Background: an optimization exercise with open tools, aiming at small area. Do not read the settings as production practice. At most, simulation tests tie the RTL to the original design; equivalence was not proved. Some runs may be left out. An edit can pass the tests and still lose a function that they never use. The RTL of run 3 was laid out without a check of its function.

### PDN straps and rails, run 1

Scale bar: 200 microns. Pins as bars on the die edge.
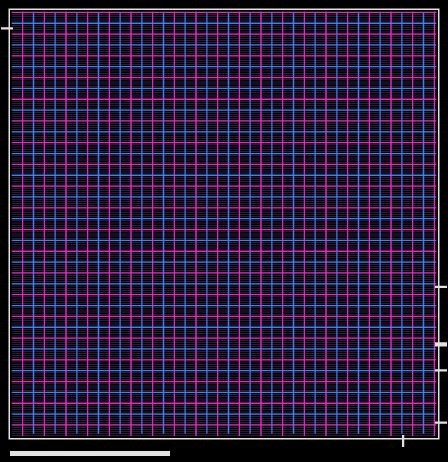
### Cell classes on the final placement, run 1

Scale bar: 200 microns. Fill, decap, tap and diode cells in grey.
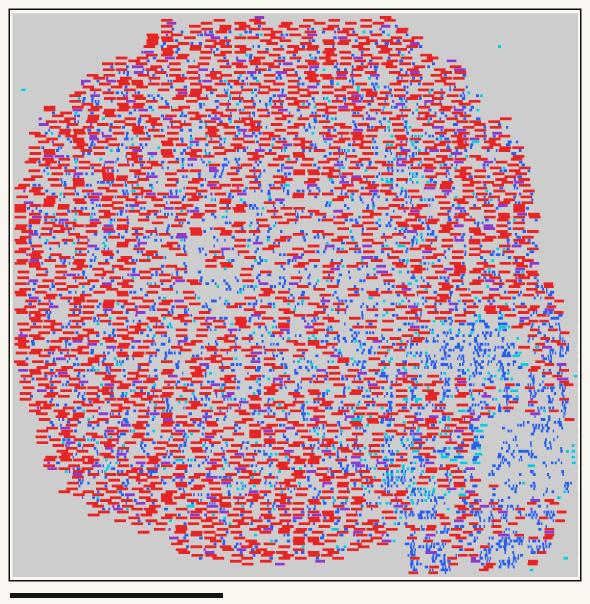
### Clock wires, drivers and flops, run 1

Scale bar: 200 microns.
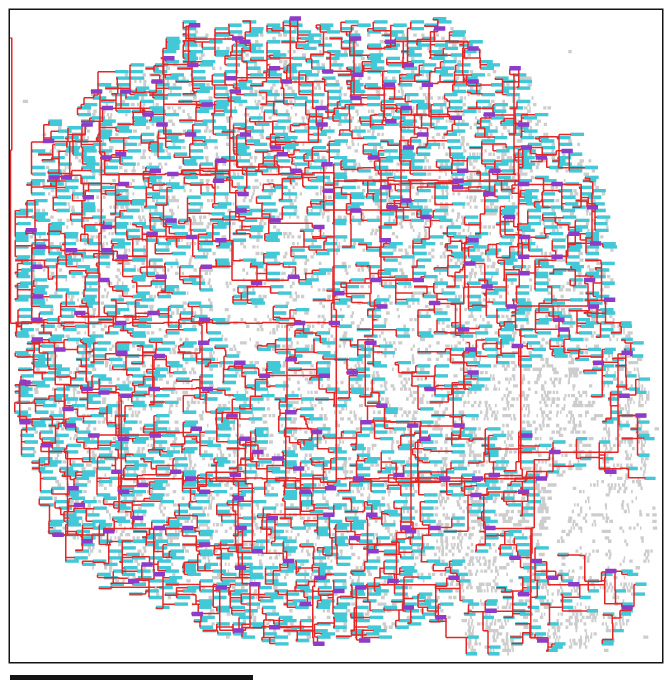
==> constraint.sdc <==
create_clock -name core_clock -period 20.0 [get_ports {CLOCK_50}]
set_input_delay 4.0000 -clock core_clock [delete_from_list [all_inputs] [get_ports {CLOCK_50}]]
set_output_delay 4.0000 -clock core_clock [all_outputs]
set_load 0.01 [all_outputs]
==> run.sh <==
#!/bin/bash
# synth_recipe.tcl (not shown) runs the flow's synth.tcl, then flattens the netlist and writes it again
# the make line also repeats each setting of config.mk as NAME=value (left out here)
make -C /OpenROAD-flow-scripts/flow DESIGN_CONFIG=/design/flow/config.mk WORK_HOME=/design/flow/orfs CLKGATE_MAP_FILE= SYNTH_SCRIPT=/design/flow/synth_recipe.tcl finish
==> design.v <==
module uart_rx( 
   input                clk,
   input                rst_n,
   input  [2:0]         baud_set,
   input                din,  
   output  reg [7:0]    rx_dout,    
   output  reg          rx_vld     
);		
localparam  BPS_115200 = 434,
            BPS_57600  = 868,
            BPS_38400  = 1302,
            BPS_19200  = 2604,
            BPS_9600   = 5208;
reg   [12:0]      cnt_bps;
wire              add_cnt_bps;
wire              end_cnt_bps;
reg   [9:0]       cnt_bit;
wire              add_cnt_bit;
wire              end_cnt_bit;
reg  [12:0]       rx_bps;   
reg  [9:0]       rx_data_r;    
reg               din_r0;  
reg               din_r1;  
reg               din_r2;
wire              nedge;
reg              rx_flag;
always @(*)begin
   case(baud_set)
      0:rx_bps = BPS_115200;
      1:rx_bps = BPS_57600;
      2:rx_bps = BPS_38400;
      3:rx_bps = BPS_19200;
      4:rx_bps = BPS_9600;
      default : rx_bps = BPS_115200;
   endcase
end
always @(posedge clk or negedge rst_n)begin 
   if(!rst_n)begin
      cnt_bps <= 0;
   end 
   else if(add_cnt_bps)begin 
      if(end_cnt_bps)begin 
         cnt_bps <= 0;
      end
      else begin 
         cnt_bps <= cnt_bps + 1;
      end 
   end
end 
assign add_cnt_bps = rx_flag  ;
assign end_cnt_bps = add_cnt_bps && cnt_bps == rx_bps -1 ;
always @(posedge clk or negedge rst_n)begin
   if (!rst_n)begin
      din_r0 <= 1'b1;
      din_r1 <= 1'b1;
      din_r2 <= 1'b1;
   end
   else begin
      din_r0 <= din;
      din_r1 <= din_r0;    
      din_r2 <= din_r1;
   end
end
assign nedge = ~din_r1 & din_r2;
always @(posedge clk or negedge rst_n)begin 
      if(!rst_n)begin
          rx_flag <= 1'b0;
      end 
      else if(nedge && rx_flag == 1'b0 )begin 
         rx_flag <= 1'b1; 
      end 
      else if(end_cnt_bit && rx_flag == 1'b1)begin
         rx_flag <= 1'b0;
      end 
end
always @(posedge clk or negedge rst_n)begin 
   if(!rst_n)begin
       cnt_bit <= 0;
   end 
   else if(add_cnt_bit)begin 
      if(end_cnt_bit)begin 
         cnt_bit <= 0;
      end
      else begin 
         cnt_bit <= cnt_bit + 1;
      end 
   end
end 
assign add_cnt_bit = end_cnt_bps;
assign end_cnt_bit = add_cnt_bit && (cnt_bit == 10-1 || rx_data_r[0]);
always @(posedge clk or negedge rst_n)begin
    if(!rst_n) begin
      rx_data_r <= 0;
    end
    else if (rx_flag &&  cnt_bps == (rx_bps>>1 ))begin
       rx_data_r[cnt_bit] <= din_r1 ;
    end
end
always @(posedge clk or negedge rst_n) begin
   if(!rst_n) begin
      rx_dout <= 0;
   end
   else if (end_cnt_bit)begin
      rx_dout <= rx_data_r[8:1] ;
   end
end
   always @(posedge clk or negedge rst_n) begin
      if(!rst_n)begin
         rx_vld <= 1'b0;
      end
      else if (end_cnt_bit)begin
         rx_vld <= 1'b1;
      end
      else  begin
         rx_vld <= 1'b0;
      end
   end
endmodule
module fifo #(
    parameter DATA_WIDTH = 8,
    parameter ADDR_WIDTH = 8
) (
    input wire aclr,
    input wire clock,
    input wire [DATA_WIDTH-1:0] data,
    input wire rdreq,
    input wire wrreq,
    output wire empty,
    output wire full,
    output wire [DATA_WIDTH-1:0] q,
    output wire [ADDR_WIDTH-1:0] usedw
);
  localparam DEPTH = 1 << ADDR_WIDTH;
  reg [DATA_WIDTH-1:0] fifo_mem [0:DEPTH-1];
  reg [ADDR_WIDTH-1:0] rd_ptr;
  reg [ADDR_WIDTH-1:0] wr_ptr;
  reg [ADDR_WIDTH:0] usedw_reg;
  reg [DATA_WIDTH-1:0] q_reg;
  wire read_en = rdreq && (usedw_reg != 0);
  wire write_en = wrreq && (usedw_reg != DEPTH);
  assign empty = (usedw_reg == 0);
  assign full = (usedw_reg == DEPTH);
  assign usedw = usedw_reg[ADDR_WIDTH-1:0];
  assign q = q_reg;
  always @(posedge clock or posedge aclr) begin
    if (aclr) begin
      rd_ptr <= {ADDR_WIDTH{1'b0}};
      wr_ptr <= {ADDR_WIDTH{1'b0}};
      usedw_reg <= {(ADDR_WIDTH+1){1'b0}};
      q_reg <= {DATA_WIDTH{1'b0}};
    end else begin
      if (write_en) begin
        fifo_mem[wr_ptr] <= data;
        wr_ptr <= wr_ptr + 1'b1;
      end
      if (read_en) begin
        q_reg <= fifo_mem[rd_ptr];
        rd_ptr <= rd_ptr + 1'b1;
      end
      case ({write_en, read_en})
        2'b10: usedw_reg <= usedw_reg + 1'b1;
        2'b01: usedw_reg <= usedw_reg - 1'b1;
        default: usedw_reg <= usedw_reg;
      endcase
    end
  end
endmodule
module control
    (input clk,
     input rst_n,
     input [7 : 0] rx_din,
     input rx_vld,
     input busy,
     output reg [7 : 0] tx_din,
     output reg tx_vld   
    );
  parameter SEND_BYTE = 8;   
  reg rdreq_sig;   
  wire [7 : 0] data_sig;
  wire wrreq_sig;
  wire empty_sig;
  wire full_sig;
  wire [7 : 0] q_sig;
  wire [7 : 0] usedw_sig;
  reg rdreq_sig_flag;   
  always @(posedge clk or negedge rst_n) begin
    if (!rst_n) begin
      rdreq_sig_flag <= 1'b0;
    end else if (usedw_sig >= SEND_BYTE) begin
      rdreq_sig_flag <= 1'b1;
    end else if (empty_sig) begin
      rdreq_sig_flag <= 1'b0;
    end
  end
  always @(*) begin
    if (rdreq_sig_flag && empty_sig == 1'b0 && busy == 1'b0) begin
      rdreq_sig <= 1'b1;
    end else begin
      rdreq_sig <= 1'b0;
    end
  end
  always @(*) begin
    tx_din = q_sig;
  end
  always @(posedge clk or negedge rst_n) begin
    if (!rst_n) begin
      tx_vld <= 1'b0;
    end else if (rdreq_sig) begin
      tx_vld <= 1'b1;
    end else begin
      tx_vld <= 1'b0;
    end
  end
  assign wrreq_sig = rx_vld &&
                     full_sig == 1'b0;   
  assign data_sig = rx_din;
  fifo fifo_inst(.aclr(~rst_n),
                 .clock(clk),
                 .data(data_sig),
                 .rdreq(rdreq_sig),
                 .wrreq(wrreq_sig),
                 .empty(empty_sig),
                 .full(full_sig),
                 .q(q_sig),
                 .usedw(usedw_sig));
endmodule
module uart_tx(
    input         clk,
    input         rst_n,
    input  [2:0]  baud_set,
    input  [7:0]  tx_din,     
    input         tx_vld,     
    output  reg   tx_dout ,
    output   reg   busy    
);
    localparam  BPS_115200 = 434,
                BPS_57600  = 868,
                BPS_38400  = 1302,
                BPS_19200  = 2604,
                BPS_9600   = 5208;
    reg   [12:0]  cnt_bps;     
    wire          add_cnt_bps;
    wire          end_cnt_bps;
    reg   [3:0]   cnt_bit;     
    wire          add_cnt_bit;
    wire          end_cnt_bit;
    reg          tx_flag;
    reg    [12:0] tx_bps;
    reg    [9:0]  tx_data_r;   
    always @ (*)begin
        case(baud_set)
            0 : tx_bps = BPS_115200;
            1 : tx_bps = BPS_57600;
            2 : tx_bps = BPS_38400;
            3 : tx_bps = BPS_19200;
            4 : tx_bps = BPS_9600;
            default : tx_bps = BPS_115200;
        endcase
    end 
    always @ (posedge clk or negedge rst_n)begin
        if(!rst_n)begin
            cnt_bps <= 0;
        end
        else if (add_cnt_bps)begin
            if(end_cnt_bps)
                cnt_bps <= 0;
            else 
                cnt_bps <= cnt_bps + 1;    
        end
    end
    assign add_cnt_bps = tx_flag ;
    assign end_cnt_bps = add_cnt_bps && cnt_bps == tx_bps - 1;
    always @(posedge clk or negedge rst_n)begin 
            if(!rst_n)begin
                cnt_bit <= 0;
            end 
            else if(add_cnt_bit)begin 
                if(end_cnt_bit)
                    cnt_bit <= 0;
                else   
                    cnt_bit <= cnt_bit + 1;  
            end 
    end
    assign add_cnt_bit = end_cnt_bps;
    assign end_cnt_bit = add_cnt_bit && cnt_bit == 10-1;
    always @(posedge clk or negedge rst_n)begin
        if(!rst_n)begin
            tx_flag <= 1'b0;
        end
        else if(tx_vld)        
            tx_flag <= 1'b1;
        else if(end_cnt_bit)    
            tx_flag <= 1'b0;
    end
    always @(posedge clk or negedge rst_n)begin 
            if(!rst_n)begin
               tx_data_r <= 0;
            end 
            else if(tx_vld)begin 
                tx_data_r <= {1'b1,tx_din,1'b0};
            end 
    end
    always @(posedge clk or negedge rst_n)begin 
            if(!rst_n)begin
                tx_dout <= 1'b1;   
            end 
            else if(tx_flag && cnt_bps == 2-1 )begin   
                tx_dout <= tx_data_r[cnt_bit];
            end 
            else begin 
                tx_dout <= tx_dout;
            end 
    end
    always @(*)begin 
        if(tx_vld || tx_flag)begin 
            busy = 1'b1;
        end 
        else begin 
            busy = 0;
        end 
    end
endmodule
module de1_soc_uart_top (
    input  wire        CLOCK_50,
    input  wire        reset_n,
    input  wire        serial_rx,
    output wire        serial_tx,
    input  wire [2:0]  baud_select,
    output wire        tx_busy_led
);
  wire [7:0] rx_byte;
  wire       rx_byte_valid;
  wire [7:0] tx_byte;
  wire       tx_byte_valid;
  wire       tx_busy;
  uart_rx uart_rx_inst (
      .clk(CLOCK_50),
      .rst_n(reset_n),
      .baud_set(baud_select),
      .din(serial_rx),
      .rx_dout(rx_byte),
      .rx_vld(rx_byte_valid)
  );
  control control_inst (
      .clk(CLOCK_50),
      .rst_n(reset_n),
      .rx_din(rx_byte),
      .rx_vld(rx_byte_valid),
      .busy(tx_busy),
      .tx_din(tx_byte),
      .tx_vld(tx_byte_valid)
  );
  uart_tx uart_tx_inst (
      .clk(CLOCK_50),
      .rst_n(reset_n),
      .baud_set(baud_select),
      .tx_din(tx_byte),
      .tx_vld(tx_byte_valid),
      .tx_dout(serial_tx),
      .busy(tx_busy)
  );
  assign tx_busy_led = tx_busy;
endmodule
==> config.mk <==
export PLATFORM = sky130hd
export DESIGN_NAME = de1_soc_uart_top
export DESIGN_NICKNAME = de1_soc_uart_top
export VERILOG_FILES = /design/flow/design.v
export SDC_FILE = /design/flow/constraint.sdc
export NUM_CORES = 4
export LEC_CHECK = 0
export CAP_MARGIN = 20
export CELL_PAD_IN_SITES_DETAIL_PLACEMENT = 1
export CELL_PAD_IN_SITES_GLOBAL_PLACEMENT = 2
export CORE_MARGIN = 2
export CORE_UTILIZATION = 30
export PLACE_DENSITY = 0.55
export SLEW_MARGIN = 20
==> run summary, run 1 <==
status=no timing/DRC/antenna violations; CP cell instances=buf_4 > or4bb_2 > buf_4 > nor2_1 > a2111oi_0 > buf_4 > nand4_1 > nor4bb_1 > nand3b_1 > or2_1 > nand4_1 > o221a_2; Synthesized Nets=5,520; clk buf depth=4; Reg clk slew, reported paths=0.06 ns; CTS H-tree lvls=4; Worst Path Required=20.84 ns; largest net degree at the start of global routing=167; post-synth top area cell=edfxtp_1; Fmax achieved=139 MHz; total track usage=40.2%; initial antenna violation count=96; Yosys cell types=101; total of max-cap violations=0; Post-synth top flop=edfxtp_1; GPL Wtd Cong=1.11; most used cell, CP=buf_4; Signal inverters=34; DRT iter0 DRCs=14.9k; synthesis warning total=5; crit path from=control_inst.fifo_inst.rd_ptr[7]$_DFFE_PN0P_; vias per cell=6.89; worst hold-check path type=flop to flop; main combinational cell family by area after synthesis=compound AO/OA/AOI/OAI gates; metal1 wirelength=210 mm; num sequential=2,156; commonest non-fill, non-tap cell in the layout=edfxtp_1; Final Hold Vio Count=0; die boundary width=536 microns; biggest regs=control_inst.fifo_inst.fifo_mem x2048, uart_rx_inst.cnt_bps x13, uart_tx_inst.cnt_bps x13; mux contribution to synthesized area=1.01%; global routing's busiest layer=met2; post-route ant nets=0; XOR/XNOR Fraction of Synth Area=0.608%; Non-clock buffer share=4.08%; area occupied by multi-input gates=19,500 sq um; I/O pins=8; Multi-input comb cells=2,891; total CTS buffers=240; WL/cell=60.2 microns; CTS Hold Buffers Added=0; Final Hold Slack=0.357 ns; WP depth=12; count of flip-flops with a built-in enable after synthesis=2,048; Hold Crit Start=uart_rx_inst.din_r0$_DFF_PN1_; setup repair bufs after CTS=0; Well Taps=3,743; final-layout clock buffer total=291; worst r2r src=control_inst.fifo_inst.rd_ptr[7]$_DFFE_PN0P_; Synth Cell Area=84,900 sq um; post-synthesis compound-gate area fraction=12.0%; CP Buf/Inv Count=3; Reg area=64,300 sq um; layout cells sized above 1=18.2%; Synth Instances=5,489; gr ovfl total=0; Simple-Gate Fraction of Synth Area=8.00%; number of detailed-route iterations in the first pass=6; met1 Use GR=49.4%; # fillers=28.7k; DP HPWL=403 mm; largest cells by area after synthesis=edfxtp_1 72%, a22oi_1 4.3%, dfrtp_1 3.1%; post-synth top area share=72.4%; CP delay by family, top=simple AND/OR/NAND/NOR gates; Reg with most FFs=control_inst.fifo_inst.fifo_mem; Place WS=11.77 ns; hold path depth=0; Post-Synth Adder-Cell Area=0.389%; GR Layer Usage met3=17.6%; Clock buf/inv share=7.58%; FF-to-FF path depth=12; dominant kind of cell=sequential cells; multi-input combinational area share=19.4%; Clock Latency Late Sink=0.99 ns; RSZ-0062 raised after global routing=no; Met2 Wirelength=235 mm; Crit Path Class=flop to flop; PnR worst setup slack=12.80 ns; max reg flops=2,048; antenna diode count=39; via count=67.5k; register bit total from synthesis=2,156; Post-Place Cell Area=92,400 sq um; CP startpoint kind=flop; global routing met2 resource utilization=55.0%; worst slew pin tran=1.36 ns; critical path arrival=8.04 ns; die area=287,000 sq um; number of gates resized after CTS=0; Non-Filler Instances=9,803; max_slew headroom=8.79%
Notes on 'PDN straps and rails' above:
- blue: VDD
- magenta: VSS
- met1 rails: 196
- met4 straps: 39
- met5 straps: 39

Notes on 'Cell classes on the final placement' above:
- blue: remaining logic cells (cells 2,925)
- red: registers (cells 2,156)
- cyan: remaining buffers and delay cells (cells 498)
- purple: clock drivers and dummy loads (cells 442)
Post-Route Utilization: 35.6%
Seq/total area: 64.0%
Core ar.: 282,000 sq um

Notes on 'Clock wires, drivers and flops' above:
- purple: clock-net drivers (count 240)
- cyan: flip-flops (count 2,156)
- red: clock wires (length 30.5 mm)
- routed clock nets: 241
- flops lie: all over the die

## run 1: synth_stat cells, drive strengths merged (60+ instances only)
| library cell | n |
|---|---|
| nor2 | 491 |
| nand2 | 158 |
| nor3 | 75 |
| edfxtp | 2048 |
| a32oi | 177 |
| o21ai | 99 |
| dfrtp | 104 |
| o22ai | 161 |
| nor4 | 85 |
| buf | 219 |
| a221oi | 60 |
| clkbuf | 189 |
| nand4 | 112 |
| nand3 | 244 |
| a22oi | 488 |
| a22o | 72 |
| a21oi | 120 |
## run 1: worst paths after layout
path                       slack (ns)                                            to
max in group asynchronous       15.66  control_inst.fifo_inst.rd_ptr[2]$_DFFE_PN0P_
hold / removal                   0.36                 uart_rx_inst.din_r1$_DFF_PN1_
hold reg to reg                  0.36                 uart_rx_inst.din_r1$_DFF_PN1_
setup reg to reg                12.80   control_inst.fifo_inst.q_reg[3]$_DFFE_PN0P_
setup / recovery                12.80   control_inst.fifo_inst.q_reg[3]$_DFFE_PN0P_
min in group asynchronous        3.11           uart_rx_inst.cnt_bit[3]$_DFFE_PN0N_
==> run 2: a larger rewrite; changed files in full <==
==> design.v <==
module uart_rx (
    input            clk,
    input            rst_n,
    input      [2:0] baud_set,
    input            din,
    output     [7:0] rx_dout,
    output reg       rx_vld
);
  reg [12:0] rx_bps;
  reg [12:0] rx_half;
  always @(*) begin
    case (baud_set)
      3'd1: begin rx_bps = 13'd867;  rx_half = 13'd434;  end
      3'd2: begin rx_bps = 13'd1301; rx_half = 13'd651;  end
      3'd3: begin rx_bps = 13'd2603; rx_half = 13'd1302; end
      3'd4: begin rx_bps = 13'd5207; rx_half = 13'd2604; end
      default: begin rx_bps = 13'd433; rx_half = 13'd217; end
    endcase
  end
  reg [12:0] cnt_bps;
  reg [3:0]  cnt_bit;
  reg [8:0]  rx_data_r;
  reg        din_r0, din_r1, din_r2;
  reg        rx_flag;
  wire end_cnt_bps = rx_flag && cnt_bps == rx_bps;
  wire end_cnt_bit = end_cnt_bps && (cnt_bit == 4'd9 || rx_data_r[0]);
  wire nedge = ~din_r1 & din_r2;
  always @(posedge clk or negedge rst_n) begin
    if (!rst_n) begin
      cnt_bps <= 13'd0;
    end else if (rx_flag) begin
      if (end_cnt_bps) cnt_bps <= 13'd0;
      else cnt_bps <= cnt_bps + 13'd1;
    end
  end
  always @(posedge clk or negedge rst_n) begin
    if (!rst_n) begin
      din_r0 <= 1'b1;
      din_r1 <= 1'b1;
      din_r2 <= 1'b1;
    end else begin
      din_r0 <= din;
      din_r1 <= din_r0;
      din_r2 <= din_r1;
    end
  end
  always @(posedge clk or negedge rst_n) begin
    if (!rst_n) rx_flag <= 1'b0;
    else if (nedge && !rx_flag) rx_flag <= 1'b1;
    else if (end_cnt_bit) rx_flag <= 1'b0;
  end
  always @(posedge clk or negedge rst_n) begin
    if (!rst_n) cnt_bit <= 4'd0;
    else if (end_cnt_bps) begin
      if (end_cnt_bit) cnt_bit <= 4'd0;
      else cnt_bit <= cnt_bit + 4'd1;
    end
  end
  always @(posedge clk or negedge rst_n) begin
    if (!rst_n) rx_data_r <= 9'd0;
    else if (rx_flag && cnt_bps == rx_half && cnt_bit != 4'd9)
      rx_data_r[cnt_bit] <= din_r1;
  end
  assign rx_dout = rx_data_r[8:1];
  always @(posedge clk or negedge rst_n) begin
    if (!rst_n) rx_vld <= 1'b0;
    else rx_vld <= end_cnt_bit;
  end
endmodule
module fifo (
    input  wire       aclr_n,
    input  wire       clock,
    input  wire [7:0] data,
    input  wire       rdreq,
    input  wire       wrreq,
    output wire       empty,
    output wire       full,
    output wire [7:0] q,
    output wire       q_load,
    output wire [7:0] usedw
);
  reg [2047:0] ring;
  reg [7:0]    ph;
  reg [7:0]    rd_ptr;
  reg [7:0]    wr_ptr;
  reg [8:0]    usedw_reg;
  reg          wr_pend;
  reg          rd_pend;
  wire read_en  = rdreq && !empty;
  wire write_en = wrreq && !full;
  assign empty = (usedw_reg == 9'd0);
  assign full  = usedw_reg[8];
  assign usedw = usedw_reg[7:0];
  wire commit = wr_pend && (ph == wr_ptr);
  assign q_load = rd_pend && (ph == rd_ptr);
  assign q = ring[2047:2040];
  always @(posedge clock) begin
    ring <= {ring[7:0], commit ? data : ring[2047:2040], ring[2039:8]};
  end
  always @(posedge clock or negedge aclr_n) begin
    if (!aclr_n) begin
      ph        <= 8'd0;
      rd_ptr    <= 8'd0;
      wr_ptr    <= 8'd0;
      usedw_reg <= 9'd0;
      wr_pend   <= 1'b0;
      rd_pend   <= 1'b0;
    end else begin
      ph <= ph + 8'd1;
      if (write_en) begin
        wr_ptr  <= wr_ptr + 8'd1;
        wr_pend <= 1'b1;
      end else if (commit) begin
        wr_pend <= 1'b0;
      end
      if (read_en) begin
        rd_ptr  <= rd_ptr + 8'd1;
        rd_pend <= 1'b1;
      end else if (q_load) begin
        rd_pend <= 1'b0;
      end
      case ({write_en, read_en})
        2'b10: usedw_reg <= usedw_reg + 9'd1;
        2'b01: usedw_reg <= usedw_reg - 9'd1;
        default: ;
      endcase
    end
  end
endmodule
module control (
    input        clk,
    input        rst_n,
    input  [7:0] rx_din,
    input        rx_vld,
    input        busy,
    output [7:0] tx_din,
    output       tx_load,
    output reg   tx_vld
);
  wire       empty, full;
  wire [7:0] usedw;
  reg        rd_flag;
  wire       rdreq = rd_flag && !empty && !busy;
  always @(posedge clk or negedge rst_n) begin
    if (!rst_n) rd_flag <= 1'b0;
    else if (usedw >= 8'd8) rd_flag <= 1'b1;
    else if (empty) rd_flag <= 1'b0;
  end
  always @(posedge clk or negedge rst_n) begin
    if (!rst_n) tx_vld <= 1'b0;
    else tx_vld <= rdreq;
  end
  fifo fifo_inst (
      .aclr_n(rst_n),
      .clock(clk),
      .data(rx_din),
      .rdreq(rdreq),
      .wrreq(rx_vld && !full),
      .empty(empty),
      .full(full),
      .q(tx_din),
      .q_load(tx_load),
      .usedw(usedw)
  );
endmodule
module uart_tx (
    input            clk,
    input            rst_n,
    input      [2:0] baud_set,
    input      [7:0] tx_din,
    input            tx_load,
    input            tx_vld,
    output reg       tx_dout,
    output           busy
);
  reg [12:0] tx_bps;
  always @(*) begin
    case (baud_set)
      3'd1: tx_bps = 13'd867;
      3'd2: tx_bps = 13'd1301;
      3'd3: tx_bps = 13'd2603;
      3'd4: tx_bps = 13'd5207;
      default: tx_bps = 13'd433;
    endcase
  end
  reg [12:0] cnt_bps;
  reg [3:0]  cnt_bit;
  reg        tx_flag;
  reg [7:0]  tx_data_r;
  wire end_cnt_bps = tx_flag && cnt_bps == tx_bps;
  wire end_cnt_bit = end_cnt_bps && cnt_bit == 4'd9;
  always @(posedge clk or negedge rst_n) begin
    if (!rst_n) cnt_bps <= 13'd0;
    else if (tx_flag) begin
      if (end_cnt_bps) cnt_bps <= 13'd0;
      else cnt_bps <= cnt_bps + 13'd1;
    end
  end
  always @(posedge clk or negedge rst_n) begin
    if (!rst_n) cnt_bit <= 4'd0;
    else if (end_cnt_bps) begin
      if (end_cnt_bit) cnt_bit <= 4'd0;
      else cnt_bit <= cnt_bit + 4'd1;
    end
  end
  always @(posedge clk or negedge rst_n) begin
    if (!rst_n) tx_flag <= 1'b0;
    else if (tx_vld) tx_flag <= 1'b1;
    else if (end_cnt_bit) tx_flag <= 1'b0;
  end
  always @(posedge clk) begin
    if (tx_load) tx_data_r <= tx_din;
  end
  reg bit_val;
  always @(*) begin
    case (cnt_bit)
      4'd0: bit_val = 1'b0;
      4'd1: bit_val = tx_data_r[0];
      4'd2: bit_val = tx_data_r[1];
      4'd3: bit_val = tx_data_r[2];
      4'd4: bit_val = tx_data_r[3];
      4'd5: bit_val = tx_data_r[4];
      4'd6: bit_val = tx_data_r[5];
      4'd7: bit_val = tx_data_r[6];
      4'd8: bit_val = tx_data_r[7];
      default: bit_val = 1'b1;
    endcase
  end
  always @(posedge clk or negedge rst_n) begin
    if (!rst_n) tx_dout <= 1'b1;
    else if (tx_flag && cnt_bps == 13'd1) tx_dout <= bit_val;
  end
  assign busy = tx_vld | tx_flag;
endmodule
module de1_soc_uart_top (
    input  wire        CLOCK_50,
    input  wire        reset_n,
    input  wire        serial_rx,
    output wire        serial_tx,
    input  wire [2:0]  baud_select,
    output wire        tx_busy_led
);
  wire [7:0] rx_byte;
  wire       rx_byte_valid;
  wire [7:0] tx_byte;
  wire       tx_byte_load;
  wire       tx_byte_valid;
  wire       tx_busy;
  wire       tx_start_bit;
  uart_rx uart_rx_inst (
      .clk(CLOCK_50),
      .rst_n(reset_n),
      .baud_set(baud_select),
      .din(serial_rx),
      .rx_dout(rx_byte),
      .rx_vld(rx_byte_valid)
  );
  control control_inst (
      .clk(CLOCK_50),
      .rst_n(reset_n),
      .rx_din(rx_byte),
      .rx_vld(rx_byte_valid),
      .busy(tx_busy),
      .tx_din(tx_byte),
      .tx_load(tx_byte_load),
      .tx_vld(tx_byte_valid)
  );
  uart_tx uart_tx_inst (
      .clk(CLOCK_50),
      .rst_n(reset_n),
      .baud_set(baud_select),
      .tx_din(tx_byte),
      .tx_load(tx_byte_load),
      .tx_vld(tx_byte_valid),
      .tx_dout(serial_tx),
      .busy(tx_busy)
  );
  assign tx_busy_led = tx_busy;
endmodule
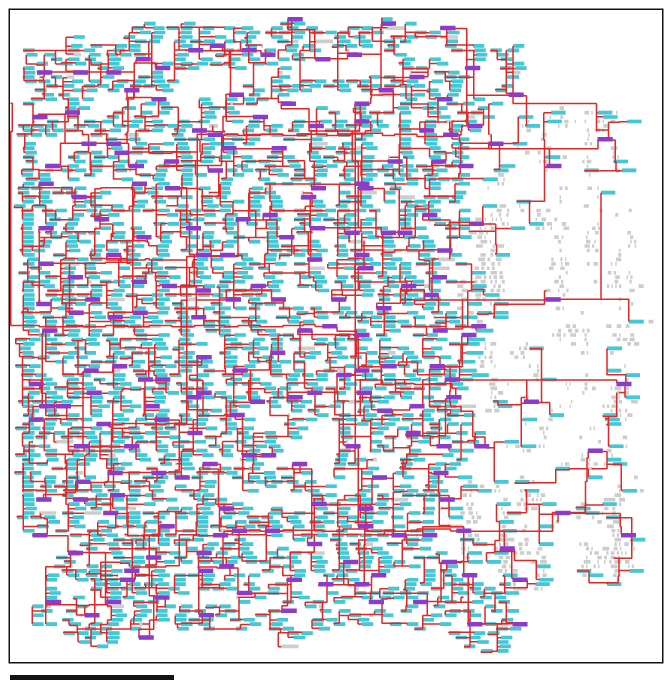
*Clock wires, drivers and flops, run 2*
Scale bar: 100 microns.
- purple: clock-net drivers (count 202)
- red: clock wires (length 23.0 mm)
- cyan: flip-flops (count 2,143)
- routed clock nets: 203

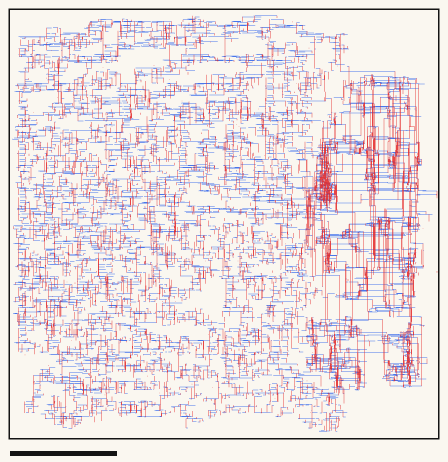
*Signal wires by layer, run 2*
Scale bar: 100 microns. Only two layers are drawn.
- red: M2 (wire length 26.3 mm)
- blue: M1 (wire length 30.3 mm)
final wirelength: 62.0 mm
WL/cell: 12.3 microns
via count: 18.1k

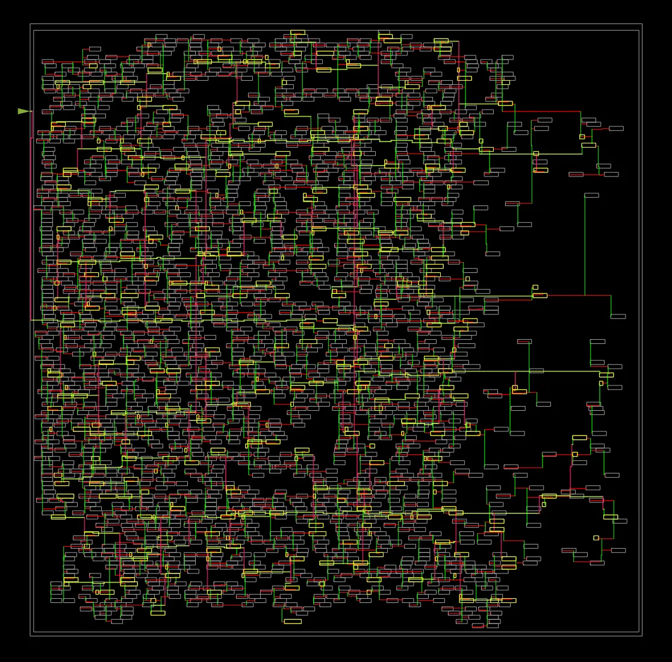
*The clock network, run 2*
final-layout clock buffer total: 287
Clock Skews: 0.0380 ns
Clock Latency Late Sink: 0.79 ns

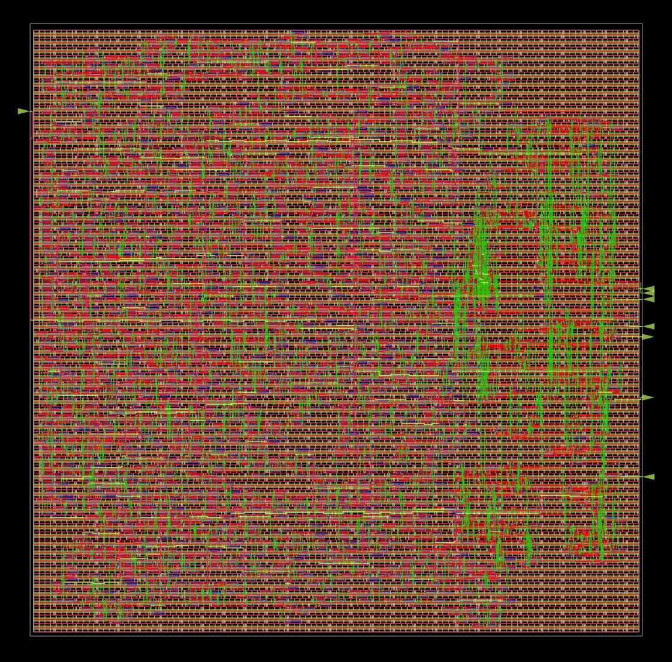
*Wires after detailed routing, run 2*
total track usage: 8.17%
WL met3: 3.18 mm
max layer used: met4
Met2 Wirelength: 26.3 mm

==> run 2 against run 1 <==
Compared with the run above:
- still clean
- design area shrank 44%
- global-route usage shrank 32 points
- wire length shrank 90%
- setup slack gained 0.37 ns
- sequential cell count shrank 13
==> run summary, run 2 <==
status=no timing/DRC/antenna violations (unchanged); RSZ-0062 raised after global routing=no (unchanged); number of detailed-route iterations in the first pass=4 (was 6); CTS Hold Buffers Added=0 (unchanged); CTS tree=done (unchanged); Signal inverters=21 (was 34); setup repair bufs after CTS=0 (unchanged); mux contribution to synthesized area=0.474% (was 1.01%); synthesis warning total=4 (was 5); Post-synth top flop=dfxtp_1 (was edfxtp_1); layout cells sized above 1=11.8% (was 18.2%); multi-input combinational area share=5.45% (was 19.4%); worst slew pin tran=1.01 ns (was 1.36 ns); Clock Sinks=2,143 (was 2,156); Reg clk slew, reported paths=0.06 ns (about the same); Multi-input comb cells=448 (was 2,891); post-route ant nets=0 (unchanged); main combinational cell family by area after synthesis=simple AND/OR/NAND/NOR gates (was compound AO/OA/AOI/OAI gates); number of gates resized after CTS=0 (unchanged); CTS H-tree lvls=4 (unchanged); # fillers=15.2k (was 28.7k); first-pass GRT wire length=106 mm (was 728 mm); Clock buf/inv share=12.3% (was 7.58%); max reg flops=2,048 (unchanged); Worst Path Required=20.66 ns (was 20.84 ns); initial antenna violation count=0 (was 96); CP delay by family, top=simple AND/OR/NAND/NOR gates (unchanged); die area=159,000 sq um (was 287,000 sq um); max_slew headroom=32.2% (was 8.79%); commonest non-fill, non-tap cell in the layout=dfxtp_1 (was edfxtp_1); Post-Synth Adder-Cell Area=0.686% (was 0.389%); gr ovfl total=0 (unchanged); min Tclk post-route=6.83 ns (was 7.20 ns); vias per cell=3.59 (was 6.89); Simple-Gate Fraction of Synth Area=2.45% (was 8.00%); Core ar.=154,000 sq um (was 282,000 sq um); num sequential=2,143 (was 2,156); critical path arrival=7.49 ns (was 8.04 ns); CP startpoint kind=primary input (was flop); post-synth top area share=87.7% (was 72.4%); DRT iter0 DRCs=518 (was 14.9k); Reg area=43,400 sq um (was 64,300 sq um); Reg with most FFs=control_inst.fifo_inst.ring (was control_inst.fifo_inst.fifo_mem); initial core utilization=30.3% (was 30.1%); Hold Crit Start=control_inst.fifo_inst.ring[149]$_DFF_P_ (was uart_rx_inst.din_r0$_DFF_PN1_); die boundary width=399 microns (was 536 microns); largest cells by area after synthesis=dfxtp_1 88%, dfrtp_1 4.4%, xor2_1 0.88% (was edfxtp_1 72%, a22oi_1 4.3%, dfrtp_1 3.1%); XOR/XNOR Fraction of Synth Area=1.42% (was 0.608%); worst hold-check path type=flop to flop (unchanged); Worst path slowest cell=clkdlybuf4s50_1 (was a2111oi_0); Fmax achieved=146 MHz (was 139 MHz); Synth top cells by count=2,048 x dfxtp_1, 83 x dfrtp_1, 58 x nor2_1 (was 2,048 x edfxtp_1, 490 x nor2_1, 487 x a22oi_1); Non-clock buffer share=0.138% (was 4.08%); CP cell instances=clkdlybuf4s50_1 > nor2b_1 > nor2_1 > nor4b_1 > o21ba_2 > and3b_1 > mux2_2 (was buf_4 > or4bb_2 > buf_4 > nor2_1 > a2111oi_0 > buf_4 > nand4_1 > nor4bb_1 > nand3b_1 > or2_1 > nand4_1 > o221a_2); antenna diode count=0 (was 39); Crit Path Class=primary input to flop (was flop to flop); Yosys cell types=67 (was 101); Final Hold Vio Count=0 (unchanged); total of max-cap violations=0 (unchanged); CP Buf/Inv Count=1 (was 3); Synth Instances=2,646 (was 5,489); Non-Filler Instances=5,037 (was 9,803); I/O pins=8 (unchanged); Well Taps=2,044 (was 3,743); count of flip-flops with a built-in enable after synthesis=8 (was 2,048); dominant kind of cell=sequential cells (unchanged); Synthesized Nets=2,677 (was 5,520); crit path from=baud_select[0] (was control_inst.fifo_inst.rd_ptr[7]$_DFFE_PN0P_); worst r2r src=control_inst.fifo_inst.usedw_reg[7]$_DFFE_PN0P_ (was control_inst.fifo_inst.rd_ptr[7]$_DFFE_PN0P_); post-synth top area cell=dfxtp_1 (was edfxtp_1); Seq/total area=77.4% (was 64.0%); biggest regs=control_inst.fifo_inst.ring x2048, uart_rx_inst.cnt_bps x13, uart_tx_inst.cnt_bps x13 (was control_inst.fifo_inst.fifo_mem x2048, uart_rx_inst.cnt_bps x13, uart_tx_inst.cnt_bps x13); post-synthesis compound-gate area fraction=1.50% (was 12.0%); register bit total from synthesis=2,143 (was 2,156); DP HPWL=31.0 mm (was 403 mm); total CTS buffers=202 (was 240); area occupied by multi-input gates=3060 sq um (was 19,500 sq um)
==> run 2: path summary, 6_finish.rpt <==
check,to,slack (ns),cells past startpoint
hold / removal,control_inst.fifo_inst.ring[141]$_DFF_P_,0.30,0
min in group asynchronous,control_inst.rd_flag$_DFFE_PN0P_,3.17,1
hold reg to reg,control_inst.fifo_inst.ring[141]$_DFF_P_,0.30,0
setup / recovery,uart_rx_inst.cnt_bit[0]$_DFFE_PN0N_,13.17,7
setup reg to reg,control_inst.fifo_inst.usedw_reg[8]$_DFFE_PN0P_,16.04,11
max in group asynchronous,uart_rx_inst.cnt_bit[2]$_DFFE_PN0N_,15.65,2
==> run 2: through the flow <==
step / cell area, sq um / setup slack (ns) / utilization, % / hold slack [ns]
after floorplan: 46700 / 14.26 / - / 0.310
after global placement: 49200 / 12.25 / 31.9 / 0.311
after detailed placement: 49200 / 12.20 / 31.9 / 0.313
after CTS: 56100 / 13.11 / 36.3 / 0.289
after global routing: 56100 / 12.94 / 36.3 / 0.307
final: 56100 / 13.17 / 36.3 / 0.298
==> run 2: routing by layer <==
metal | GRT usage [%] | share of wire (%)
met5 | 0 | 0
met4 | 3.92 | 3.5
met3 | 2.82 | 5.1
met2 | 12.0 | 42
met1 | 10.8 | 49
--- run 3 (changed files replaced; the others as in run 2) ---
removed: run.sh
==> design.v <==
module uart_rx (
    input            clk,
    input            rst_n,
    input      [2:0] baud_set,
    input            din,
    output reg [7:0] rx_dout,
    output reg       rx_vld
);
  reg [3:0] seg_end;
  reg [3:0] seg_mid;
  reg       odd;
  always @(*) begin
    case (baud_set)
      3'd1: begin seg_end = 4'd1;  seg_mid = 4'd1; odd = 1'b0; end
      3'd2: begin seg_end = 4'd2;  seg_mid = 4'd1; odd = 1'b1; end
      3'd3: begin seg_end = 4'd5;  seg_mid = 4'd3; odd = 1'b0; end
      3'd4: begin seg_end = 4'd11; seg_mid = 4'd6; odd = 1'b0; end
      default: begin seg_end = 4'd0; seg_mid = 4'd0; odd = 1'b1; end
    endcase
  end
  reg [8:0] sub;
  reg [3:0] seg;
  reg [3:0] cnt_bit;
  reg       bit0;
  reg       din_r0, din_r1, din_r2;
  reg       rx_flag;
  wire sub_end = sub == 9'd433;
  wire end_cnt_bps = rx_flag && sub_end && seg == seg_end;
  wire end_cnt_bit = end_cnt_bps && (cnt_bit == 4'd9 || bit0);
  wire mid = rx_flag && seg == seg_mid && sub == (odd ? 9'd217 : 9'd0);
  wire nedge = ~din_r1 & din_r2;
  always @(posedge clk or negedge rst_n) begin
    if (!rst_n) begin
      sub <= 9'd0;
      seg <= 4'd0;
    end else if (rx_flag) begin
      if (sub_end) begin
        sub <= 9'd0;
        seg <= end_cnt_bps ? 4'd0 : seg + 4'd1;
      end else begin
        sub <= sub + 9'd1;
      end
    end
  end
  always @(posedge clk or negedge rst_n) begin
    if (!rst_n) begin
      din_r0 <= 1'b1;
      din_r1 <= 1'b1;
      din_r2 <= 1'b1;
    end else begin
      din_r0 <= din;
      din_r1 <= din_r0;
      din_r2 <= din_r1;
    end
  end
  always @(posedge clk or negedge rst_n) begin
    if (!rst_n) rx_flag <= 1'b0;
    else if (nedge && !rx_flag) rx_flag <= 1'b1;
    else if (end_cnt_bit) rx_flag <= 1'b0;
  end
  always @(posedge clk or negedge rst_n) begin
    if (!rst_n) cnt_bit <= 4'd0;
    else if (end_cnt_bps) begin
      if (end_cnt_bit) cnt_bit <= 4'd0;
      else cnt_bit <= cnt_bit + 4'd1;
    end
  end
  always @(posedge clk) begin
    if (mid && cnt_bit == 4'd0) bit0 <= din_r1;
  end
  always @(posedge clk or negedge rst_n) begin
    if (!rst_n) rx_dout <= 8'd0;
    else if (mid && cnt_bit != 4'd0 && cnt_bit != 4'd9)
      rx_dout <= {din_r1, rx_dout[7:1]};
  end
  always @(posedge clk or negedge rst_n) begin
    if (!rst_n) rx_vld <= 1'b0;
    else rx_vld <= end_cnt_bit;
  end
endmodule
module fifo (
    input  wire       aclr_n,
    input  wire       clock,
    input  wire [7:0] data,
    input  wire       rdreq,
    input  wire       wrreq,
    output wire       empty,
    output wire       full,
    output wire [7:0] q,
    output wire       q_load,
    output wire [7:0] usedw
);
  reg [2047:0] ring;
  reg [7:0]    ph;
  reg [7:0]    rd_ptr;
  reg [7:0]    wr_ptr;
  reg          full_r;
  reg          wr_pend;
  reg          rd_pend;
  assign usedw = wr_ptr - rd_ptr;
  assign full  = full_r;
  assign empty = (wr_ptr == rd_ptr) && !full_r;
  wire read_en  = rdreq && !empty;
  wire write_en = wrreq && !full_r;
  wire commit = wr_pend && (ph == wr_ptr);
  assign q_load = rd_pend && (ph == rd_ptr);
  assign q = ring[2047:2040];
  always @(posedge clock) begin
    ring <= {ring[7:0], commit ? data : ring[2047:2040], ring[2039:8]};
  end
  always @(posedge clock or negedge aclr_n) begin
    if (!aclr_n) begin
      ph      <= 8'd0;
      rd_ptr  <= 8'd0;
      wr_ptr  <= 8'd0;
      full_r  <= 1'b0;
      wr_pend <= 1'b0;
      rd_pend <= 1'b0;
    end else begin
      ph <= ph + 8'd1;
      if (write_en) begin
        wr_ptr  <= wr_ptr + 8'd1;
        wr_pend <= 1'b1;
      end else if (commit) begin
        wr_pend <= 1'b0;
      end
      if (read_en) begin
        rd_ptr  <= rd_ptr + 8'd1;
        rd_pend <= 1'b1;
      end else if (q_load) begin
        rd_pend <= 1'b0;
      end
      if (read_en) full_r <= 1'b0;
      else if (write_en && usedw == 8'd255) full_r <= 1'b1;
    end
  end
endmodule
module control (
    input        clk,
    input        rst_n,
    input  [7:0] rx_din,
    input        rx_vld,
    input        busy,
    output [7:0] tx_din,
    output       tx_load,
    output reg   tx_vld
);
  wire       empty, full;
  wire [7:0] usedw;
  reg        rd_flag;
  wire       rdreq = rd_flag && !empty && !busy;
  always @(posedge clk or negedge rst_n) begin
    if (!rst_n) rd_flag <= 1'b0;
    else if (usedw >= 8'd8) rd_flag <= 1'b1;
    else if (empty) rd_flag <= 1'b0;
  end
  always @(posedge clk or negedge rst_n) begin
    if (!rst_n) tx_vld <= 1'b0;
    else tx_vld <= rdreq;
  end
  fifo fifo_inst (
      .aclr_n(rst_n),
      .clock(clk),
      .data(rx_din),
      .rdreq(rdreq),
      .wrreq(rx_vld && !full),
      .empty(empty),
      .full(full),
      .q(tx_din),
      .q_load(tx_load),
      .usedw(usedw)
  );
endmodule
module uart_tx (
    input            clk,
    input            rst_n,
    input      [2:0] baud_set,
    input      [7:0] tx_din,
    input            tx_load,
    input            tx_vld,
    output reg       tx_dout,
    output           busy
);
  reg [3:0] seg_end;
  always @(*) begin
    case (baud_set)
      3'd1: seg_end = 4'd1;
      3'd2: seg_end = 4'd2;
      3'd3: seg_end = 4'd5;
      3'd4: seg_end = 4'd11;
      default: seg_end = 4'd0;
    endcase
  end
  reg [8:0] sub;
  reg [3:0] seg;
  reg [3:0] cnt_bit;
  reg       tx_flag;
  reg [7:0] tx_data_r;
  wire sub_end = sub == 9'd433;
  wire end_cnt_bps = tx_flag && sub_end && seg == seg_end;
  wire end_cnt_bit = end_cnt_bps && cnt_bit == 4'd9;
  always @(posedge clk or negedge rst_n) begin
    if (!rst_n) begin
      sub <= 9'd0;
      seg <= 4'd0;
    end else if (tx_flag) begin
      if (sub_end) begin
        sub <= 9'd0;
        seg <= end_cnt_bps ? 4'd0 : seg + 4'd1;
      end else begin
        sub <= sub + 9'd1;
      end
    end
  end
  always @(posedge clk or negedge rst_n) begin
    if (!rst_n) cnt_bit <= 4'd0;
    else if (end_cnt_bps) begin
      if (end_cnt_bit) cnt_bit <= 4'd0;
      else cnt_bit <= cnt_bit + 4'd1;
    end
  end
  always @(posedge clk or negedge rst_n) begin
    if (!rst_n) tx_flag <= 1'b0;
    else if (tx_vld) tx_flag <= 1'b1;
    else if (end_cnt_bit) tx_flag <= 1'b0;
  end
  always @(posedge clk) begin
    if (tx_load) tx_data_r <= tx_din;
  end
  reg bit_val;
  always @(*) begin
    case (cnt_bit)
      4'd0: bit_val = 1'b0;
      4'd1: bit_val = tx_data_r[0];
      4'd2: bit_val = tx_data_r[1];
      4'd3: bit_val = tx_data_r[2];
      4'd4: bit_val = tx_data_r[3];
      4'd5: bit_val = tx_data_r[4];
      4'd6: bit_val = tx_data_r[5];
      4'd7: bit_val = tx_data_r[6];
      4'd8: bit_val = tx_data_r[7];
      default: bit_val = 1'b1;
    endcase
  end
  always @(posedge clk or negedge rst_n) begin
    if (!rst_n) tx_dout <= 1'b1;
    else if (tx_flag && seg == 4'd0 && sub == 9'd1) tx_dout <= bit_val;
  end
  assign busy = tx_vld | tx_flag;
endmodule
module de1_soc_uart_top (
    input  wire        CLOCK_50,
    input  wire        reset_n,
    input  wire        serial_rx,
    output wire        serial_tx,
    input  wire [2:0]  baud_select,
    output wire        tx_busy_led
);
  wire [7:0] rx_byte;
  wire       rx_byte_valid;
  wire [7:0] tx_byte;
  wire       tx_byte_load;
  wire       tx_byte_valid;
  wire       tx_busy;
  wire       tx_start_bit;
  uart_rx uart_rx_inst (
      .clk(CLOCK_50),
      .rst_n(reset_n),
      .baud_set(baud_select),
      .din(serial_rx),
      .rx_dout(rx_byte),
      .rx_vld(rx_byte_valid)
  );
  control control_inst (
      .clk(CLOCK_50),
      .rst_n(reset_n),
      .rx_din(rx_byte),
      .rx_vld(rx_byte_valid),
      .busy(tx_busy),
      .tx_din(tx_byte),
      .tx_load(tx_byte_load),
      .tx_vld(tx_byte_valid)
  );
  uart_tx uart_tx_inst (
      .clk(CLOCK_50),
      .rst_n(reset_n),
      .baud_set(baud_select),
      .tx_din(tx_byte),
      .tx_load(tx_byte_load),
      .tx_vld(tx_byte_valid),
      .tx_dout(serial_tx),
      .busy(tx_busy)
  );
  assign tx_busy_led = tx_busy;
endmodule
==> flow/run.sh <==
#!/bin/bash
# Standard layout, with clock tree synthesis using small leaf clusters of
# clkbuf_8 and no dummy loads.
set -euo pipefail
export CTS_ARGS="-sink_clustering_enable -repair_clock_nets -dont_use_dummy_load -buf_list sky130_fd_sc_hd__clkbuf_8 -sink_clustering_size 16 -sink_clustering_max_diameter 40"
bash standard.sh > standard.log 2>&1
==> standard.sh <==
#!/bin/bash
# synth_recipe.tcl (not shown) runs the flow's synth.tcl, then flattens the netlist and writes it again
# the make line also repeats each setting of config.mk as NAME=value (left out here)
make -C /OpenROAD-flow-scripts/flow DESIGN_CONFIG=/design/flow/config.mk WORK_HOME=/design/flow/orfs CLKGATE_MAP_FILE= SYNTH_SCRIPT=/design/flow/synth_recipe.tcl "${@:-finish}"
==> config.mk <==
export PLATFORM = sky130hd
export DESIGN_NAME = de1_soc_uart_top
export DESIGN_NICKNAME = de1_soc_uart_top
export VERILOG_FILES = /design/flow/design.v
export SDC_FILE = /design/flow/constraint.sdc
export NUM_CORES = 4
export LEC_CHECK = 0
export CAP_MARGIN = 20
export CELL_PAD_IN_SITES_DETAIL_PLACEMENT = 0
export CELL_PAD_IN_SITES_GLOBAL_PLACEMENT = 1
export CORE_MARGIN = 2
export CORE_UTILIZATION = 65
export PLACE_DENSITY = 0.75
export SLEW_MARGIN = 20
==> run 3 against run 2 <==
Compared with the run above:
- highest routed layer unchanged
- setup slack better by 0.60 ns
- critical path depth is the same
- still clean on timing, DRC and antenna
- clock-buffer cell count decreased by 124
- cell count fell by 28%
- register-to-register slack better by 1.3 ns
- sequential share of layout area up 10 points
- sequential cell count shrank 8
- non-clock buffer count stayed put
==> run summary, run 3 <==
PnR worst setup slack=13.77 ns (was 13.17 ns); worst hold-check path type=flop to flop (unchanged); clk buf depth=3 (unchanged); Worst Path Required=20.58 ns (was 20.66 ns); initial core utilization=65.6% (was 30.3%); Place WS=12.96 ns (was 12.20 ns); # fillers=4,467 (was 15.2k); r2r setup slk=17.33 ns (was 16.04 ns); hold path depth=0 (unchanged); gr ovfl total=0 (unchanged); total of max-cap violations=0 (unchanged); initial antenna violation count=1 (was 0); Post-Route Utilization=70.5% (was 36.3%); crit path from=baud_select[2] (was baud_select[0]); Final Hold Slack=0.260 ns (was 0.298 ns); CP cell instances=clkdlybuf4s50_1 > nor3b_2 > or2_2 > a31oi_1 > a2111oi_0 > nor2b_1 > mux2_2 (was clkdlybuf4s50_1 > nor2b_1 > nor2_1 > nor4b_1 > o21ba_2 > and3b_1 > mux2_2); Synth Cell Area=45,900 sq um (was 46,700 sq um); Non-Filler Instances=3,619 (was 5,037); most frequent cell after synthesis=dfxtp_1 (unchanged); largest net degree at the start of global routing=79 (was 52); worst slew pin tran=0.730 ns (was 1.01 ns); Worst path slowest cell=clkdlybuf4s50_1 (unchanged); first-pass GRT wire length=81.1 mm (was 106 mm); Post-Place Cell Area=47,000 sq um (was 49,200 sq um); biggest regs=control_inst.fifo_inst.ring x2048, uart_rx_inst.sub x9, uart_tx_inst.sub x9 (was control_inst.fifo_inst.ring x2048, uart_rx_inst.cnt_bps x13, uart_tx_inst.cnt_bps x13); critical path arrival=6.82 ns (was 7.49 ns); register bit total from synthesis=2,135 (was 2,143); post-synth top area share=89.4% (was 87.7%); total CTS buffers=163 (was 202); Reg clk slew, reported paths=0.09 ns (was 0.06 ns); Setup crit end=uart_rx_inst.rx_dout[5]$_DFFE_PN0P_ (was uart_rx_inst.cnt_bit[0]$_DFFE_PN0N_); CP delay by family, top=simple AND/OR/NAND/NOR gates (unchanged); I/O pins=8 (unchanged); WP depth=7 (unchanged); DP HPWL=23.1 mm (was 31.0 mm); status=no timing/DRC/antenna violations (unchanged); Post-synth top flop=dfxtp_1 (unchanged); commonest non-fill, non-tap cell in the layout=dfxtp_1 (unchanged)
[run 3: changes by cell type after synthesis, sizes merged, moves of 10 or more]
cell / delta
nor2: -17
clkbuf: -10
nand3: -12
xor2: -17
o21ai: -10
[run 3: kinds of logic (layout without fill, tap and decap cells)]
group           Yosys count  after routing  share of synthesized area [%]
fa+ha+maj                26             26                          0.726
xor+xnor                 61             61                           1.16
mux                      21             21                          0.513
compound gates           72             72                           1.05
flops                  2135           2135                           94.2
simple gates            165            165                           1.91
other cells               0              1                              0
buf+inv                  43            198                          0.398
[run 3: per-layer routing]
metal | track usage (%) | routed length (microns)
met5 | 0 | 0
met3 | 4.05 | 2000
met2 | 17.9 | 17800
met4 | 5.98 | 1380
met1 | 20.7 | 25700
[run 3: area by class of cell]
cell class / count / share of cell area [%]
Antenna cell: 1 / 0.00508
Clock buffer: 163 / 4.55
Inverter: 26 / 0.198
Multi-Input combinational cell: 345 / 5.00
Sequential cell: 2135 / 87.7
Tap cell: 940 / 2.39
Timing Repair Buffer: 9 / 0.170
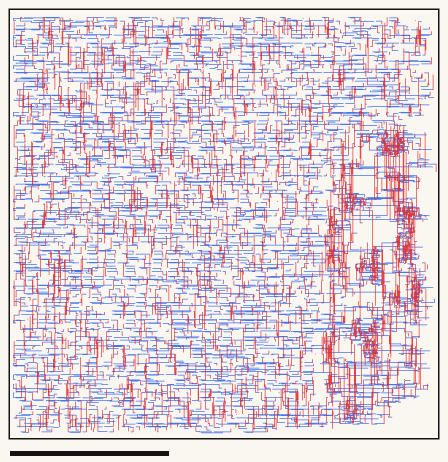
*Signal wires by layer, run 3*
Scale bar: 100 microns. Only two layers are drawn.
- red: M2 (wire length 17,800 microns)
- blue: M1 (wire length 25.7 mm)

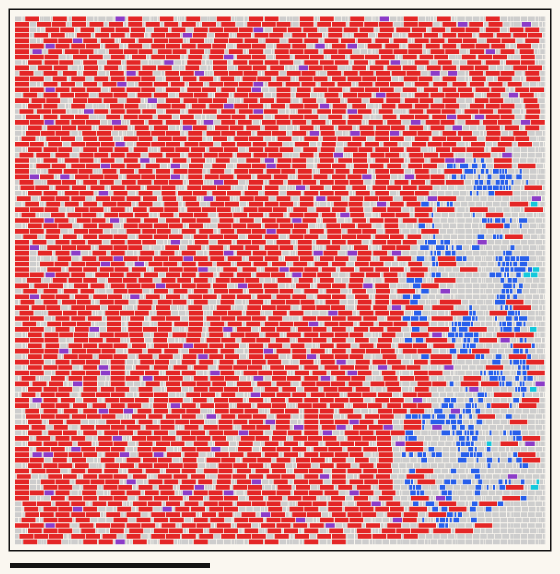
*Cell classes on the final placement, run 3*
Scale bar: 100 microns. Fill, decap, tap and diode cells in grey.
- red: registers (cells 2,135)
- purple: clock-net drivers (cells 163)
- cyan: remaining buffers and delay cells (cells 9)
- blue: remaining logic cells (cells 371)

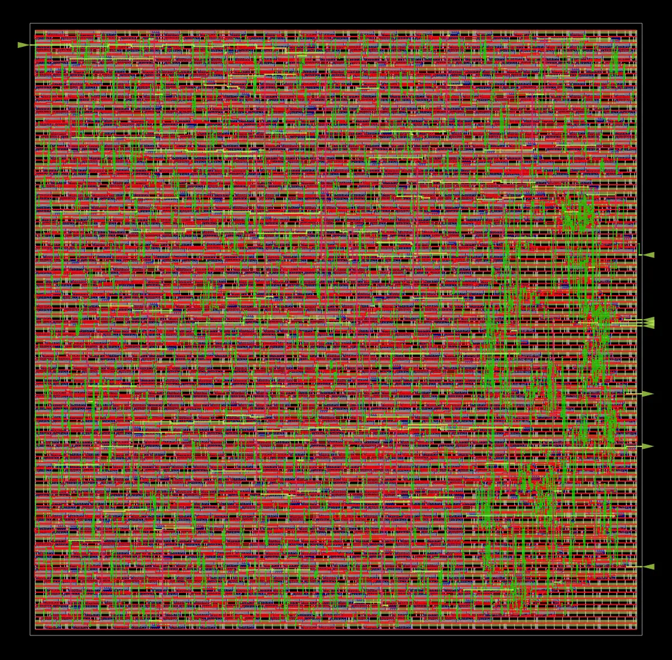
*Wires after detailed routing, run 3*
WL met3: 2.00 mm
total track usage: 13.6%

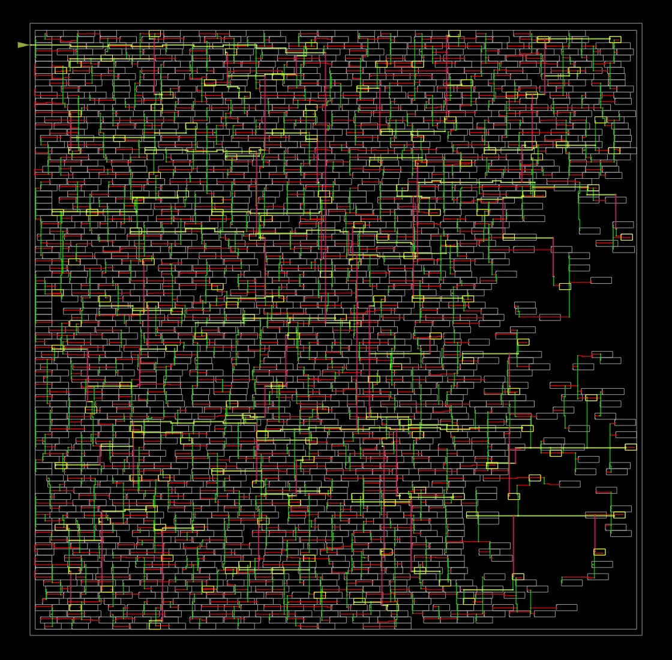
*The clock network, run 3*
num sequential: 2,135

==> run 4: changes to the inputs <==
--- a/design.v
+++ b/design.v
@@ -30,16 +30,11 @@
   wire mid = rx_flag && seg == seg_mid && sub == (odd ? 9'd217 : 9'd0);
   wire nedge = ~din_r1 & din_r2;
-  always @(posedge clk or negedge rst_n) begin
-    if (!rst_n) begin
-      sub <= 9'd0;
-      seg <= 4'd0;
-    end else if (rx_flag) begin
-      if (sub_end) begin
-        sub <= 9'd0;
-        seg <= end_cnt_bps ? 4'd0 : seg + 4'd1;
-      end else begin
-        sub <= sub + 9'd1;
-      end
-    end
+  always @(posedge clk) begin
+    if (!rx_flag || sub_end) sub <= 9'd0;
+    else sub <= sub + 9'd1;
+  end
+  always @(posedge clk) begin
+    if (!rx_flag || end_cnt_bps) seg <= 4'd0;
+    else if (sub_end) seg <= seg + 4'd1;
   end
   always @(posedge clk or negedge rst_n) begin
@@ -59,10 +54,7 @@
     else if (end_cnt_bit) rx_flag <= 1'b0;
   end
-  always @(posedge clk or negedge rst_n) begin
-    if (!rst_n) cnt_bit <= 4'd0;
-    else if (end_cnt_bps) begin
-      if (end_cnt_bit) cnt_bit <= 4'd0;
-      else cnt_bit <= cnt_bit + 4'd1;
-    end
+  always @(posedge clk) begin
+    if (!rx_flag || end_cnt_bit) cnt_bit <= 4'd0;
+    else if (end_cnt_bps) cnt_bit <= cnt_bit + 4'd1;
   end
   always @(posedge clk) begin
@@ -92,17 +84,16 @@
 );
   reg [2047:0] ring;
-  reg [7:0]    ph;
-  reg [7:0]    rd_ptr;
-  reg [7:0]    wr_ptr;
+  reg [7:0]    rd_rel;
+  reg [7:0]    wr_rel;
   reg          full_r;
   reg          wr_pend;
   reg          rd_pend;
-  assign usedw = wr_ptr - rd_ptr;
+  assign usedw = wr_rel - rd_rel;
   assign full  = full_r;
-  assign empty = (wr_ptr == rd_ptr) && !full_r;
+  assign empty = (usedw == 8'd0) && !full_r;
   wire read_en  = rdreq && !empty;
   wire write_en = wrreq && !full_r;
-  wire commit = wr_pend && (ph == wr_ptr);
-  assign q_load = rd_pend && (ph == rd_ptr);
+  wire commit = wr_pend && (wr_rel == 8'd0);
+  assign q_load = rd_pend && (rd_rel == 8'd0);
   assign q = ring[2047:2040];
   always @(posedge clock) begin
@@ -111,23 +102,19 @@
   always @(posedge clock or negedge aclr_n) begin
     if (!aclr_n) begin
-      ph      <= 8'd0;
-      rd_ptr  <= 8'd0;
-      wr_ptr  <= 8'd0;
+      rd_rel  <= 8'd0;
+      wr_rel  <= 8'd0;
       full_r  <= 1'b0;
       wr_pend <= 1'b0;
       rd_pend <= 1'b0;
     end else begin
-      ph <= ph + 8'd1;
-      if (write_en) begin
-        wr_ptr  <= wr_ptr + 8'd1;
-        wr_pend <= 1'b1;
-      end else if (commit) begin
-        wr_pend <= 1'b0;
+      if (write_en) wr_pend <= 1'b1;
+      else begin
+        wr_rel <= wr_rel - 8'd1;
+        if (commit) wr_pend <= 1'b0;
       end
-      if (read_en) begin
-        rd_ptr  <= rd_ptr + 8'd1;
-        rd_pend <= 1'b1;
-      end else if (q_load) begin
-        rd_pend <= 1'b0;
+      if (read_en) rd_pend <= 1'b1;
+      else begin
+        rd_rel <= rd_rel - 8'd1;
+        if (q_load) rd_pend <= 1'b0;
       end
       if (read_en) full_r <= 1'b0;
@@ -200,23 +187,15 @@
   wire end_cnt_bps = tx_flag && sub_end && seg == seg_end;
   wire end_cnt_bit = end_cnt_bps && cnt_bit == 4'd9;
-  always @(posedge clk or negedge rst_n) begin
-    if (!rst_n) begin
-      sub <= 9'd0;
-      seg <= 4'd0;
-    end else if (tx_flag) begin
-      if (sub_end) begin
-        sub <= 9'd0;
-        seg <= end_cnt_bps ? 4'd0 : seg + 4'd1;
-      end else begin
-        sub <= sub + 9'd1;
-      end
-    end
-  end
-  always @(posedge clk or negedge rst_n) begin
-    if (!rst_n) cnt_bit <= 4'd0;
-    else if (end_cnt_bps) begin
-      if (end_cnt_bit) cnt_bit <= 4'd0;
-      else cnt_bit <= cnt_bit + 4'd1;
-    end
+  always @(posedge clk) begin
+    if (!tx_flag || sub_end) sub <= 9'd0;
+    else sub <= sub + 9'd1;
+  end
+  always @(posedge clk) begin
+    if (!tx_flag || end_cnt_bps) seg <= 4'd0;
+    else if (sub_end) seg <= seg + 4'd1;
+  end
+  always @(posedge clk) begin
+    if (!tx_flag || end_cnt_bit) cnt_bit <= 4'd0;
+    else if (end_cnt_bps) cnt_bit <= cnt_bit + 4'd1;
   end
   always @(posedge clk or negedge rst_n) begin
==> flow/run.sh (replaced) <==
#!/bin/bash
# The standard layout (standard.sh), with clock tree synthesis told to
# build leaf clusters of at most 18 sinks driven by clkbuf_8 and to insert
# no dummy loads: the ~2100 flip-flops otherwise get a clkbuf_16 per ~12
# sinks plus dummy loads. The full output goes to standard.log; ORFS's own
# per-step logs are under orfs/logs.
set -euo pipefail
export CTS_ARGS="-sink_clustering_enable -repair_clock_nets -dont_use_dummy_load -buf_list sky130_fd_sc_hd__clkbuf_8 -sink_clustering_size 18 -sink_clustering_max_diameter 50"
bash standard.sh > standard.log 2>&1
--- a/config.mk
+++ b/config.mk
@@ -6,4 +6,5 @@
 export NUM_CORES = 4
 export LEC_CHECK = 0
+export ABC_AREA = 1
 export CAP_MARGIN = 20
 export CELL_PAD_IN_SITES_DETAIL_PLACEMENT = 0
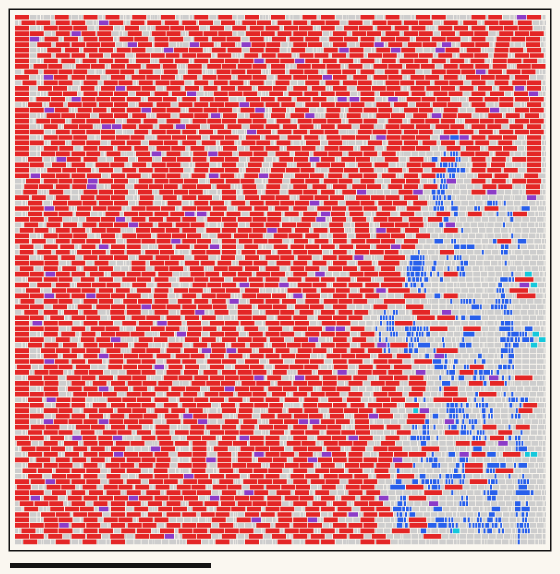
*Cell classes on the final placement, run 4*
Scale bar: 100 microns. Fill, decap, tap and diode cells in grey.
- red: registers (cells 2,127)
- cyan: remaining buffers and delay cells (cells 9)
- blue: remaining logic cells (cells 503)
- purple: clock-net drivers (cells 142)
Seq/total area: 87.9%
final instance area: 48,800 sq um
# rows: 97
Core ar.: 69,800 sq um

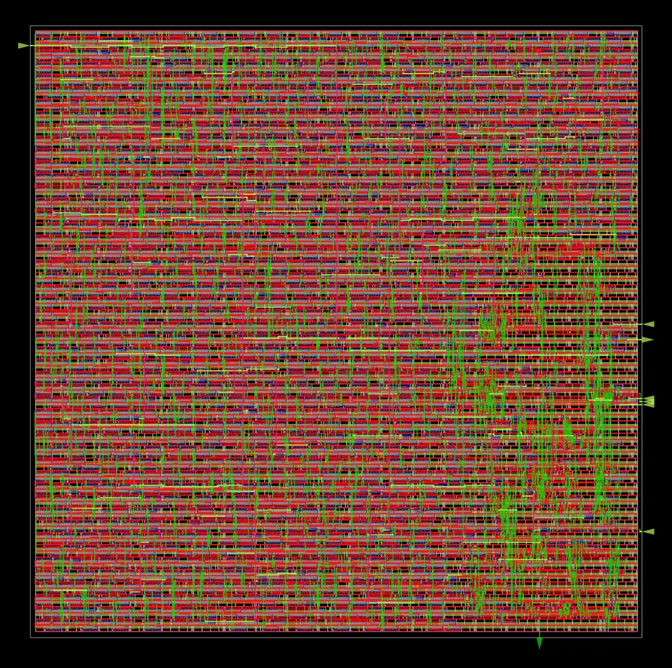
*Wires after detailed routing, run 4*
WL met3: 1.73 mm
metal1 wirelength: 26.6 mm
total track usage: 14.2%
final wirelength: 48.5 mm
Met2 Wirelength: 18.7 mm

==> run 4 against run 3 <==
Compared with the run above:
- wire length increased by 3.3%
- design area decreased by 1.0%
- still clean
- clock skew decreased by 0.014 ns
- global-route usage increased by 0.59 points
- critical endpoint is now tx_busy_led
- setup slack got worse by 0.25 ns
- sequential cell count decreased by 8
- clock-buffer cell count decreased by 21
- synthesized cell count increased by 4.4%
- highest routed layer unchanged
- synthesized area decreased by 0.63%
- critical path type is now flop to primary output
==> run summary, run 4 <==
DP HPWL=25.0 mm (was 23.1 mm); mux contribution to synthesized area=0% (was 0.513%); initial antenna violation count=3 (was 1); worst slew pin tran=0.836 ns (was 0.730 ns); gr ovfl total=0 (unchanged); largest cells by area after synthesis=dfxtp_1 91%, dfrtp_1 1.8%, nand2_1 1.3% (was dfxtp_1 89%, dfrtp_1 4.0%, ha_1 0.68%); max_slew headroom=44.0% (was 51.1%); Clock buf/inv share=4.01% (was 4.55%); RSZ-0062 raised after global routing=no (unchanged); layout cells sized above 1=6.80% (was 7.51%); Signal inverters=86 (was 26); total of max-cap violations=0 (unchanged); status=no timing/DRC/antenna violations (unchanged); die boundary width=269 microns (was 270 microns); Synth Instances=2,634 (was 2,523); post-route ant nets=0 (unchanged); WL/cell=13.0 microns (about the same); CTS tree=done (unchanged); dominant kind of cell=sequential cells (unchanged); Reg area=42,900 sq um (was 43,200 sq um); area occupied by multi-input gates=2380 sq um (was 2460 sq um); max reg flops=2,048 (unchanged); I/O pins=8 (unchanged); biggest regs=control_inst.fifo_inst.ring x2048, uart_rx_inst.sub x9, uart_tx_inst.sub x9 (unchanged); first-pass GRT wire length=81.5 mm (was 81.1 mm); Post-Synth Adder-Cell Area=0.703% (was 0.726%); CP cell instances=nor2_1 > inv_1 > clkdlybuf4s50_1 (was clkdlybuf4s50_1 > nor3b_2 > or2_2 > a31oi_1 > a2111oi_0 > nor2b_1 > mux2_2); Synth Cell Area=45,600 sq um (was 45,900 sq um); worst hold-check path type=flop to flop (unchanged); Post-synth top flop=dfxtp_1 (unchanged); Synthesized Nets=2,665 (was 2,555); Fmax achieved=154 MHz (was 160 MHz); CP startpoint kind=flop (was primary input); number of gates resized after CTS=0 (unchanged); antenna diode count=1 (unchanged); CP delay by family, top=simple AND/OR/NAND/NOR gates (unchanged); Non-clock buffer share=0.174% (was 0.170%); Worst Path Required=16.00 ns (was 20.58 ns); global routing's busiest layer=met1 (unchanged); most frequent cell after synthesis=dfxtp_1 (unchanged); Reg clk slew, reported paths=0.10 ns (was 0.09 ns); max layer used=met4 (unchanged); XOR/XNOR Fraction of Synth Area=0.554% (was 1.16%); post-synth top area share=91.4% (was 89.4%); num sequential=2,127 (was 2,135); global routing met2 resource utilization=19.1% (was 17.9%); Crit Path Class=flop to primary output (was primary input to flop); crit path from=uart_tx_inst.tx_flag$_DFFE_PN0P_ (was baud_select[2]); Multi-input comb cells=417 (was 345); worst r2r src=control_inst.fifo_inst.wr_rel[0]$_DFFE_PN0N_ (was uart_rx_inst.sub[0]$_DFFE_PN0P_)
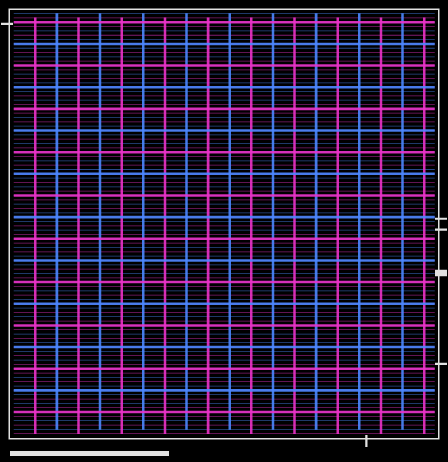
*PDN straps and rails, run 4*
Scale bar: 100 microns. Pins as bars on the die edge.
- magenta: VSS
- blue: VDD
- met5 straps: 19
- met4 straps: 19
- met1 rails: 98

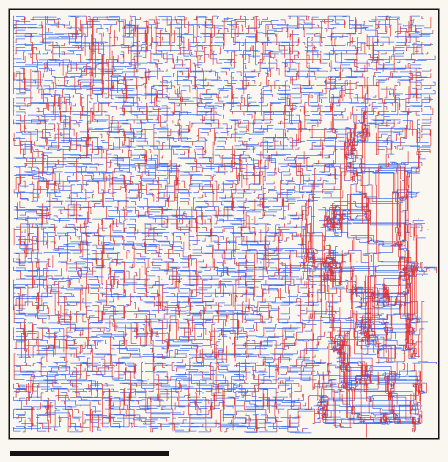
*Signal wires by layer, run 4*
Scale bar: 100 microns. Only two layers are drawn.
- red: M2 (wire length 18,700 microns)
- blue: M1 (wire length 26.6 mm)

[run 4: final timing paths]
kind,slack (ns),cells after the start,endpoint
max reg2reg,17.53,14,control_inst.fifo_inst.rd_pend$_DFFE_PN0P_
min in group asynchronous,3.71,2,control_inst.fifo_inst.wr_rel[2]$_DFFE_PN0N_
min,0.29,0,control_inst.fifo_inst.ring[1859]$_DFF_P_
max in group asynchronous,15.85,2,uart_rx_inst.din_r0$_DFF_PN1_
min reg2reg,0.29,0,control_inst.fifo_inst.ring[1859]$_DFF_P_
max,13.52,3,tx_busy_led
[run 4: through the flow]
stage	instances	setup WS, ns	util, %	instance area [sq um]
4_1_cts	3721	13.35	69.9	48800
6_report	3722	13.52	69.9	48800
2_1_floorplan	2634	14.77	-	45600
3_3_place_gp	3579	14.10	67.1	46800
3_5_place_dp	3579	14.06	67.1	46800
5_1_grt	3722	13.28	69.9	48800
==> run 5: changes to the inputs <==
--- a/config.mk
+++ b/config.mk
@@ -6,5 +6,4 @@
 export NUM_CORES = 4
 export LEC_CHECK = 0
-export ABC_AREA = 1
 export CAP_MARGIN = 20
 export CELL_PAD_IN_SITES_DETAIL_PLACEMENT = 0
==> run 5 against run 4 <==
Compared with the run above:
- register-to-register slack worse by 0.78 ns
- highest routed layer unchanged
- maximum frequency up 8.2%
- global-route usage down 0.77 points
- critical path depth up 2
==> run summary, run 5 <==
die area=71,600 sq um (was 72,300 sq um); Synth Instances=2,459 (was 2,634); I/O pins=8 (unchanged); biggest regs=control_inst.fifo_inst.ring x2048, uart_rx_inst.sub x9, uart_tx_inst.sub x9 (unchanged); Placed Instances=3,391 (was 3,579); Clock Sinks=2,127 (unchanged); Yosys cell types=55 (was 46); Worst path slowest cell=clkdlybuf4s50_1 (was nor2_1); r2r setup slk=16.75 ns (was 17.53 ns); total of max-cap violations=0 (unchanged); sink of the worst hold path=control_inst.fifo_inst.ring[1905]$_DFF_P_ (was control_inst.fifo_inst.ring[1859]$_DFF_P_); Place WS=13.32 ns (was 14.06 ns); GPL Wtd Cong=0.726 (was 0.747); count of flip-flops with a built-in enable after synthesis=9 (unchanged); Reg with most FFs=control_inst.fifo_inst.ring (unchanged); worst slew pin tran=0.685 ns (was 0.836 ns); most frequent cell after synthesis=dfxtp_1 (unchanged); Final Hold Slack=0.270 ns (was 0.293 ns); post-synth top area share=92.3% (was 91.4%); DRT iter0 DRCs=610 (was 638); Worst Path Required=20.59 ns (was 16.00 ns); FF-to-FF path depth=11 (was 14); post-synth top area cell=dfxtp_1 (unchanged); Hold Crit Start=control_inst.fifo_inst.ring[1913]$_DFF_P_ (was control_inst.fifo_inst.ring[1867]$_DFF_P_); Reg clk slew, reported paths=0.10 ns (about the same); number of detailed-route iterations in the first pass=4 (was 6); synthesis warning total=4 (unchanged); CTS Hold Buffers Added=0 (unchanged); PnR worst setup slack=14.01 ns (was 13.52 ns); clk buf depth=3 (unchanged); RR Endpoint=control_inst.fifo_inst.rd_rel[6]$_DFFE_PN0N_ (was control_inst.fifo_inst.rd_pend$_DFFE_PN0P_); Clock Latency Late Sink=0.78 ns (was 0.74 ns); Synth top cells by count=2,082 x dfxtp_1, 55 x nor2_1, 32 x dfrtp_1 (was 2,082 x dfxtp_1, 154 x nand2_1, 74 x inv_1); initial core utilization=65.7% (was 65.3%); DP HPWL=22.4 mm (was 25.0 mm); commonest non-fill, non-tap cell in the layout=dfxtp_1 (unchanged); min Tclk post-route=5.99 ns (was 6.48 ns); crit path from=baud_select[2] (was uart_tx_inst.tx_flag$_DFFE_PN0P_); RSZ-0062 raised after global routing=no (unchanged); worst r2r src=control_inst.fifo_inst.wr_rel[0]$_DFFE_PN0N_ (unchanged); CTS tree=done (unchanged); Non-Filler Instances=3,532 (was 3,722); Crit Path Class=primary input to flop (was flop to primary output); first-pass GRT wire length=77.5 mm (was 81.5 mm); Final Hold Vio Count=0 (unchanged); worst hold-check path type=flop to flop (unchanged); Synthesized Nets=2,490 (was 2,665); largest net degree at the start of global routing=37 (unchanged); register bit total from synthesis=2,127 (unchanged); post-route ant nets=0 (unchanged); largest cells by area after synthesis=dfxtp_1 92%, dfrtp_1 1.8%, ha_1 0.67% (was dfxtp_1 91%, dfrtp_1 1.8%, nand2_1 1.3%); max reg flops=2,048 (unchanged); Setup crit end=uart_rx_inst.rx_dout[4]$_DFFE_PN0P_ (was tx_busy_led); CP startpoint kind=primary input (was flop); Post-Place Cell Area=46,400 sq um (was 46,800 sq um); status=no timing/DRC/antenna violations (unchanged); initial antenna violation count=1 (was 3); CP Buf/Inv Count=1 (was 2); CP delay by family, top=simple AND/OR/NAND/NOR gates (unchanged); Synth Cell Area=45,100 sq um (was 45,600 sq um); WP depth=5 (was 3); Fmax achieved=167 MHz (was 154 MHz); CTS H-tree lvls=4 (unchanged); total CTS buffers=140 (was 142); number of gates resized after CTS=0 (unchanged); CP cell instances=clkdlybuf4s50_1 > nor3b_1 > a31oi_1 > nor4_4 > mux2_2 (was nor2_1 > inv_1 > clkdlybuf4s50_1); max_slew headroom=54.2% (was 44.0%); die boundary width=268 microns (was 269 microns); critical path arrival=6.58 ns (was 2.48 ns); hold path depth=0 (unchanged); Tcrit/Tclk final=30.0% (was 32.4%); Post-synth top flop=dfxtp_1 (unchanged); CTS root buf=clkbuf_8 (unchanged); gr ovfl total=0 (unchanged); setup repair bufs after CTS=0 (unchanged); layout cells sized above 1=6.58% (was 6.80%)
## run 5: worst reg2reg max path: cells and delay by family (launching register included)
kind                     cells  cell delay, ns
AND/OR/NAND/NOR              2            1.02
AO/OA/AOI/OAI                3            0.82
adder cells (fa/ha/maj)      2            0.56
XOR/XNOR                     2            0.25
flip-flops                   1            0.39
buffers and inverters        2            0.18
## run 5: cell families (layout without fill, tap and decap cells)
logic type	count (synthesis)	count (layout)	share of synthesized area (%)
DFF	2127	2127	94.9
and+or+nand+nor	149	149	1.71
xor gates and xnor gates	54	54	1.05
AOI/OAI and AO/OA	43	43	0.646
buffers and inverters	36	177	0.316
adders and majority gates	25	25	0.710
muxes	25	25	0.632
other	0	1	0
## run 5: area by class of cell
cell class                 count  area, sq um  area share, %
timing repair buffer          10         92.6          0.192
inverter                      27          101          0.210
clock buffer                 140         1930           3.99
antenna                        1         2.50        0.00518
tap                          931         1160           2.41
sequential                  2127        42900           88.8
multi-input combinational    296         2140           4.44
## run 5: per-layer routing
metal	vias to the layer above	GRT usage, %	wire (microns)
met5	-	0	0
met4	0	5.83	1210
met3	104	3.71	1860
met2	181	17.9	17500
met1	7173	20.4	25000
li1	7859	-	-
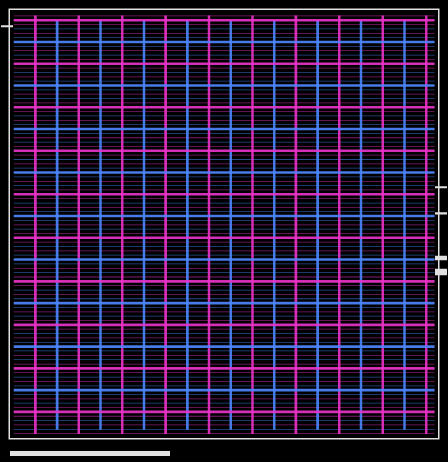
*PDN straps and rails, run 5*
Scale bar: 100 microns. Pins as bars on the die edge.
- blue: VDD
- magenta: VSS
- met1 rails: 97
- met4 straps: 19
- signal pins: 8
Die Y: 268 microns
Core ar.: 68,700 sq um

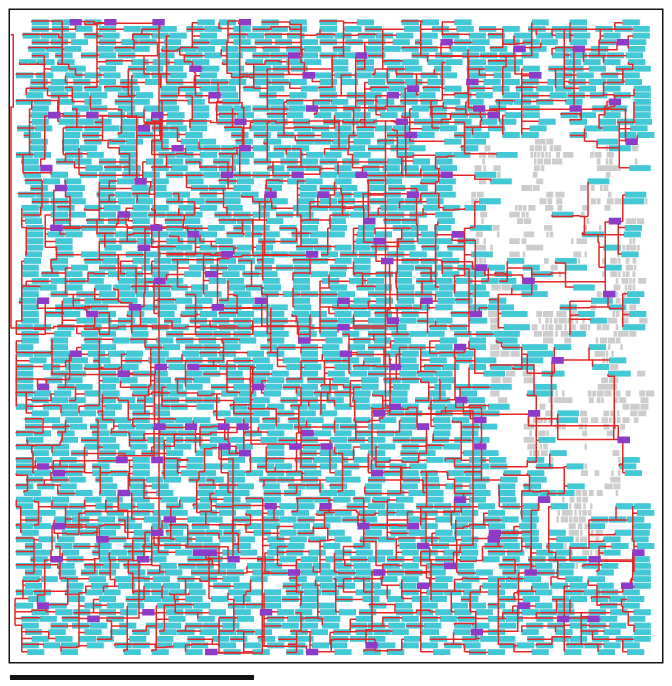
*Clock wires, drivers and flops, run 5*
Scale bar: 100 microns.
- cyan: flip-flops (count 2,127)
- purple: clock-net drivers (count 140)
- red: clock wires (length 17,300 microns)
- routed clock nets: 141
- flops lie: all over the die
Clock Skews: 0.0807 ns

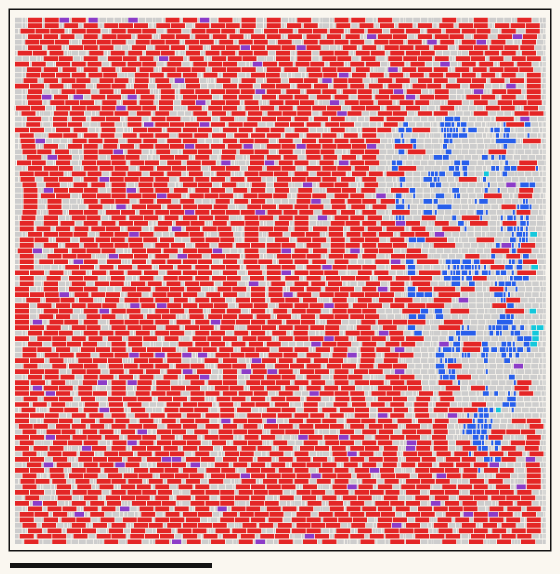
*Cell classes on the final placement, run 5*
Scale bar: 100 microns. Fill, decap, tap and diode cells in grey.
- purple: clock-net drivers (cells 140)
- red: registers (cells 2,127)
- cyan: remaining buffers and delay cells (cells 10)
- blue: remaining logic cells (cells 323)
Post-Route Utilization: 70.3%
final instance area: 48,300 sq um
# rows: 96

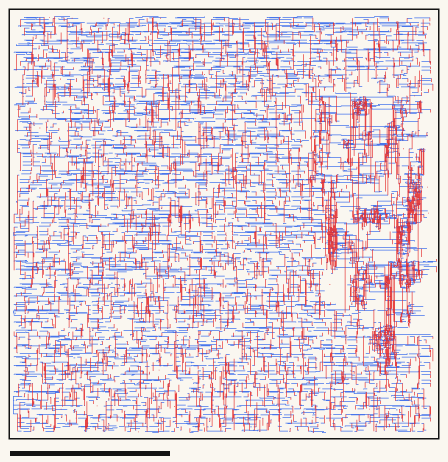
*Signal wires by layer, run 5*
Scale bar: 100 microns. Only two layers are drawn.
- blue: M1 (wire length 25.0 mm)
- red: M2 (wire length 17,500 microns)
total track usage: 13.4%
via count: 15.3k
final wirelength: 45.6 mm
WL/cell: 12.9 microns

==> run 6: changes to the inputs <==
--- a/flow/run.sh
+++ b/flow/run.sh
@@ -6,4 +6,4 @@
 # per-step logs are under orfs/logs.
 set -euo pipefail
-export CTS_ARGS="-sink_clustering_enable -repair_clock_nets -dont_use_dummy_load -buf_list sky130_fd_sc_hd__clkbuf_8 -sink_clustering_size 18 -sink_clustering_max_diameter 50"
+export CTS_ARGS="-sink_clustering_enable -repair_clock_nets -dont_use_dummy_load -buf_list sky130_fd_sc_hd__clkbuf_8 -sink_clustering_size 22 -sink_clustering_max_diameter 40"
 bash standard.sh > standard.log 2>&1
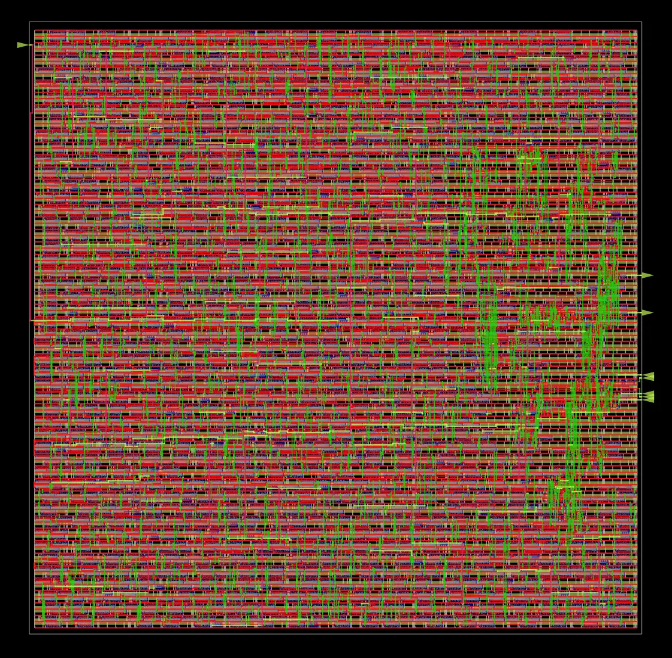
*Wires after detailed routing, run 6*
WL/cell: 12.8 microns
via count: 15.3k
final wirelength: 45.5 mm
Met2 Wirelength: 17.4 mm

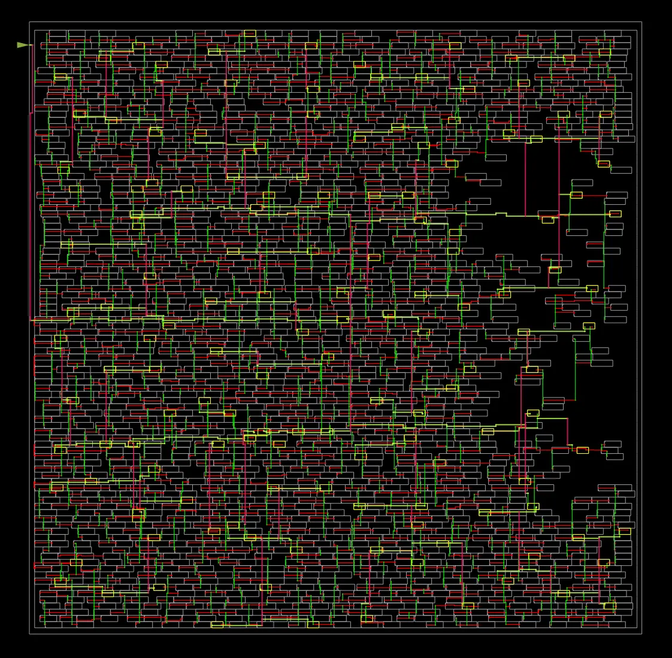
*The clock network, run 6*
Clock Sinks: 2,127
final-layout clock buffer total: 146
total CTS buffers: 146

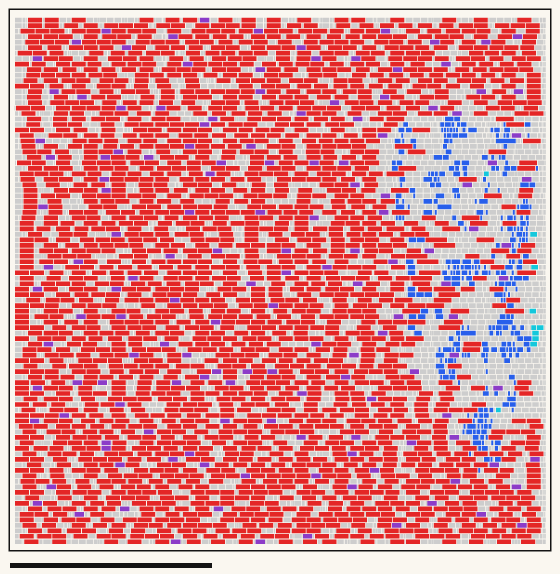
*Cell classes on the final placement, run 6*
Scale bar: 100 microns. Fill, decap, tap and diode cells in grey.
- cyan: remaining buffers and delay cells (cells 10)
- red: registers (cells 2,127)
- purple: clock-net drivers (cells 146)
- blue: remaining logic cells (cells 323)
Seq/total area: 88.6%
Post-Route Utilization: 70.4%
final instance area: 48,400 sq um

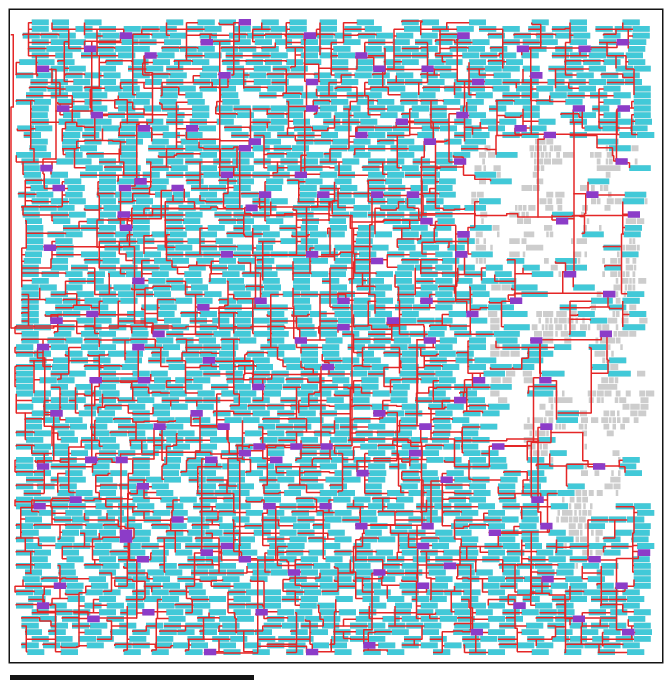
*Clock wires, drivers and flops, run 6*
Scale bar: 100 microns.
- purple: clock-net drivers (count 146)
- red: clock wires (length 17,100 microns)
- cyan: flip-flops (count 2,127)
- flops lie: all over the die

==> run 6 against run 5 <==
Compared with the run above:
- wire length decreased by 0.22%
- highest routed layer unchanged
- clock skew down 0.011 ns
- first-iteration DRC count grew 0.82%
- critical endpoint is now tx_busy_led
- global-route usage about the same
- largest cell class unchanged
- sequential share of layout area decreased by 0.16 points
- critical path depth fell by 3
- register-to-register slack got worse by 0.07 ns
- worst hold slack worse by 0.011 ns
==> run summary, run 6 <==
Simple-Gate Fraction of Synth Area=1.71% (unchanged); initial antenna violation count=2 (was 1); DP HPWL=22.4 mm (unchanged); CP Buf/Inv Count=1 (unchanged); first-pass GRT wire length=77.2 mm (was 77.5 mm); DRT iter0 DRCs=615 (was 610); RSZ-0062 raised after global routing=no (unchanged); CP startpoint kind=flop (was primary input); Post-Synth Adder-Cell Area=0.710% (unchanged); Reg with most FFs=control_inst.fifo_inst.ring (unchanged); post-synthesis compound-gate area fraction=0.646% (unchanged); max layer used=met4 (unchanged); largest net degree at the start of global routing=37 (unchanged); Final Hold Vio Count=0 (unchanged); CTS Hold Buffers Added=0 (unchanged); status=no timing/DRC/antenna violations (unchanged); worst hold-check path type=flop to flop (unchanged); global routing's busiest layer=met1 (unchanged); Final Hold Slack=0.259 ns (was 0.270 ns); mux contribution to synthesized area=0.632% (unchanged); Synth Instances=2,459 (unchanged); max reg flops=2,048 (unchanged); Synth Cell Area=45,100 sq um (unchanged); die area=71,600 sq um (unchanged); Crit Path Class=flop to primary output (was primary input to flop); PnR worst setup slack=14.04 ns (was 14.01 ns); Synth top cells by count=2,082 x dfxtp_1, 55 x nor2_1, 32 x dfrtp_1 (unchanged); total track usage=13.4% (about the same); Clock Latency Late Sink=0.75 ns (was 0.78 ns); commonest non-fill, non-tap cell in the layout=dfxtp_1 (unchanged); Placed Instances=3,391 (unchanged); largest cells by area after synthesis=dfxtp_1 92%, dfrtp_1 1.8%, ha_1 0.67% (unchanged); worst slew pin tran=0.662 ns (was 0.685 ns); min Tclk post-route=5.96 ns (was 5.99 ns); initial core utilization=65.7% (unchanged); Die Y=268 microns (unchanged); total of max-cap violations=0 (unchanged); Post-Place Cell Area=46,400 sq um (unchanged); main combinational cell family by area after synthesis=simple AND/OR/NAND/NOR gates (unchanged); # rows=96 (unchanged); number of detailed-route iterations in the first pass=6 (was 4); CTS H-tree lvls=4 (unchanged); global routing met2 resource utilization=17.7% (was 17.9%); Tcrit/Tclk final=29.8% (was 30.0%); Fmax achieved=168 MHz (was 167 MHz); vias per cell=4.34 (about the same); Synthesized Nets=2,490 (unchanged); Non-Filler Instances=3,539 (was 3,532); synthesis warning total=4 (unchanged); Core ar.=68,700 sq um (unchanged); biggest regs=control_inst.fifo_inst.ring x2048, uart_rx_inst.sub x9, uart_tx_inst.sub x9 (unchanged); FF-to-FF path depth=11 (unchanged); GPL Wtd Cong=0.726 (unchanged); metal1 wirelength=24.8 mm (was 25.0 mm)
run 6: path summary, 6_finish.rpt:
kind,start,endpoint
worst max-delay path,uart_tx_inst.tx_flag$_DFFE_PN0P_,tx_busy_led
worst min-delay path,control_inst.fifo_inst.ring[1913]$_DFF_P_,control_inst.fifo_inst.ring[1905]$_DFF_P_
worst max register to register,control_inst.fifo_inst.wr_rel[0]$_DFFE_PN0N_,control_inst.fifo_inst.rd_rel[6]$_DFFE_PN0N_
worst min register to register,control_inst.fifo_inst.ring[1913]$_DFF_P_,control_inst.fifo_inst.ring[1905]$_DFF_P_
max in group asynchronous,reset_n,uart_rx_inst.din_r2$_DFF_PN1_
min in group asynchronous,reset_n,control_inst.fifo_inst.wr_rel[5]$_DFFE_PN0N_
run 6: cell type report:
| class | count | area (sq um) | share of cell area (%) |
|---|---|---|---|
| Antenna cell | 2 | 5.00 | 0.0103 |
| Tap cell | 931 | 1160 | 2.41 |
| Timing Repair Buffer | 10 | 92.6 | 0.191 |
| Multi-Input combinational cell | 296 | 2140 | 4.43 |
| Sequential cell | 2127 | 42900 | 88.6 |
| Clock buffer | 146 | 2010 | 4.15 |
| Inverter | 27 | 101 | 0.210 |
==> run 7: changes to the inputs <==
--- a/flow/run.sh
+++ b/flow/run.sh
@@ -6,4 +6,4 @@
 # per-step logs are under orfs/logs.
 set -euo pipefail
-export CTS_ARGS="-sink_clustering_enable -repair_clock_nets -dont_use_dummy_load -buf_list sky130_fd_sc_hd__clkbuf_8 -sink_clustering_size 22 -sink_clustering_max_diameter 40"
+export CTS_ARGS="-sink_clustering_enable -repair_clock_nets -dont_use_dummy_load -buf_list sky130_fd_sc_hd__clkbuf_8 -sink_clustering_size 20 -sink_clustering_max_diameter 45"
 bash standard.sh > standard.log 2>&1
==> run 7 against run 6 <==
Compared with the run above:
- still clean
- clock skew rose by 0.0016 ns
- design area down 0.23%
- cell count decreased by 0.25%
- via count down 0.29%
- clock-buffer cell count down 8
- synthesized area did not move
- setup slack lost 0.032 ns
- register-to-register slack about the same
- critical path type is now primary input to flop
- highest routed layer unchanged
==> run summary, run 7 <==
status=no timing/DRC/antenna violations (unchanged); DP HPWL=22.4 mm (unchanged); Yosys cell types=55 (unchanged); Final Hold Vio Count=0 (unchanged); Placed Instances=3,391 (unchanged); Clock Sinks=2,127 (unchanged); layout cells sized above 1=6.51% (was 6.79%); count of flip-flops with a built-in enable after synthesis=9 (unchanged); first-pass GRT wire length=77.5 mm (was 77.2 mm); Reg area=42,900 sq um (unchanged); worst hold-check path type=flop to flop (unchanged); Core ar.=68,700 sq um (unchanged); synthesis warning total=4 (unchanged); number of gates resized after CTS=0 (unchanged); RSZ-0062 raised after global routing=no (unchanged); DRT iter0 DRCs=663 (was 615); # rows=96 (unchanged); crit path from=baud_select[2] (was uart_tx_inst.tx_flag$_DFFE_PN0P_); r2r setup slk=16.68 ns (about the same); total CTS buffers=138 (was 146); area occupied by multi-input gates=2140 sq um (unchanged); Crit Path Class=primary input to flop (was flop to primary output); Clock Skews=0.0710 ns (was 0.0694 ns); WP depth=5 (was 2); gr ovfl total=0 (unchanged); Final Hold Slack=0.253 ns (was 0.259 ns); Post-Place Cell Area=46,400 sq um (unchanged); max reg flops=2,048 (unchanged); Die Y=268 microns (unchanged); Clock Latency Late Sink=0.77 ns (was 0.75 ns); CTS Hold Buffers Added=0 (unchanged); most frequent cell after synthesis=dfxtp_1 (unchanged); RR Endpoint=control_inst.fifo_inst.rd_rel[6]$_DFFE_PN0N_ (unchanged); CP delay by family, top=simple AND/OR/NAND/NOR gates (was buffers and inverters); CP cell instances=clkdlybuf4s50_1 > nor3b_1 > a31oi_1 > nor4_4 > mux2_2 (was or2_2 > clkdlybuf4s50_1); largest net degree at the start of global routing=37 (unchanged); worst r2r src=control_inst.fifo_inst.wr_rel[0]$_DFFE_PN0N_ (unchanged); number of detailed-route iterations in the first pass=4 (was 6); critical path arrival=6.58 ns (was 1.96 ns); register bit total from synthesis=2,127 (unchanged); sink of the worst hold path=control_inst.fifo_inst.ring[1905]$_DFF_P_ (unchanged); Synth top cells by count=2,082 x dfxtp_1, 55 x nor2_1, 32 x dfrtp_1 (unchanged); post-route ant nets=0 (unchanged); Post-synth top flop=dfxtp_1 (unchanged); Reg with most FFs=control_inst.fifo_inst.ring (unchanged); die area=71,600 sq um (unchanged); Worst path slowest cell=clkdlybuf4s50_1 (unchanged); CTS H-tree lvls=4 (unchanged); Reg clk slew, reported paths=0.10 ns (was 0.11 ns); clk buf depth=3 (unchanged); Tcrit/Tclk final=30.0% (was 29.8%); total of max-cap violations=0 (unchanged); Synth Cell Area=45,100 sq um (unchanged); Synthesized Nets=2,490 (unchanged); Hold Crit Start=control_inst.fifo_inst.ring[1913]$_DFF_P_ (unchanged); commonest non-fill, non-tap cell in the layout=dfxtp_1 (unchanged); max_slew headroom=53.8% (was 55.3%); Setup crit end=uart_rx_inst.rx_dout[4]$_DFFE_PN0P_ (was tx_busy_led); # fillers=4,421 (was 4,402); hold path depth=0 (unchanged); post-synth top area share=92.3% (unchanged); vias per cell=4.33 (was 4.34); FF-to-FF path depth=11 (unchanged); setup repair bufs after CTS=0 (unchanged); initial core utilization=65.7% (unchanged); largest cells by area after synthesis=dfxtp_1 92%, dfrtp_1 1.8%, ha_1 0.67% (unchanged); Fmax achieved=167 MHz (was 168 MHz)
-- run 7: cell counts after synthesis --
Identical to the previous run, type by type.
-- run 7: final cells by class --
type                            count  share of cell area, %
Timing Repair Buffer               10                  0.192
Inverter                           27                  0.210
Antenna cell                        1                0.00519
Tap cell                          931                   2.41
Sequential cell                  2127                   88.8
Clock buffer                      138                   3.94
Multi-Input combinational cell    296                   4.44
-- run 7: per-layer routing --
layer	up-vias	track usage (%)	share of wire, %
li1	7860	-	-
met1	7140	20.5	54
met2	184	17.9	39
met3	117	3.65	4.1
met4	0	6.24	2.9
met5	-	0	0
-- run 7: cells by family (layout without fill, tap and decap cells) --
kind of cell	count (synthesis)	after routing	share of synthesized area, %
AOI/OAI and AO/OA	43	43	0.646
xor gates and xnor gates	54	54	1.05
adders and majority gates	25	25	0.710
buffers and inverters	36	175	0.316
DFF	2127	2127	94.9
muxes	25	25	0.632
other	0	1	0
and+or+nand+nor	149	149	1.71
-- run 7: stage by stage --
stage,setup slack [ns]
after floorplan,14.04
after global placement,13.39
after detailed placement,13.32
after CTS,13.92
after global routing,13.90
final,14.01
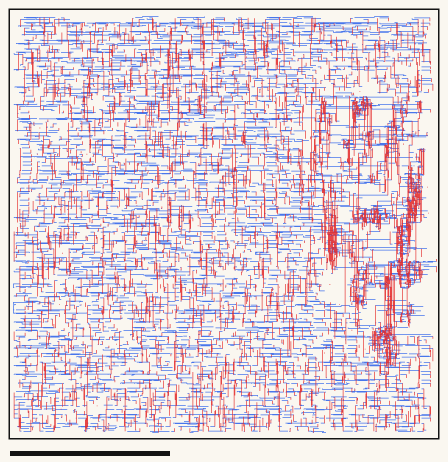
*Signal wires by layer, run 7*
Scale bar: 100 microns. Only two layers are drawn.
- red: M2 (wire length 17,600 microns)
- blue: M1 (wire length 24.7 mm)
via count: 15.3k
total track usage: 13.4%
WL/cell: 12.9 microns
final wirelength: 45.5 mm

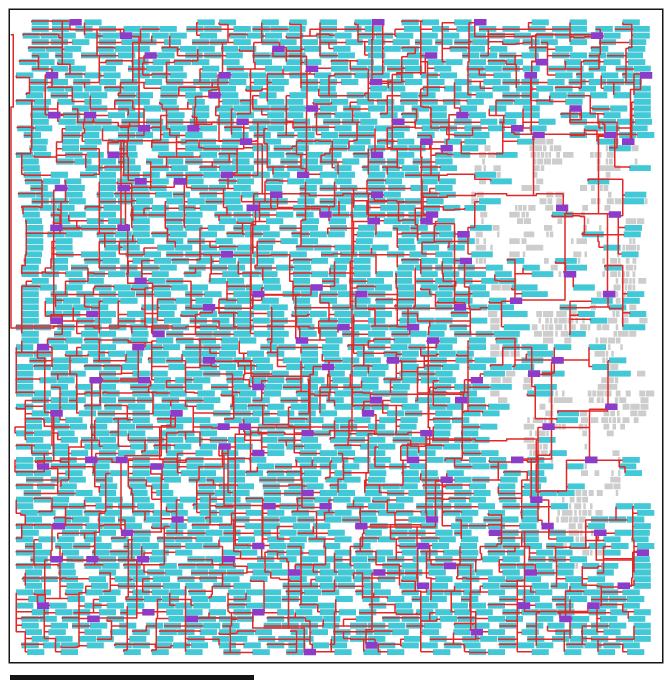
*Clock wires, drivers and flops, run 7*
Scale bar: 100 microns.
- purple: clock-net drivers (count 138)
- cyan: flip-flops (count 2,127)
- red: clock wires (length 17,100 microns)
- flops lie: all over the die
- routed clock nets: 139

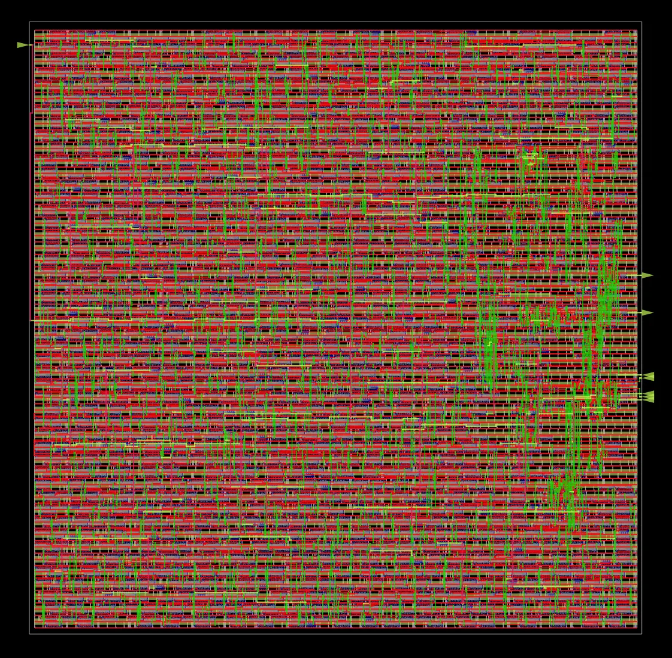
*Wires after detailed routing, run 7*
Met2 Wirelength: 17.6 mm
WL met3: 1.88 mm
metal1 wirelength: 24.7 mm

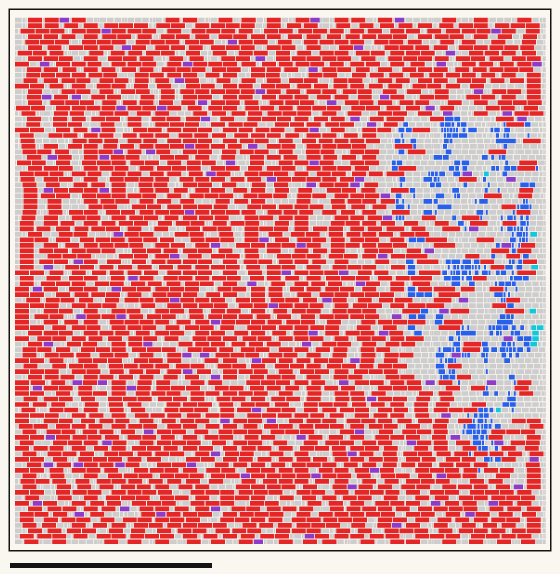
*Cell classes on the final placement, run 7*
Scale bar: 100 microns. Fill, decap, tap and diode cells in grey.
- blue: remaining logic cells (cells 323)
- red: registers (cells 2,127)
- cyan: remaining buffers and delay cells (cells 10)
- purple: clock-net drivers (cells 138)
Seq/total area: 88.8%
final instance area: 48,300 sq um
Post-Route Utilization: 70.2%

### The clock network, run 7

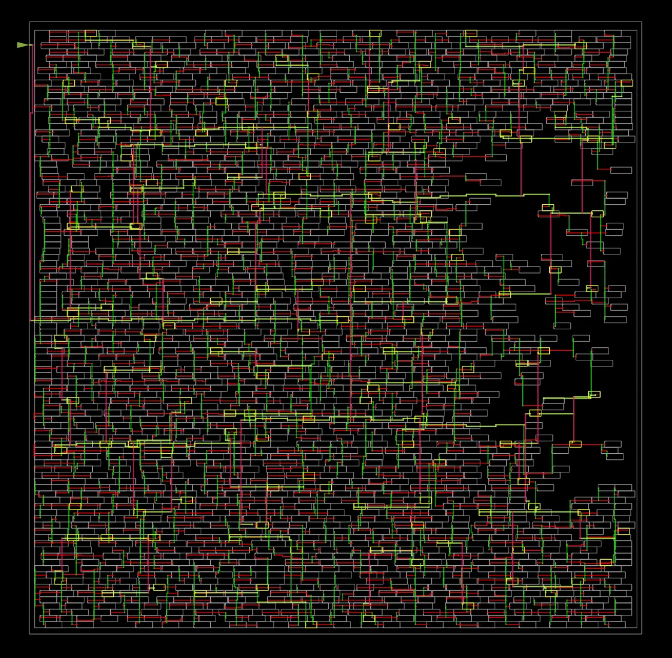

==> run 8: changes to the inputs <==
--- a/design.v
+++ b/design.v
@@ -13,7 +13,7 @@
     case (baud_set)
       3'd1: begin seg_end = 4'd1;  seg_mid = 4'd1; odd = 1'b0; end
-      3'd2: begin seg_end = 4'd2;  seg_mid = 4'd1; odd = 1'b1; end
-      3'd3: begin seg_end = 4'd5;  seg_mid = 4'd3; odd = 1'b0; end
-      3'd4: begin seg_end = 4'd11; seg_mid = 4'd6; odd = 1'b0; end
+      3'd2: begin seg_end = 4'd3;  seg_mid = 4'd1; odd = 1'b1; end
+      3'd3: begin seg_end = 4'd13; seg_mid = 4'd7; odd = 1'b0; end
+      3'd4: begin seg_end = 4'd5;  seg_mid = 4'd11; odd = 1'b0; end
       default: begin seg_end = 4'd0; seg_mid = 4'd0; odd = 1'b1; end
     endcase
@@ -25,16 +25,16 @@
   reg       din_r0, din_r1, din_r2;
   reg       rx_flag;
-  wire sub_end = sub == 9'd433;
+  wire sub_end = sub == 9'd182;
   wire end_cnt_bps = rx_flag && sub_end && seg == seg_end;
   wire end_cnt_bit = end_cnt_bps && (cnt_bit == 4'd9 || bit0);
-  wire mid = rx_flag && seg == seg_mid && sub == (odd ? 9'd217 : 9'd0);
+  wire mid = rx_flag && seg == seg_mid && sub == (odd ? 9'd77 : 9'd0);
   wire nedge = ~din_r1 & din_r2;
   always @(posedge clk) begin
     if (!rx_flag || sub_end) sub <= 9'd0;
-    else sub <= sub + 9'd1;
+    else sub <= {sub[7:0], ~(sub[8] ^ sub[4])};
   end
   always @(posedge clk) begin
     if (!rx_flag || end_cnt_bps) seg <= 4'd0;
-    else if (sub_end) seg <= seg + 4'd1;
+    else if (sub_end) seg <= {seg[2:0], ~(seg[3] ^ seg[2])};
   end
   always @(posedge clk or negedge rst_n) begin
@@ -56,5 +56,5 @@
   always @(posedge clk) begin
     if (!rx_flag || end_cnt_bit) cnt_bit <= 4'd0;
-    else if (end_cnt_bps) cnt_bit <= cnt_bit + 4'd1;
+    else if (end_cnt_bps) cnt_bit <= {cnt_bit[2:0], ~(cnt_bit[3] ^ cnt_bit[2])};
   end
   always @(posedge clk) begin
@@ -173,7 +173,7 @@
     case (baud_set)
       3'd1: seg_end = 4'd1;
-      3'd2: seg_end = 4'd2;
-      3'd3: seg_end = 4'd5;
-      3'd4: seg_end = 4'd11;
+      3'd2: seg_end = 4'd3;
+      3'd3: seg_end = 4'd13;
+      3'd4: seg_end = 4'd5;
       default: seg_end = 4'd0;
     endcase
@@ -184,18 +184,18 @@
   reg       tx_flag;
   reg [7:0] tx_data_r;
-  wire sub_end = sub == 9'd433;
+  wire sub_end = sub == 9'd182;
   wire end_cnt_bps = tx_flag && sub_end && seg == seg_end;
   wire end_cnt_bit = end_cnt_bps && cnt_bit == 4'd9;
   always @(posedge clk) begin
     if (!tx_flag || sub_end) sub <= 9'd0;
-    else sub <= sub + 9'd1;
+    else sub <= {sub[7:0], ~(sub[8] ^ sub[4])};
   end
   always @(posedge clk) begin
     if (!tx_flag || end_cnt_bps) seg <= 4'd0;
-    else if (sub_end) seg <= seg + 4'd1;
+    else if (sub_end) seg <= {seg[2:0], ~(seg[3] ^ seg[2])};
   end
   always @(posedge clk) begin
     if (!tx_flag || end_cnt_bit) cnt_bit <= 4'd0;
-    else if (end_cnt_bps) cnt_bit <= cnt_bit + 4'd1;
+    else if (end_cnt_bps) cnt_bit <= {cnt_bit[2:0], ~(cnt_bit[3] ^ cnt_bit[2])};
   end
   always @(posedge clk or negedge rst_n) begin
@@ -212,11 +212,11 @@
       4'd0: bit_val = 1'b0;
       4'd1: bit_val = tx_data_r[0];
-      4'd2: bit_val = tx_data_r[1];
-      4'd3: bit_val = tx_data_r[2];
-      4'd4: bit_val = tx_data_r[3];
-      4'd5: bit_val = tx_data_r[4];
-      4'd6: bit_val = tx_data_r[5];
-      4'd7: bit_val = tx_data_r[6];
-      4'd8: bit_val = tx_data_r[7];
+      4'd3: bit_val = tx_data_r[1];
+      4'd7: bit_val = tx_data_r[2];
+      4'd14: bit_val = tx_data_r[3];
+      4'd13: bit_val = tx_data_r[4];
+      4'd11: bit_val = tx_data_r[5];
+      4'd6: bit_val = tx_data_r[6];
+      4'd12: bit_val = tx_data_r[7];
       default: bit_val = 1'b1;
     endcase
==> flow/run.sh (replaced) <==
#!/bin/bash
# The standard layout (standard.sh), with clock tree synthesis told to
# build leaf clusters of at most 18 sinks driven by clkbuf_8 and to insert
# no dummy loads: the ~2100 flip-flops otherwise get a clkbuf_16 per ~12
# sinks plus dummy loads. Port buffers are buf_1 rather than the
# clkdlybuf4s50_1 that buffer_ports picks by default. The full output goes
# to standard.log; ORFS's own per-step logs are under orfs/logs.
set -euo pipefail
export CTS_ARGS="-sink_clustering_enable -repair_clock_nets -dont_use_dummy_load -buf_list sky130_fd_sc_hd__clkbuf_8 -sink_clustering_size 18 -sink_clustering_max_diameter 50"
export BUFFER_PORTS_ARGS="-buffer_cell sky130_fd_sc_hd__buf_1"
bash standard.sh > standard.log 2>&1
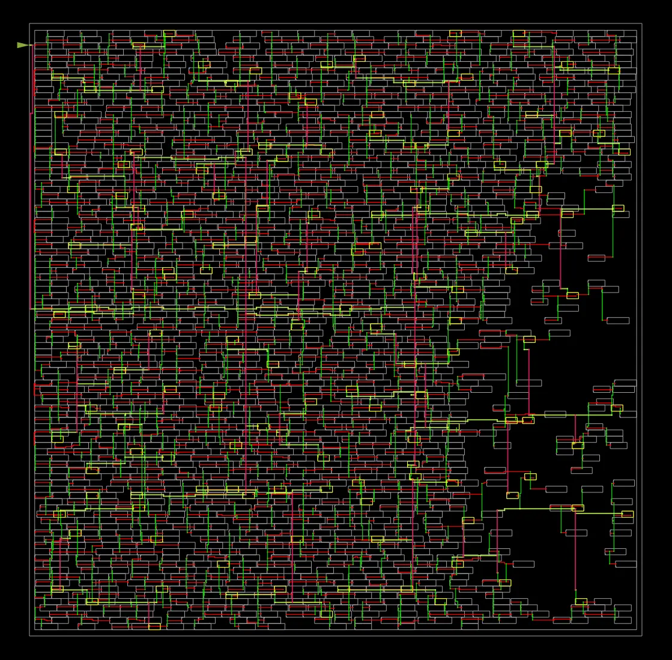
*The clock network, run 8*
final-layout clock buffer total: 145
num sequential: 2,127
total CTS buffers: 145

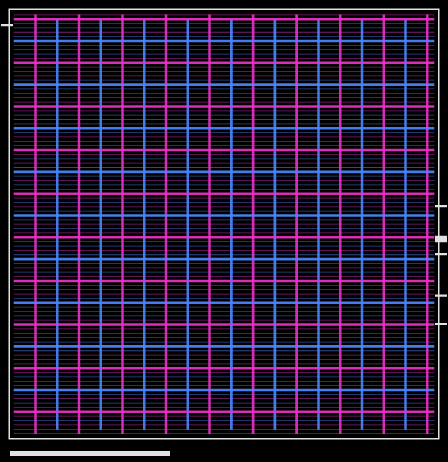
*PDN straps and rails, run 8*
Scale bar: 100 microns. Pins as bars on the die edge.
- magenta: VSS
- blue: VDD
- met4 straps: 19
- met1 rails: 97
- signal pins: 8
- rows: 96
Core ar.: 68,500 sq um
Die Y: 267 microns
die boundary width: 267 microns

==> run 8 against run 7 <==
Compared with the run above:
- still clean on timing, DRC and antenna
- die area shrank 0.52%
- sequential share of layout area increased by 0.49 points
- synthesized area fell by 0.53%
- register-to-register slack improved by 0.15 ns
- synthesized cell count fell by 1.3%
- wire length is 1.1% higher
- clock skew grew 0.023 ns
- critical path type is now flop to primary output
- highest routed layer unchanged
==> run summary, run 8 <==
min Tclk post-route=5.73 ns (was 5.99 ns); Post-Route Utilization=70.1% (was 70.2%); Clock Sinks=2,127 (unchanged); largest cells by area after synthesis=dfxtp_1 93%, dfrtp_1 1.8%, edfxtp_1 0.60% (was dfxtp_1 92%, dfrtp_1 1.8%, ha_1 0.67%); post-route ant nets=0 (unchanged); setup repair bufs after CTS=0 (unchanged); vias per cell=4.36 (was 4.33); # fillers=4,204 (was 4,421); CP startpoint kind=flop (was primary input); Final Hold Vio Count=0 (unchanged); largest net degree at the start of global routing=37 (unchanged); Clock Skews=0.0940 ns (was 0.0710 ns); status=no timing/DRC/antenna violations (unchanged); gr ovfl total=0 (unchanged); Seq/total area=89.3% (was 88.8%); total of max-cap violations=0 (unchanged); layout cells sized above 1=6.26% (was 6.51%); die area=71,200 sq um (was 71,600 sq um); area occupied by multi-input gates=1910 sq um (was 2140 sq um); Crit Path Class=flop to primary output (was primary input to flop); Clock buf/inv share=4.16% (was 3.94%); max_slew headroom=41.3% (was 53.8%); most frequent cell after synthesis=dfxtp_1 (unchanged); RR Endpoint=control_inst.fifo_inst.rd_rel[1]$_DFFE_PN0N_ (was control_inst.fifo_inst.rd_rel[6]$_DFFE_PN0N_); Place WS=13.76 ns (was 13.32 ns); sink of the worst hold path=control_inst.fifo_inst.ring[27]$_DFF_P_ (was control_inst.fifo_inst.ring[1905]$_DFF_P_); Reg clk slew, reported paths=0.10 ns (about the same); first-pass GRT wire length=78.7 mm (was 77.5 mm); DP HPWL=23.2 mm (was 22.4 mm); initial core utilization=65.6% (was 65.7%); worst hold-check path type=flop to flop (unchanged); PnR worst setup slack=14.27 ns (was 14.01 ns); synthesis warning total=4 (unchanged); CTS Hold Buffers Added=0 (unchanged); Fmax achieved=174 MHz (was 167 MHz); Synth Cell Area=44,900 sq um (was 45,100 sq um); critical path arrival=1.73 ns (was 6.58 ns); GPL Wtd Cong=0.697 (was 0.726); biggest regs=control_inst.fifo_inst.ring x2048, uart_rx_inst.sub x9, uart_tx_inst.sub x9 (unchanged); Reg area=42,900 sq um (unchanged); asr flop ratio synth=1.69% (unchanged); Clock Latency Late Sink=0.74 ns (was 0.77 ns); PortBufs=7 (unchanged); Post-synth top flop=dfxtp_1 (unchanged); CP Capture Type=primary output (was flop); Signal inverters=27 (unchanged); dominant kind of cell=sequential cells (unchanged); number of detailed-route iterations in the first pass=4 (unchanged); WL/cell=13.3 microns (was 12.9 microns); Signal buffers=7 (was 10); final instance area=48,000 sq um (was 48,300 sq um); Placed Instances=3,309 (was 3,391); Reg with most FFs=control_inst.fifo_inst.ring (unchanged); Hold Crit Start=control_inst.fifo_inst.ring[35]$_DFF_P_ (was control_inst.fifo_inst.ring[1913]$_DFF_P_); Post-Place Cell Area=46,000 sq um (was 46,400 sq um); DRT iter0 DRCs=724 (was 663); Yosys cell types=58 (was 55); # rows=96 (unchanged); FF-to-FF path depth=11 (unchanged); post-synth top area cell=dfxtp_1 (unchanged); RSZ-0062 raised after global routing=no (unchanged); CTS tree=done (unchanged); post-synthesis area per instance=18.5 sq um (was 18.4 sq um); worst slew pin tran=0.881 ns (was 0.692 ns); Synth top cells by count=2,082 x dfxtp_1, 32 x dfrtp_1, 30 x nand2_1 (was 2,082 x dfxtp_1, 55 x nor2_1, 32 x dfrtp_1); initial antenna violation count=1 (unchanged); CTS H-tree lvls=4 (unchanged); total track usage=13.8% (was 13.4%); I/O pins=8 (unchanged); Synthesized Nets=2,452 (was 2,490); Synth Instances=2,428 (was 2,459); sequential area share after synthesis=95.4% (was 94.9%); r2r setup slk=16.83 ns (was 16.68 ns); CTS root buf=clkbuf_8 (unchanged); antenna diode count=1 (unchanged); Tcrit/Tclk final=28.7% (was 30.0%); worst r2r src=control_inst.fifo_inst.wr_rel[0]$_DFFE_PN0N_ (unchanged); Multi-input comb cells=266 (was 296); commonest non-fill, non-tap cell in the layout=dfxtp_1 (unchanged); Non-clock buffer share=0.0574% (was 0.192%); count of flip-flops with a built-in enable after synthesis=9 (unchanged); register bit total from synthesis=2,127 (unchanged); Well Taps=882 (was 931); number of gates resized after CTS=0 (unchanged); post-synth top area share=92.8% (was 92.3%); Worst Path Required=16.00 ns (was 20.59 ns); hold path depth=0 (unchanged); Final Hold Slack=0.249 ns (was 0.253 ns); multi-input combinational area share=3.97% (was 4.44%); clk buf depth=3 (unchanged); Non-Filler Instances=3,455 (was 3,530); max reg flops=2,048 (unchanged)
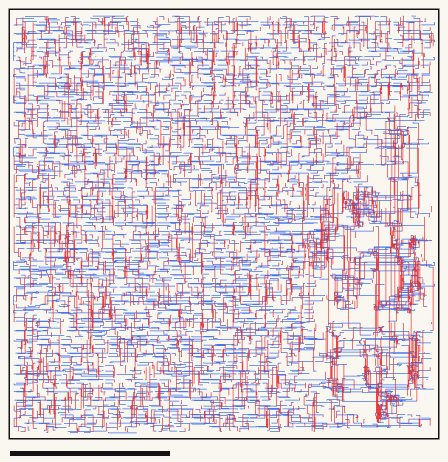
*Signal wires by layer, run 8*
Scale bar: 100 microns. Only two layers are drawn.
- red: M2 (wire length 17,900 microns)
- blue: M1 (wire length 25.2 mm)

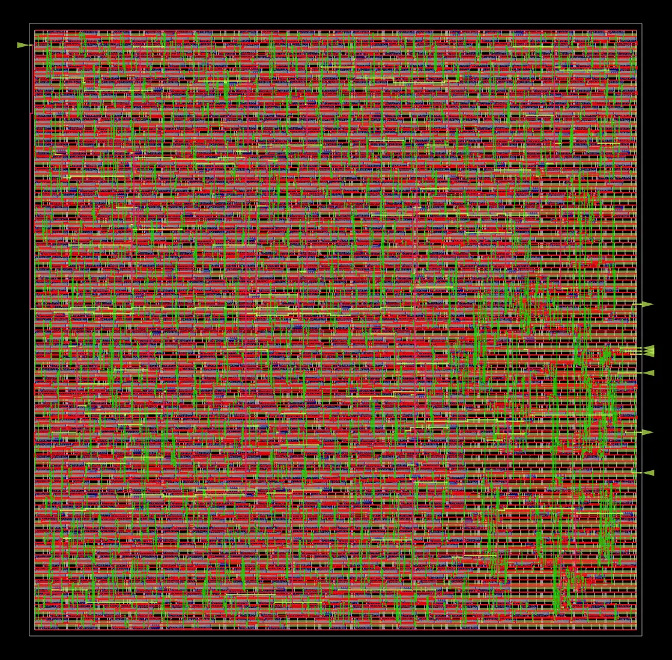
*Wires after detailed routing, run 8*
final wirelength: 46.0 mm
Met2 Wirelength: 17.9 mm
via count: 15.0k
WL met3: 1.71 mm

run 8: how the worst max path moves through the flow:
stage                                          start                                   end  slack, ns  cells past startpoint
detailed placement                    baud_select[2]   uart_rx_inst.rx_dout[6]$_DFFE_PN0P_      13.76                      8
CTS                 uart_tx_inst.tx_flag$_DFFE_PN0P_                           tx_busy_led      14.16                      2
finish              uart_tx_inst.tx_flag$_DFFE_PN0P_                           tx_busy_led      14.27                      2
global placement                      baud_select[2]   uart_rx_inst.rx_dout[0]$_DFFE_PN0P_      13.91                      7
global route        uart_tx_inst.tx_flag$_DFFE_PN0P_                           tx_busy_led      14.14                      2
floorplan                             baud_select[2]  uart_rx_inst.cnt_bit[0]$_SDFFE_PP0P_      14.25                      9
run 8: logic make-up after synthesis:
group	synth area share [%]
mux	0.758
compound gates	0.819
buf+inv	0.312
xor+xnor	0.546
flops	95.4
simple gates	1.60
fa+ha+maj	0.518
run 8: critical path, stage by stage, from the launching register on:
cell     delay (ns)
dfrtp_1        0.51
or2_2          0.39
buf_1          0.14
run 8: layer usage:
metal	track usage, %	part of all wire [%]	vias to the layer above
li1	-	-	7769
met1	21.0	55	7006
met2	18.5	39	165
met3	3.66	3.7	107
met4	6.18	2.7	0
met5	0	0	-

## Gallery

The clock network.
(a)
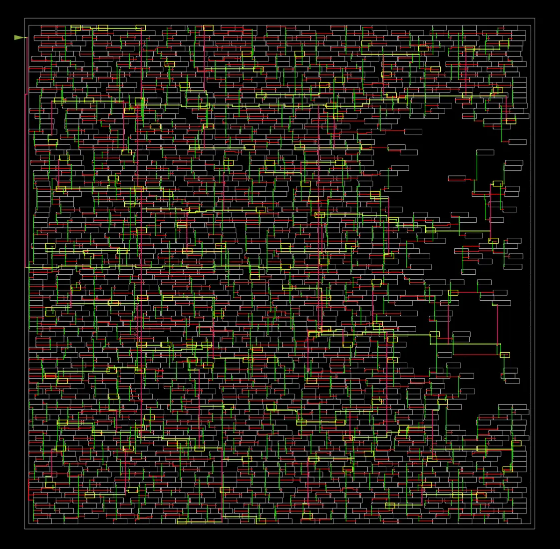
(b)
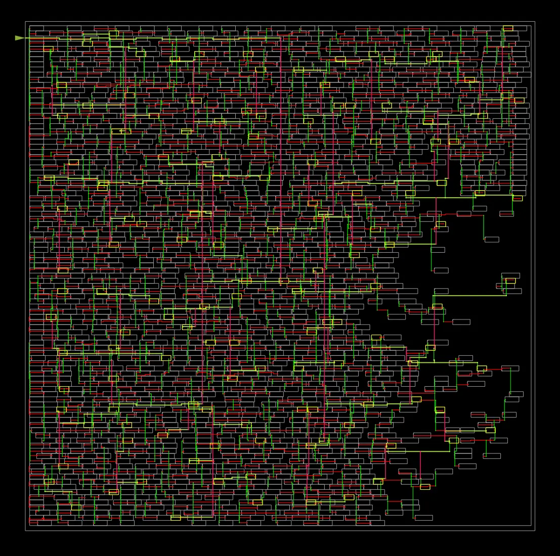
(c)
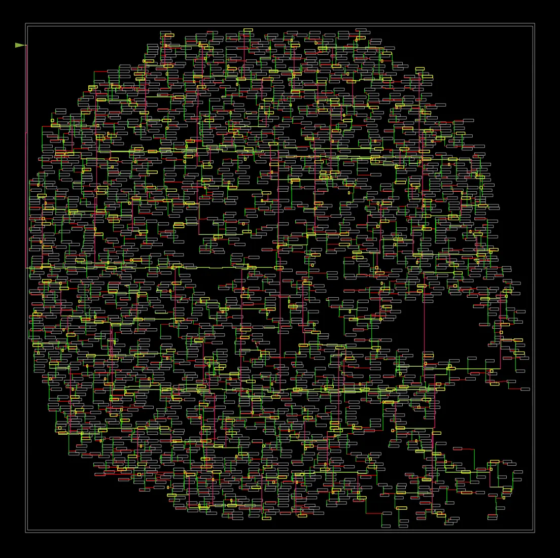
Run 1 is (c).
Run 4 is (b).
Run 5 is (a).

## port drivers added, routing unchanged
In the flow no input, the clock included, has a driving cell. The finished layouts below were timed again as built, in two steps.
Step 1 sets driving cells, clkbuf_16 on the clock port and buf_2 on the other inputs (assumed; they add their load-dependent delay and slew).
Step 2 adds t to the input delays and takes it off the output delays; t is the mean of the earliest and latest rising clock arrival at the registers after step 1. Input paths then give back, and output paths get back, about the clock's delay inside the block.
Three values: ideal ports, drivers, drivers and shift; two values: the first two.
run | shift t [ns] | slack for setup (ns) | latest minus earliest clock arrival (ns) | slew at the worst register clock pin (ns)
run 1 | 1.039 | 12.800 / 12.800 / 11.845 | 0.103 / 0.103 | 0.07 / 0.07
run 2 | 0.839 | 13.169 / 13.201 / 12.362 | 0.040 / 0.041 | 0.07 / 0.07
run 3 | 0.794 | 13.765 / 13.795 / 13.001 | 0.104 / 0.105 | 0.09 / 0.09
run 4 | 0.782 | 13.518 / 13.458 / 14.035 | 0.110 / 0.110 | 0.11 / 0.11
run 5 | 0.793 | 14.008 / 13.996 / 13.244 | 0.084 / 0.084 | 0.11 / 0.11
run 6 | 0.793 | 14.039 / 13.984 / 13.279 | 0.111 / 0.112 | 0.12 / 0.12
run 7 | 0.793 | 14.007 / 13.958 / 13.242 | 0.093 / 0.093 | 0.11 / 0.11
run 8 | 0.763 | 14.268 / 14.213 / 13.748 | 0.120 / 0.119 | 0.10 / 0.10
After both steps setup and hold are still met in every run listed. The setup slack of run 1, which loses most, moves by 0.000 ns with the drivers and by -0.955 ns with both steps.
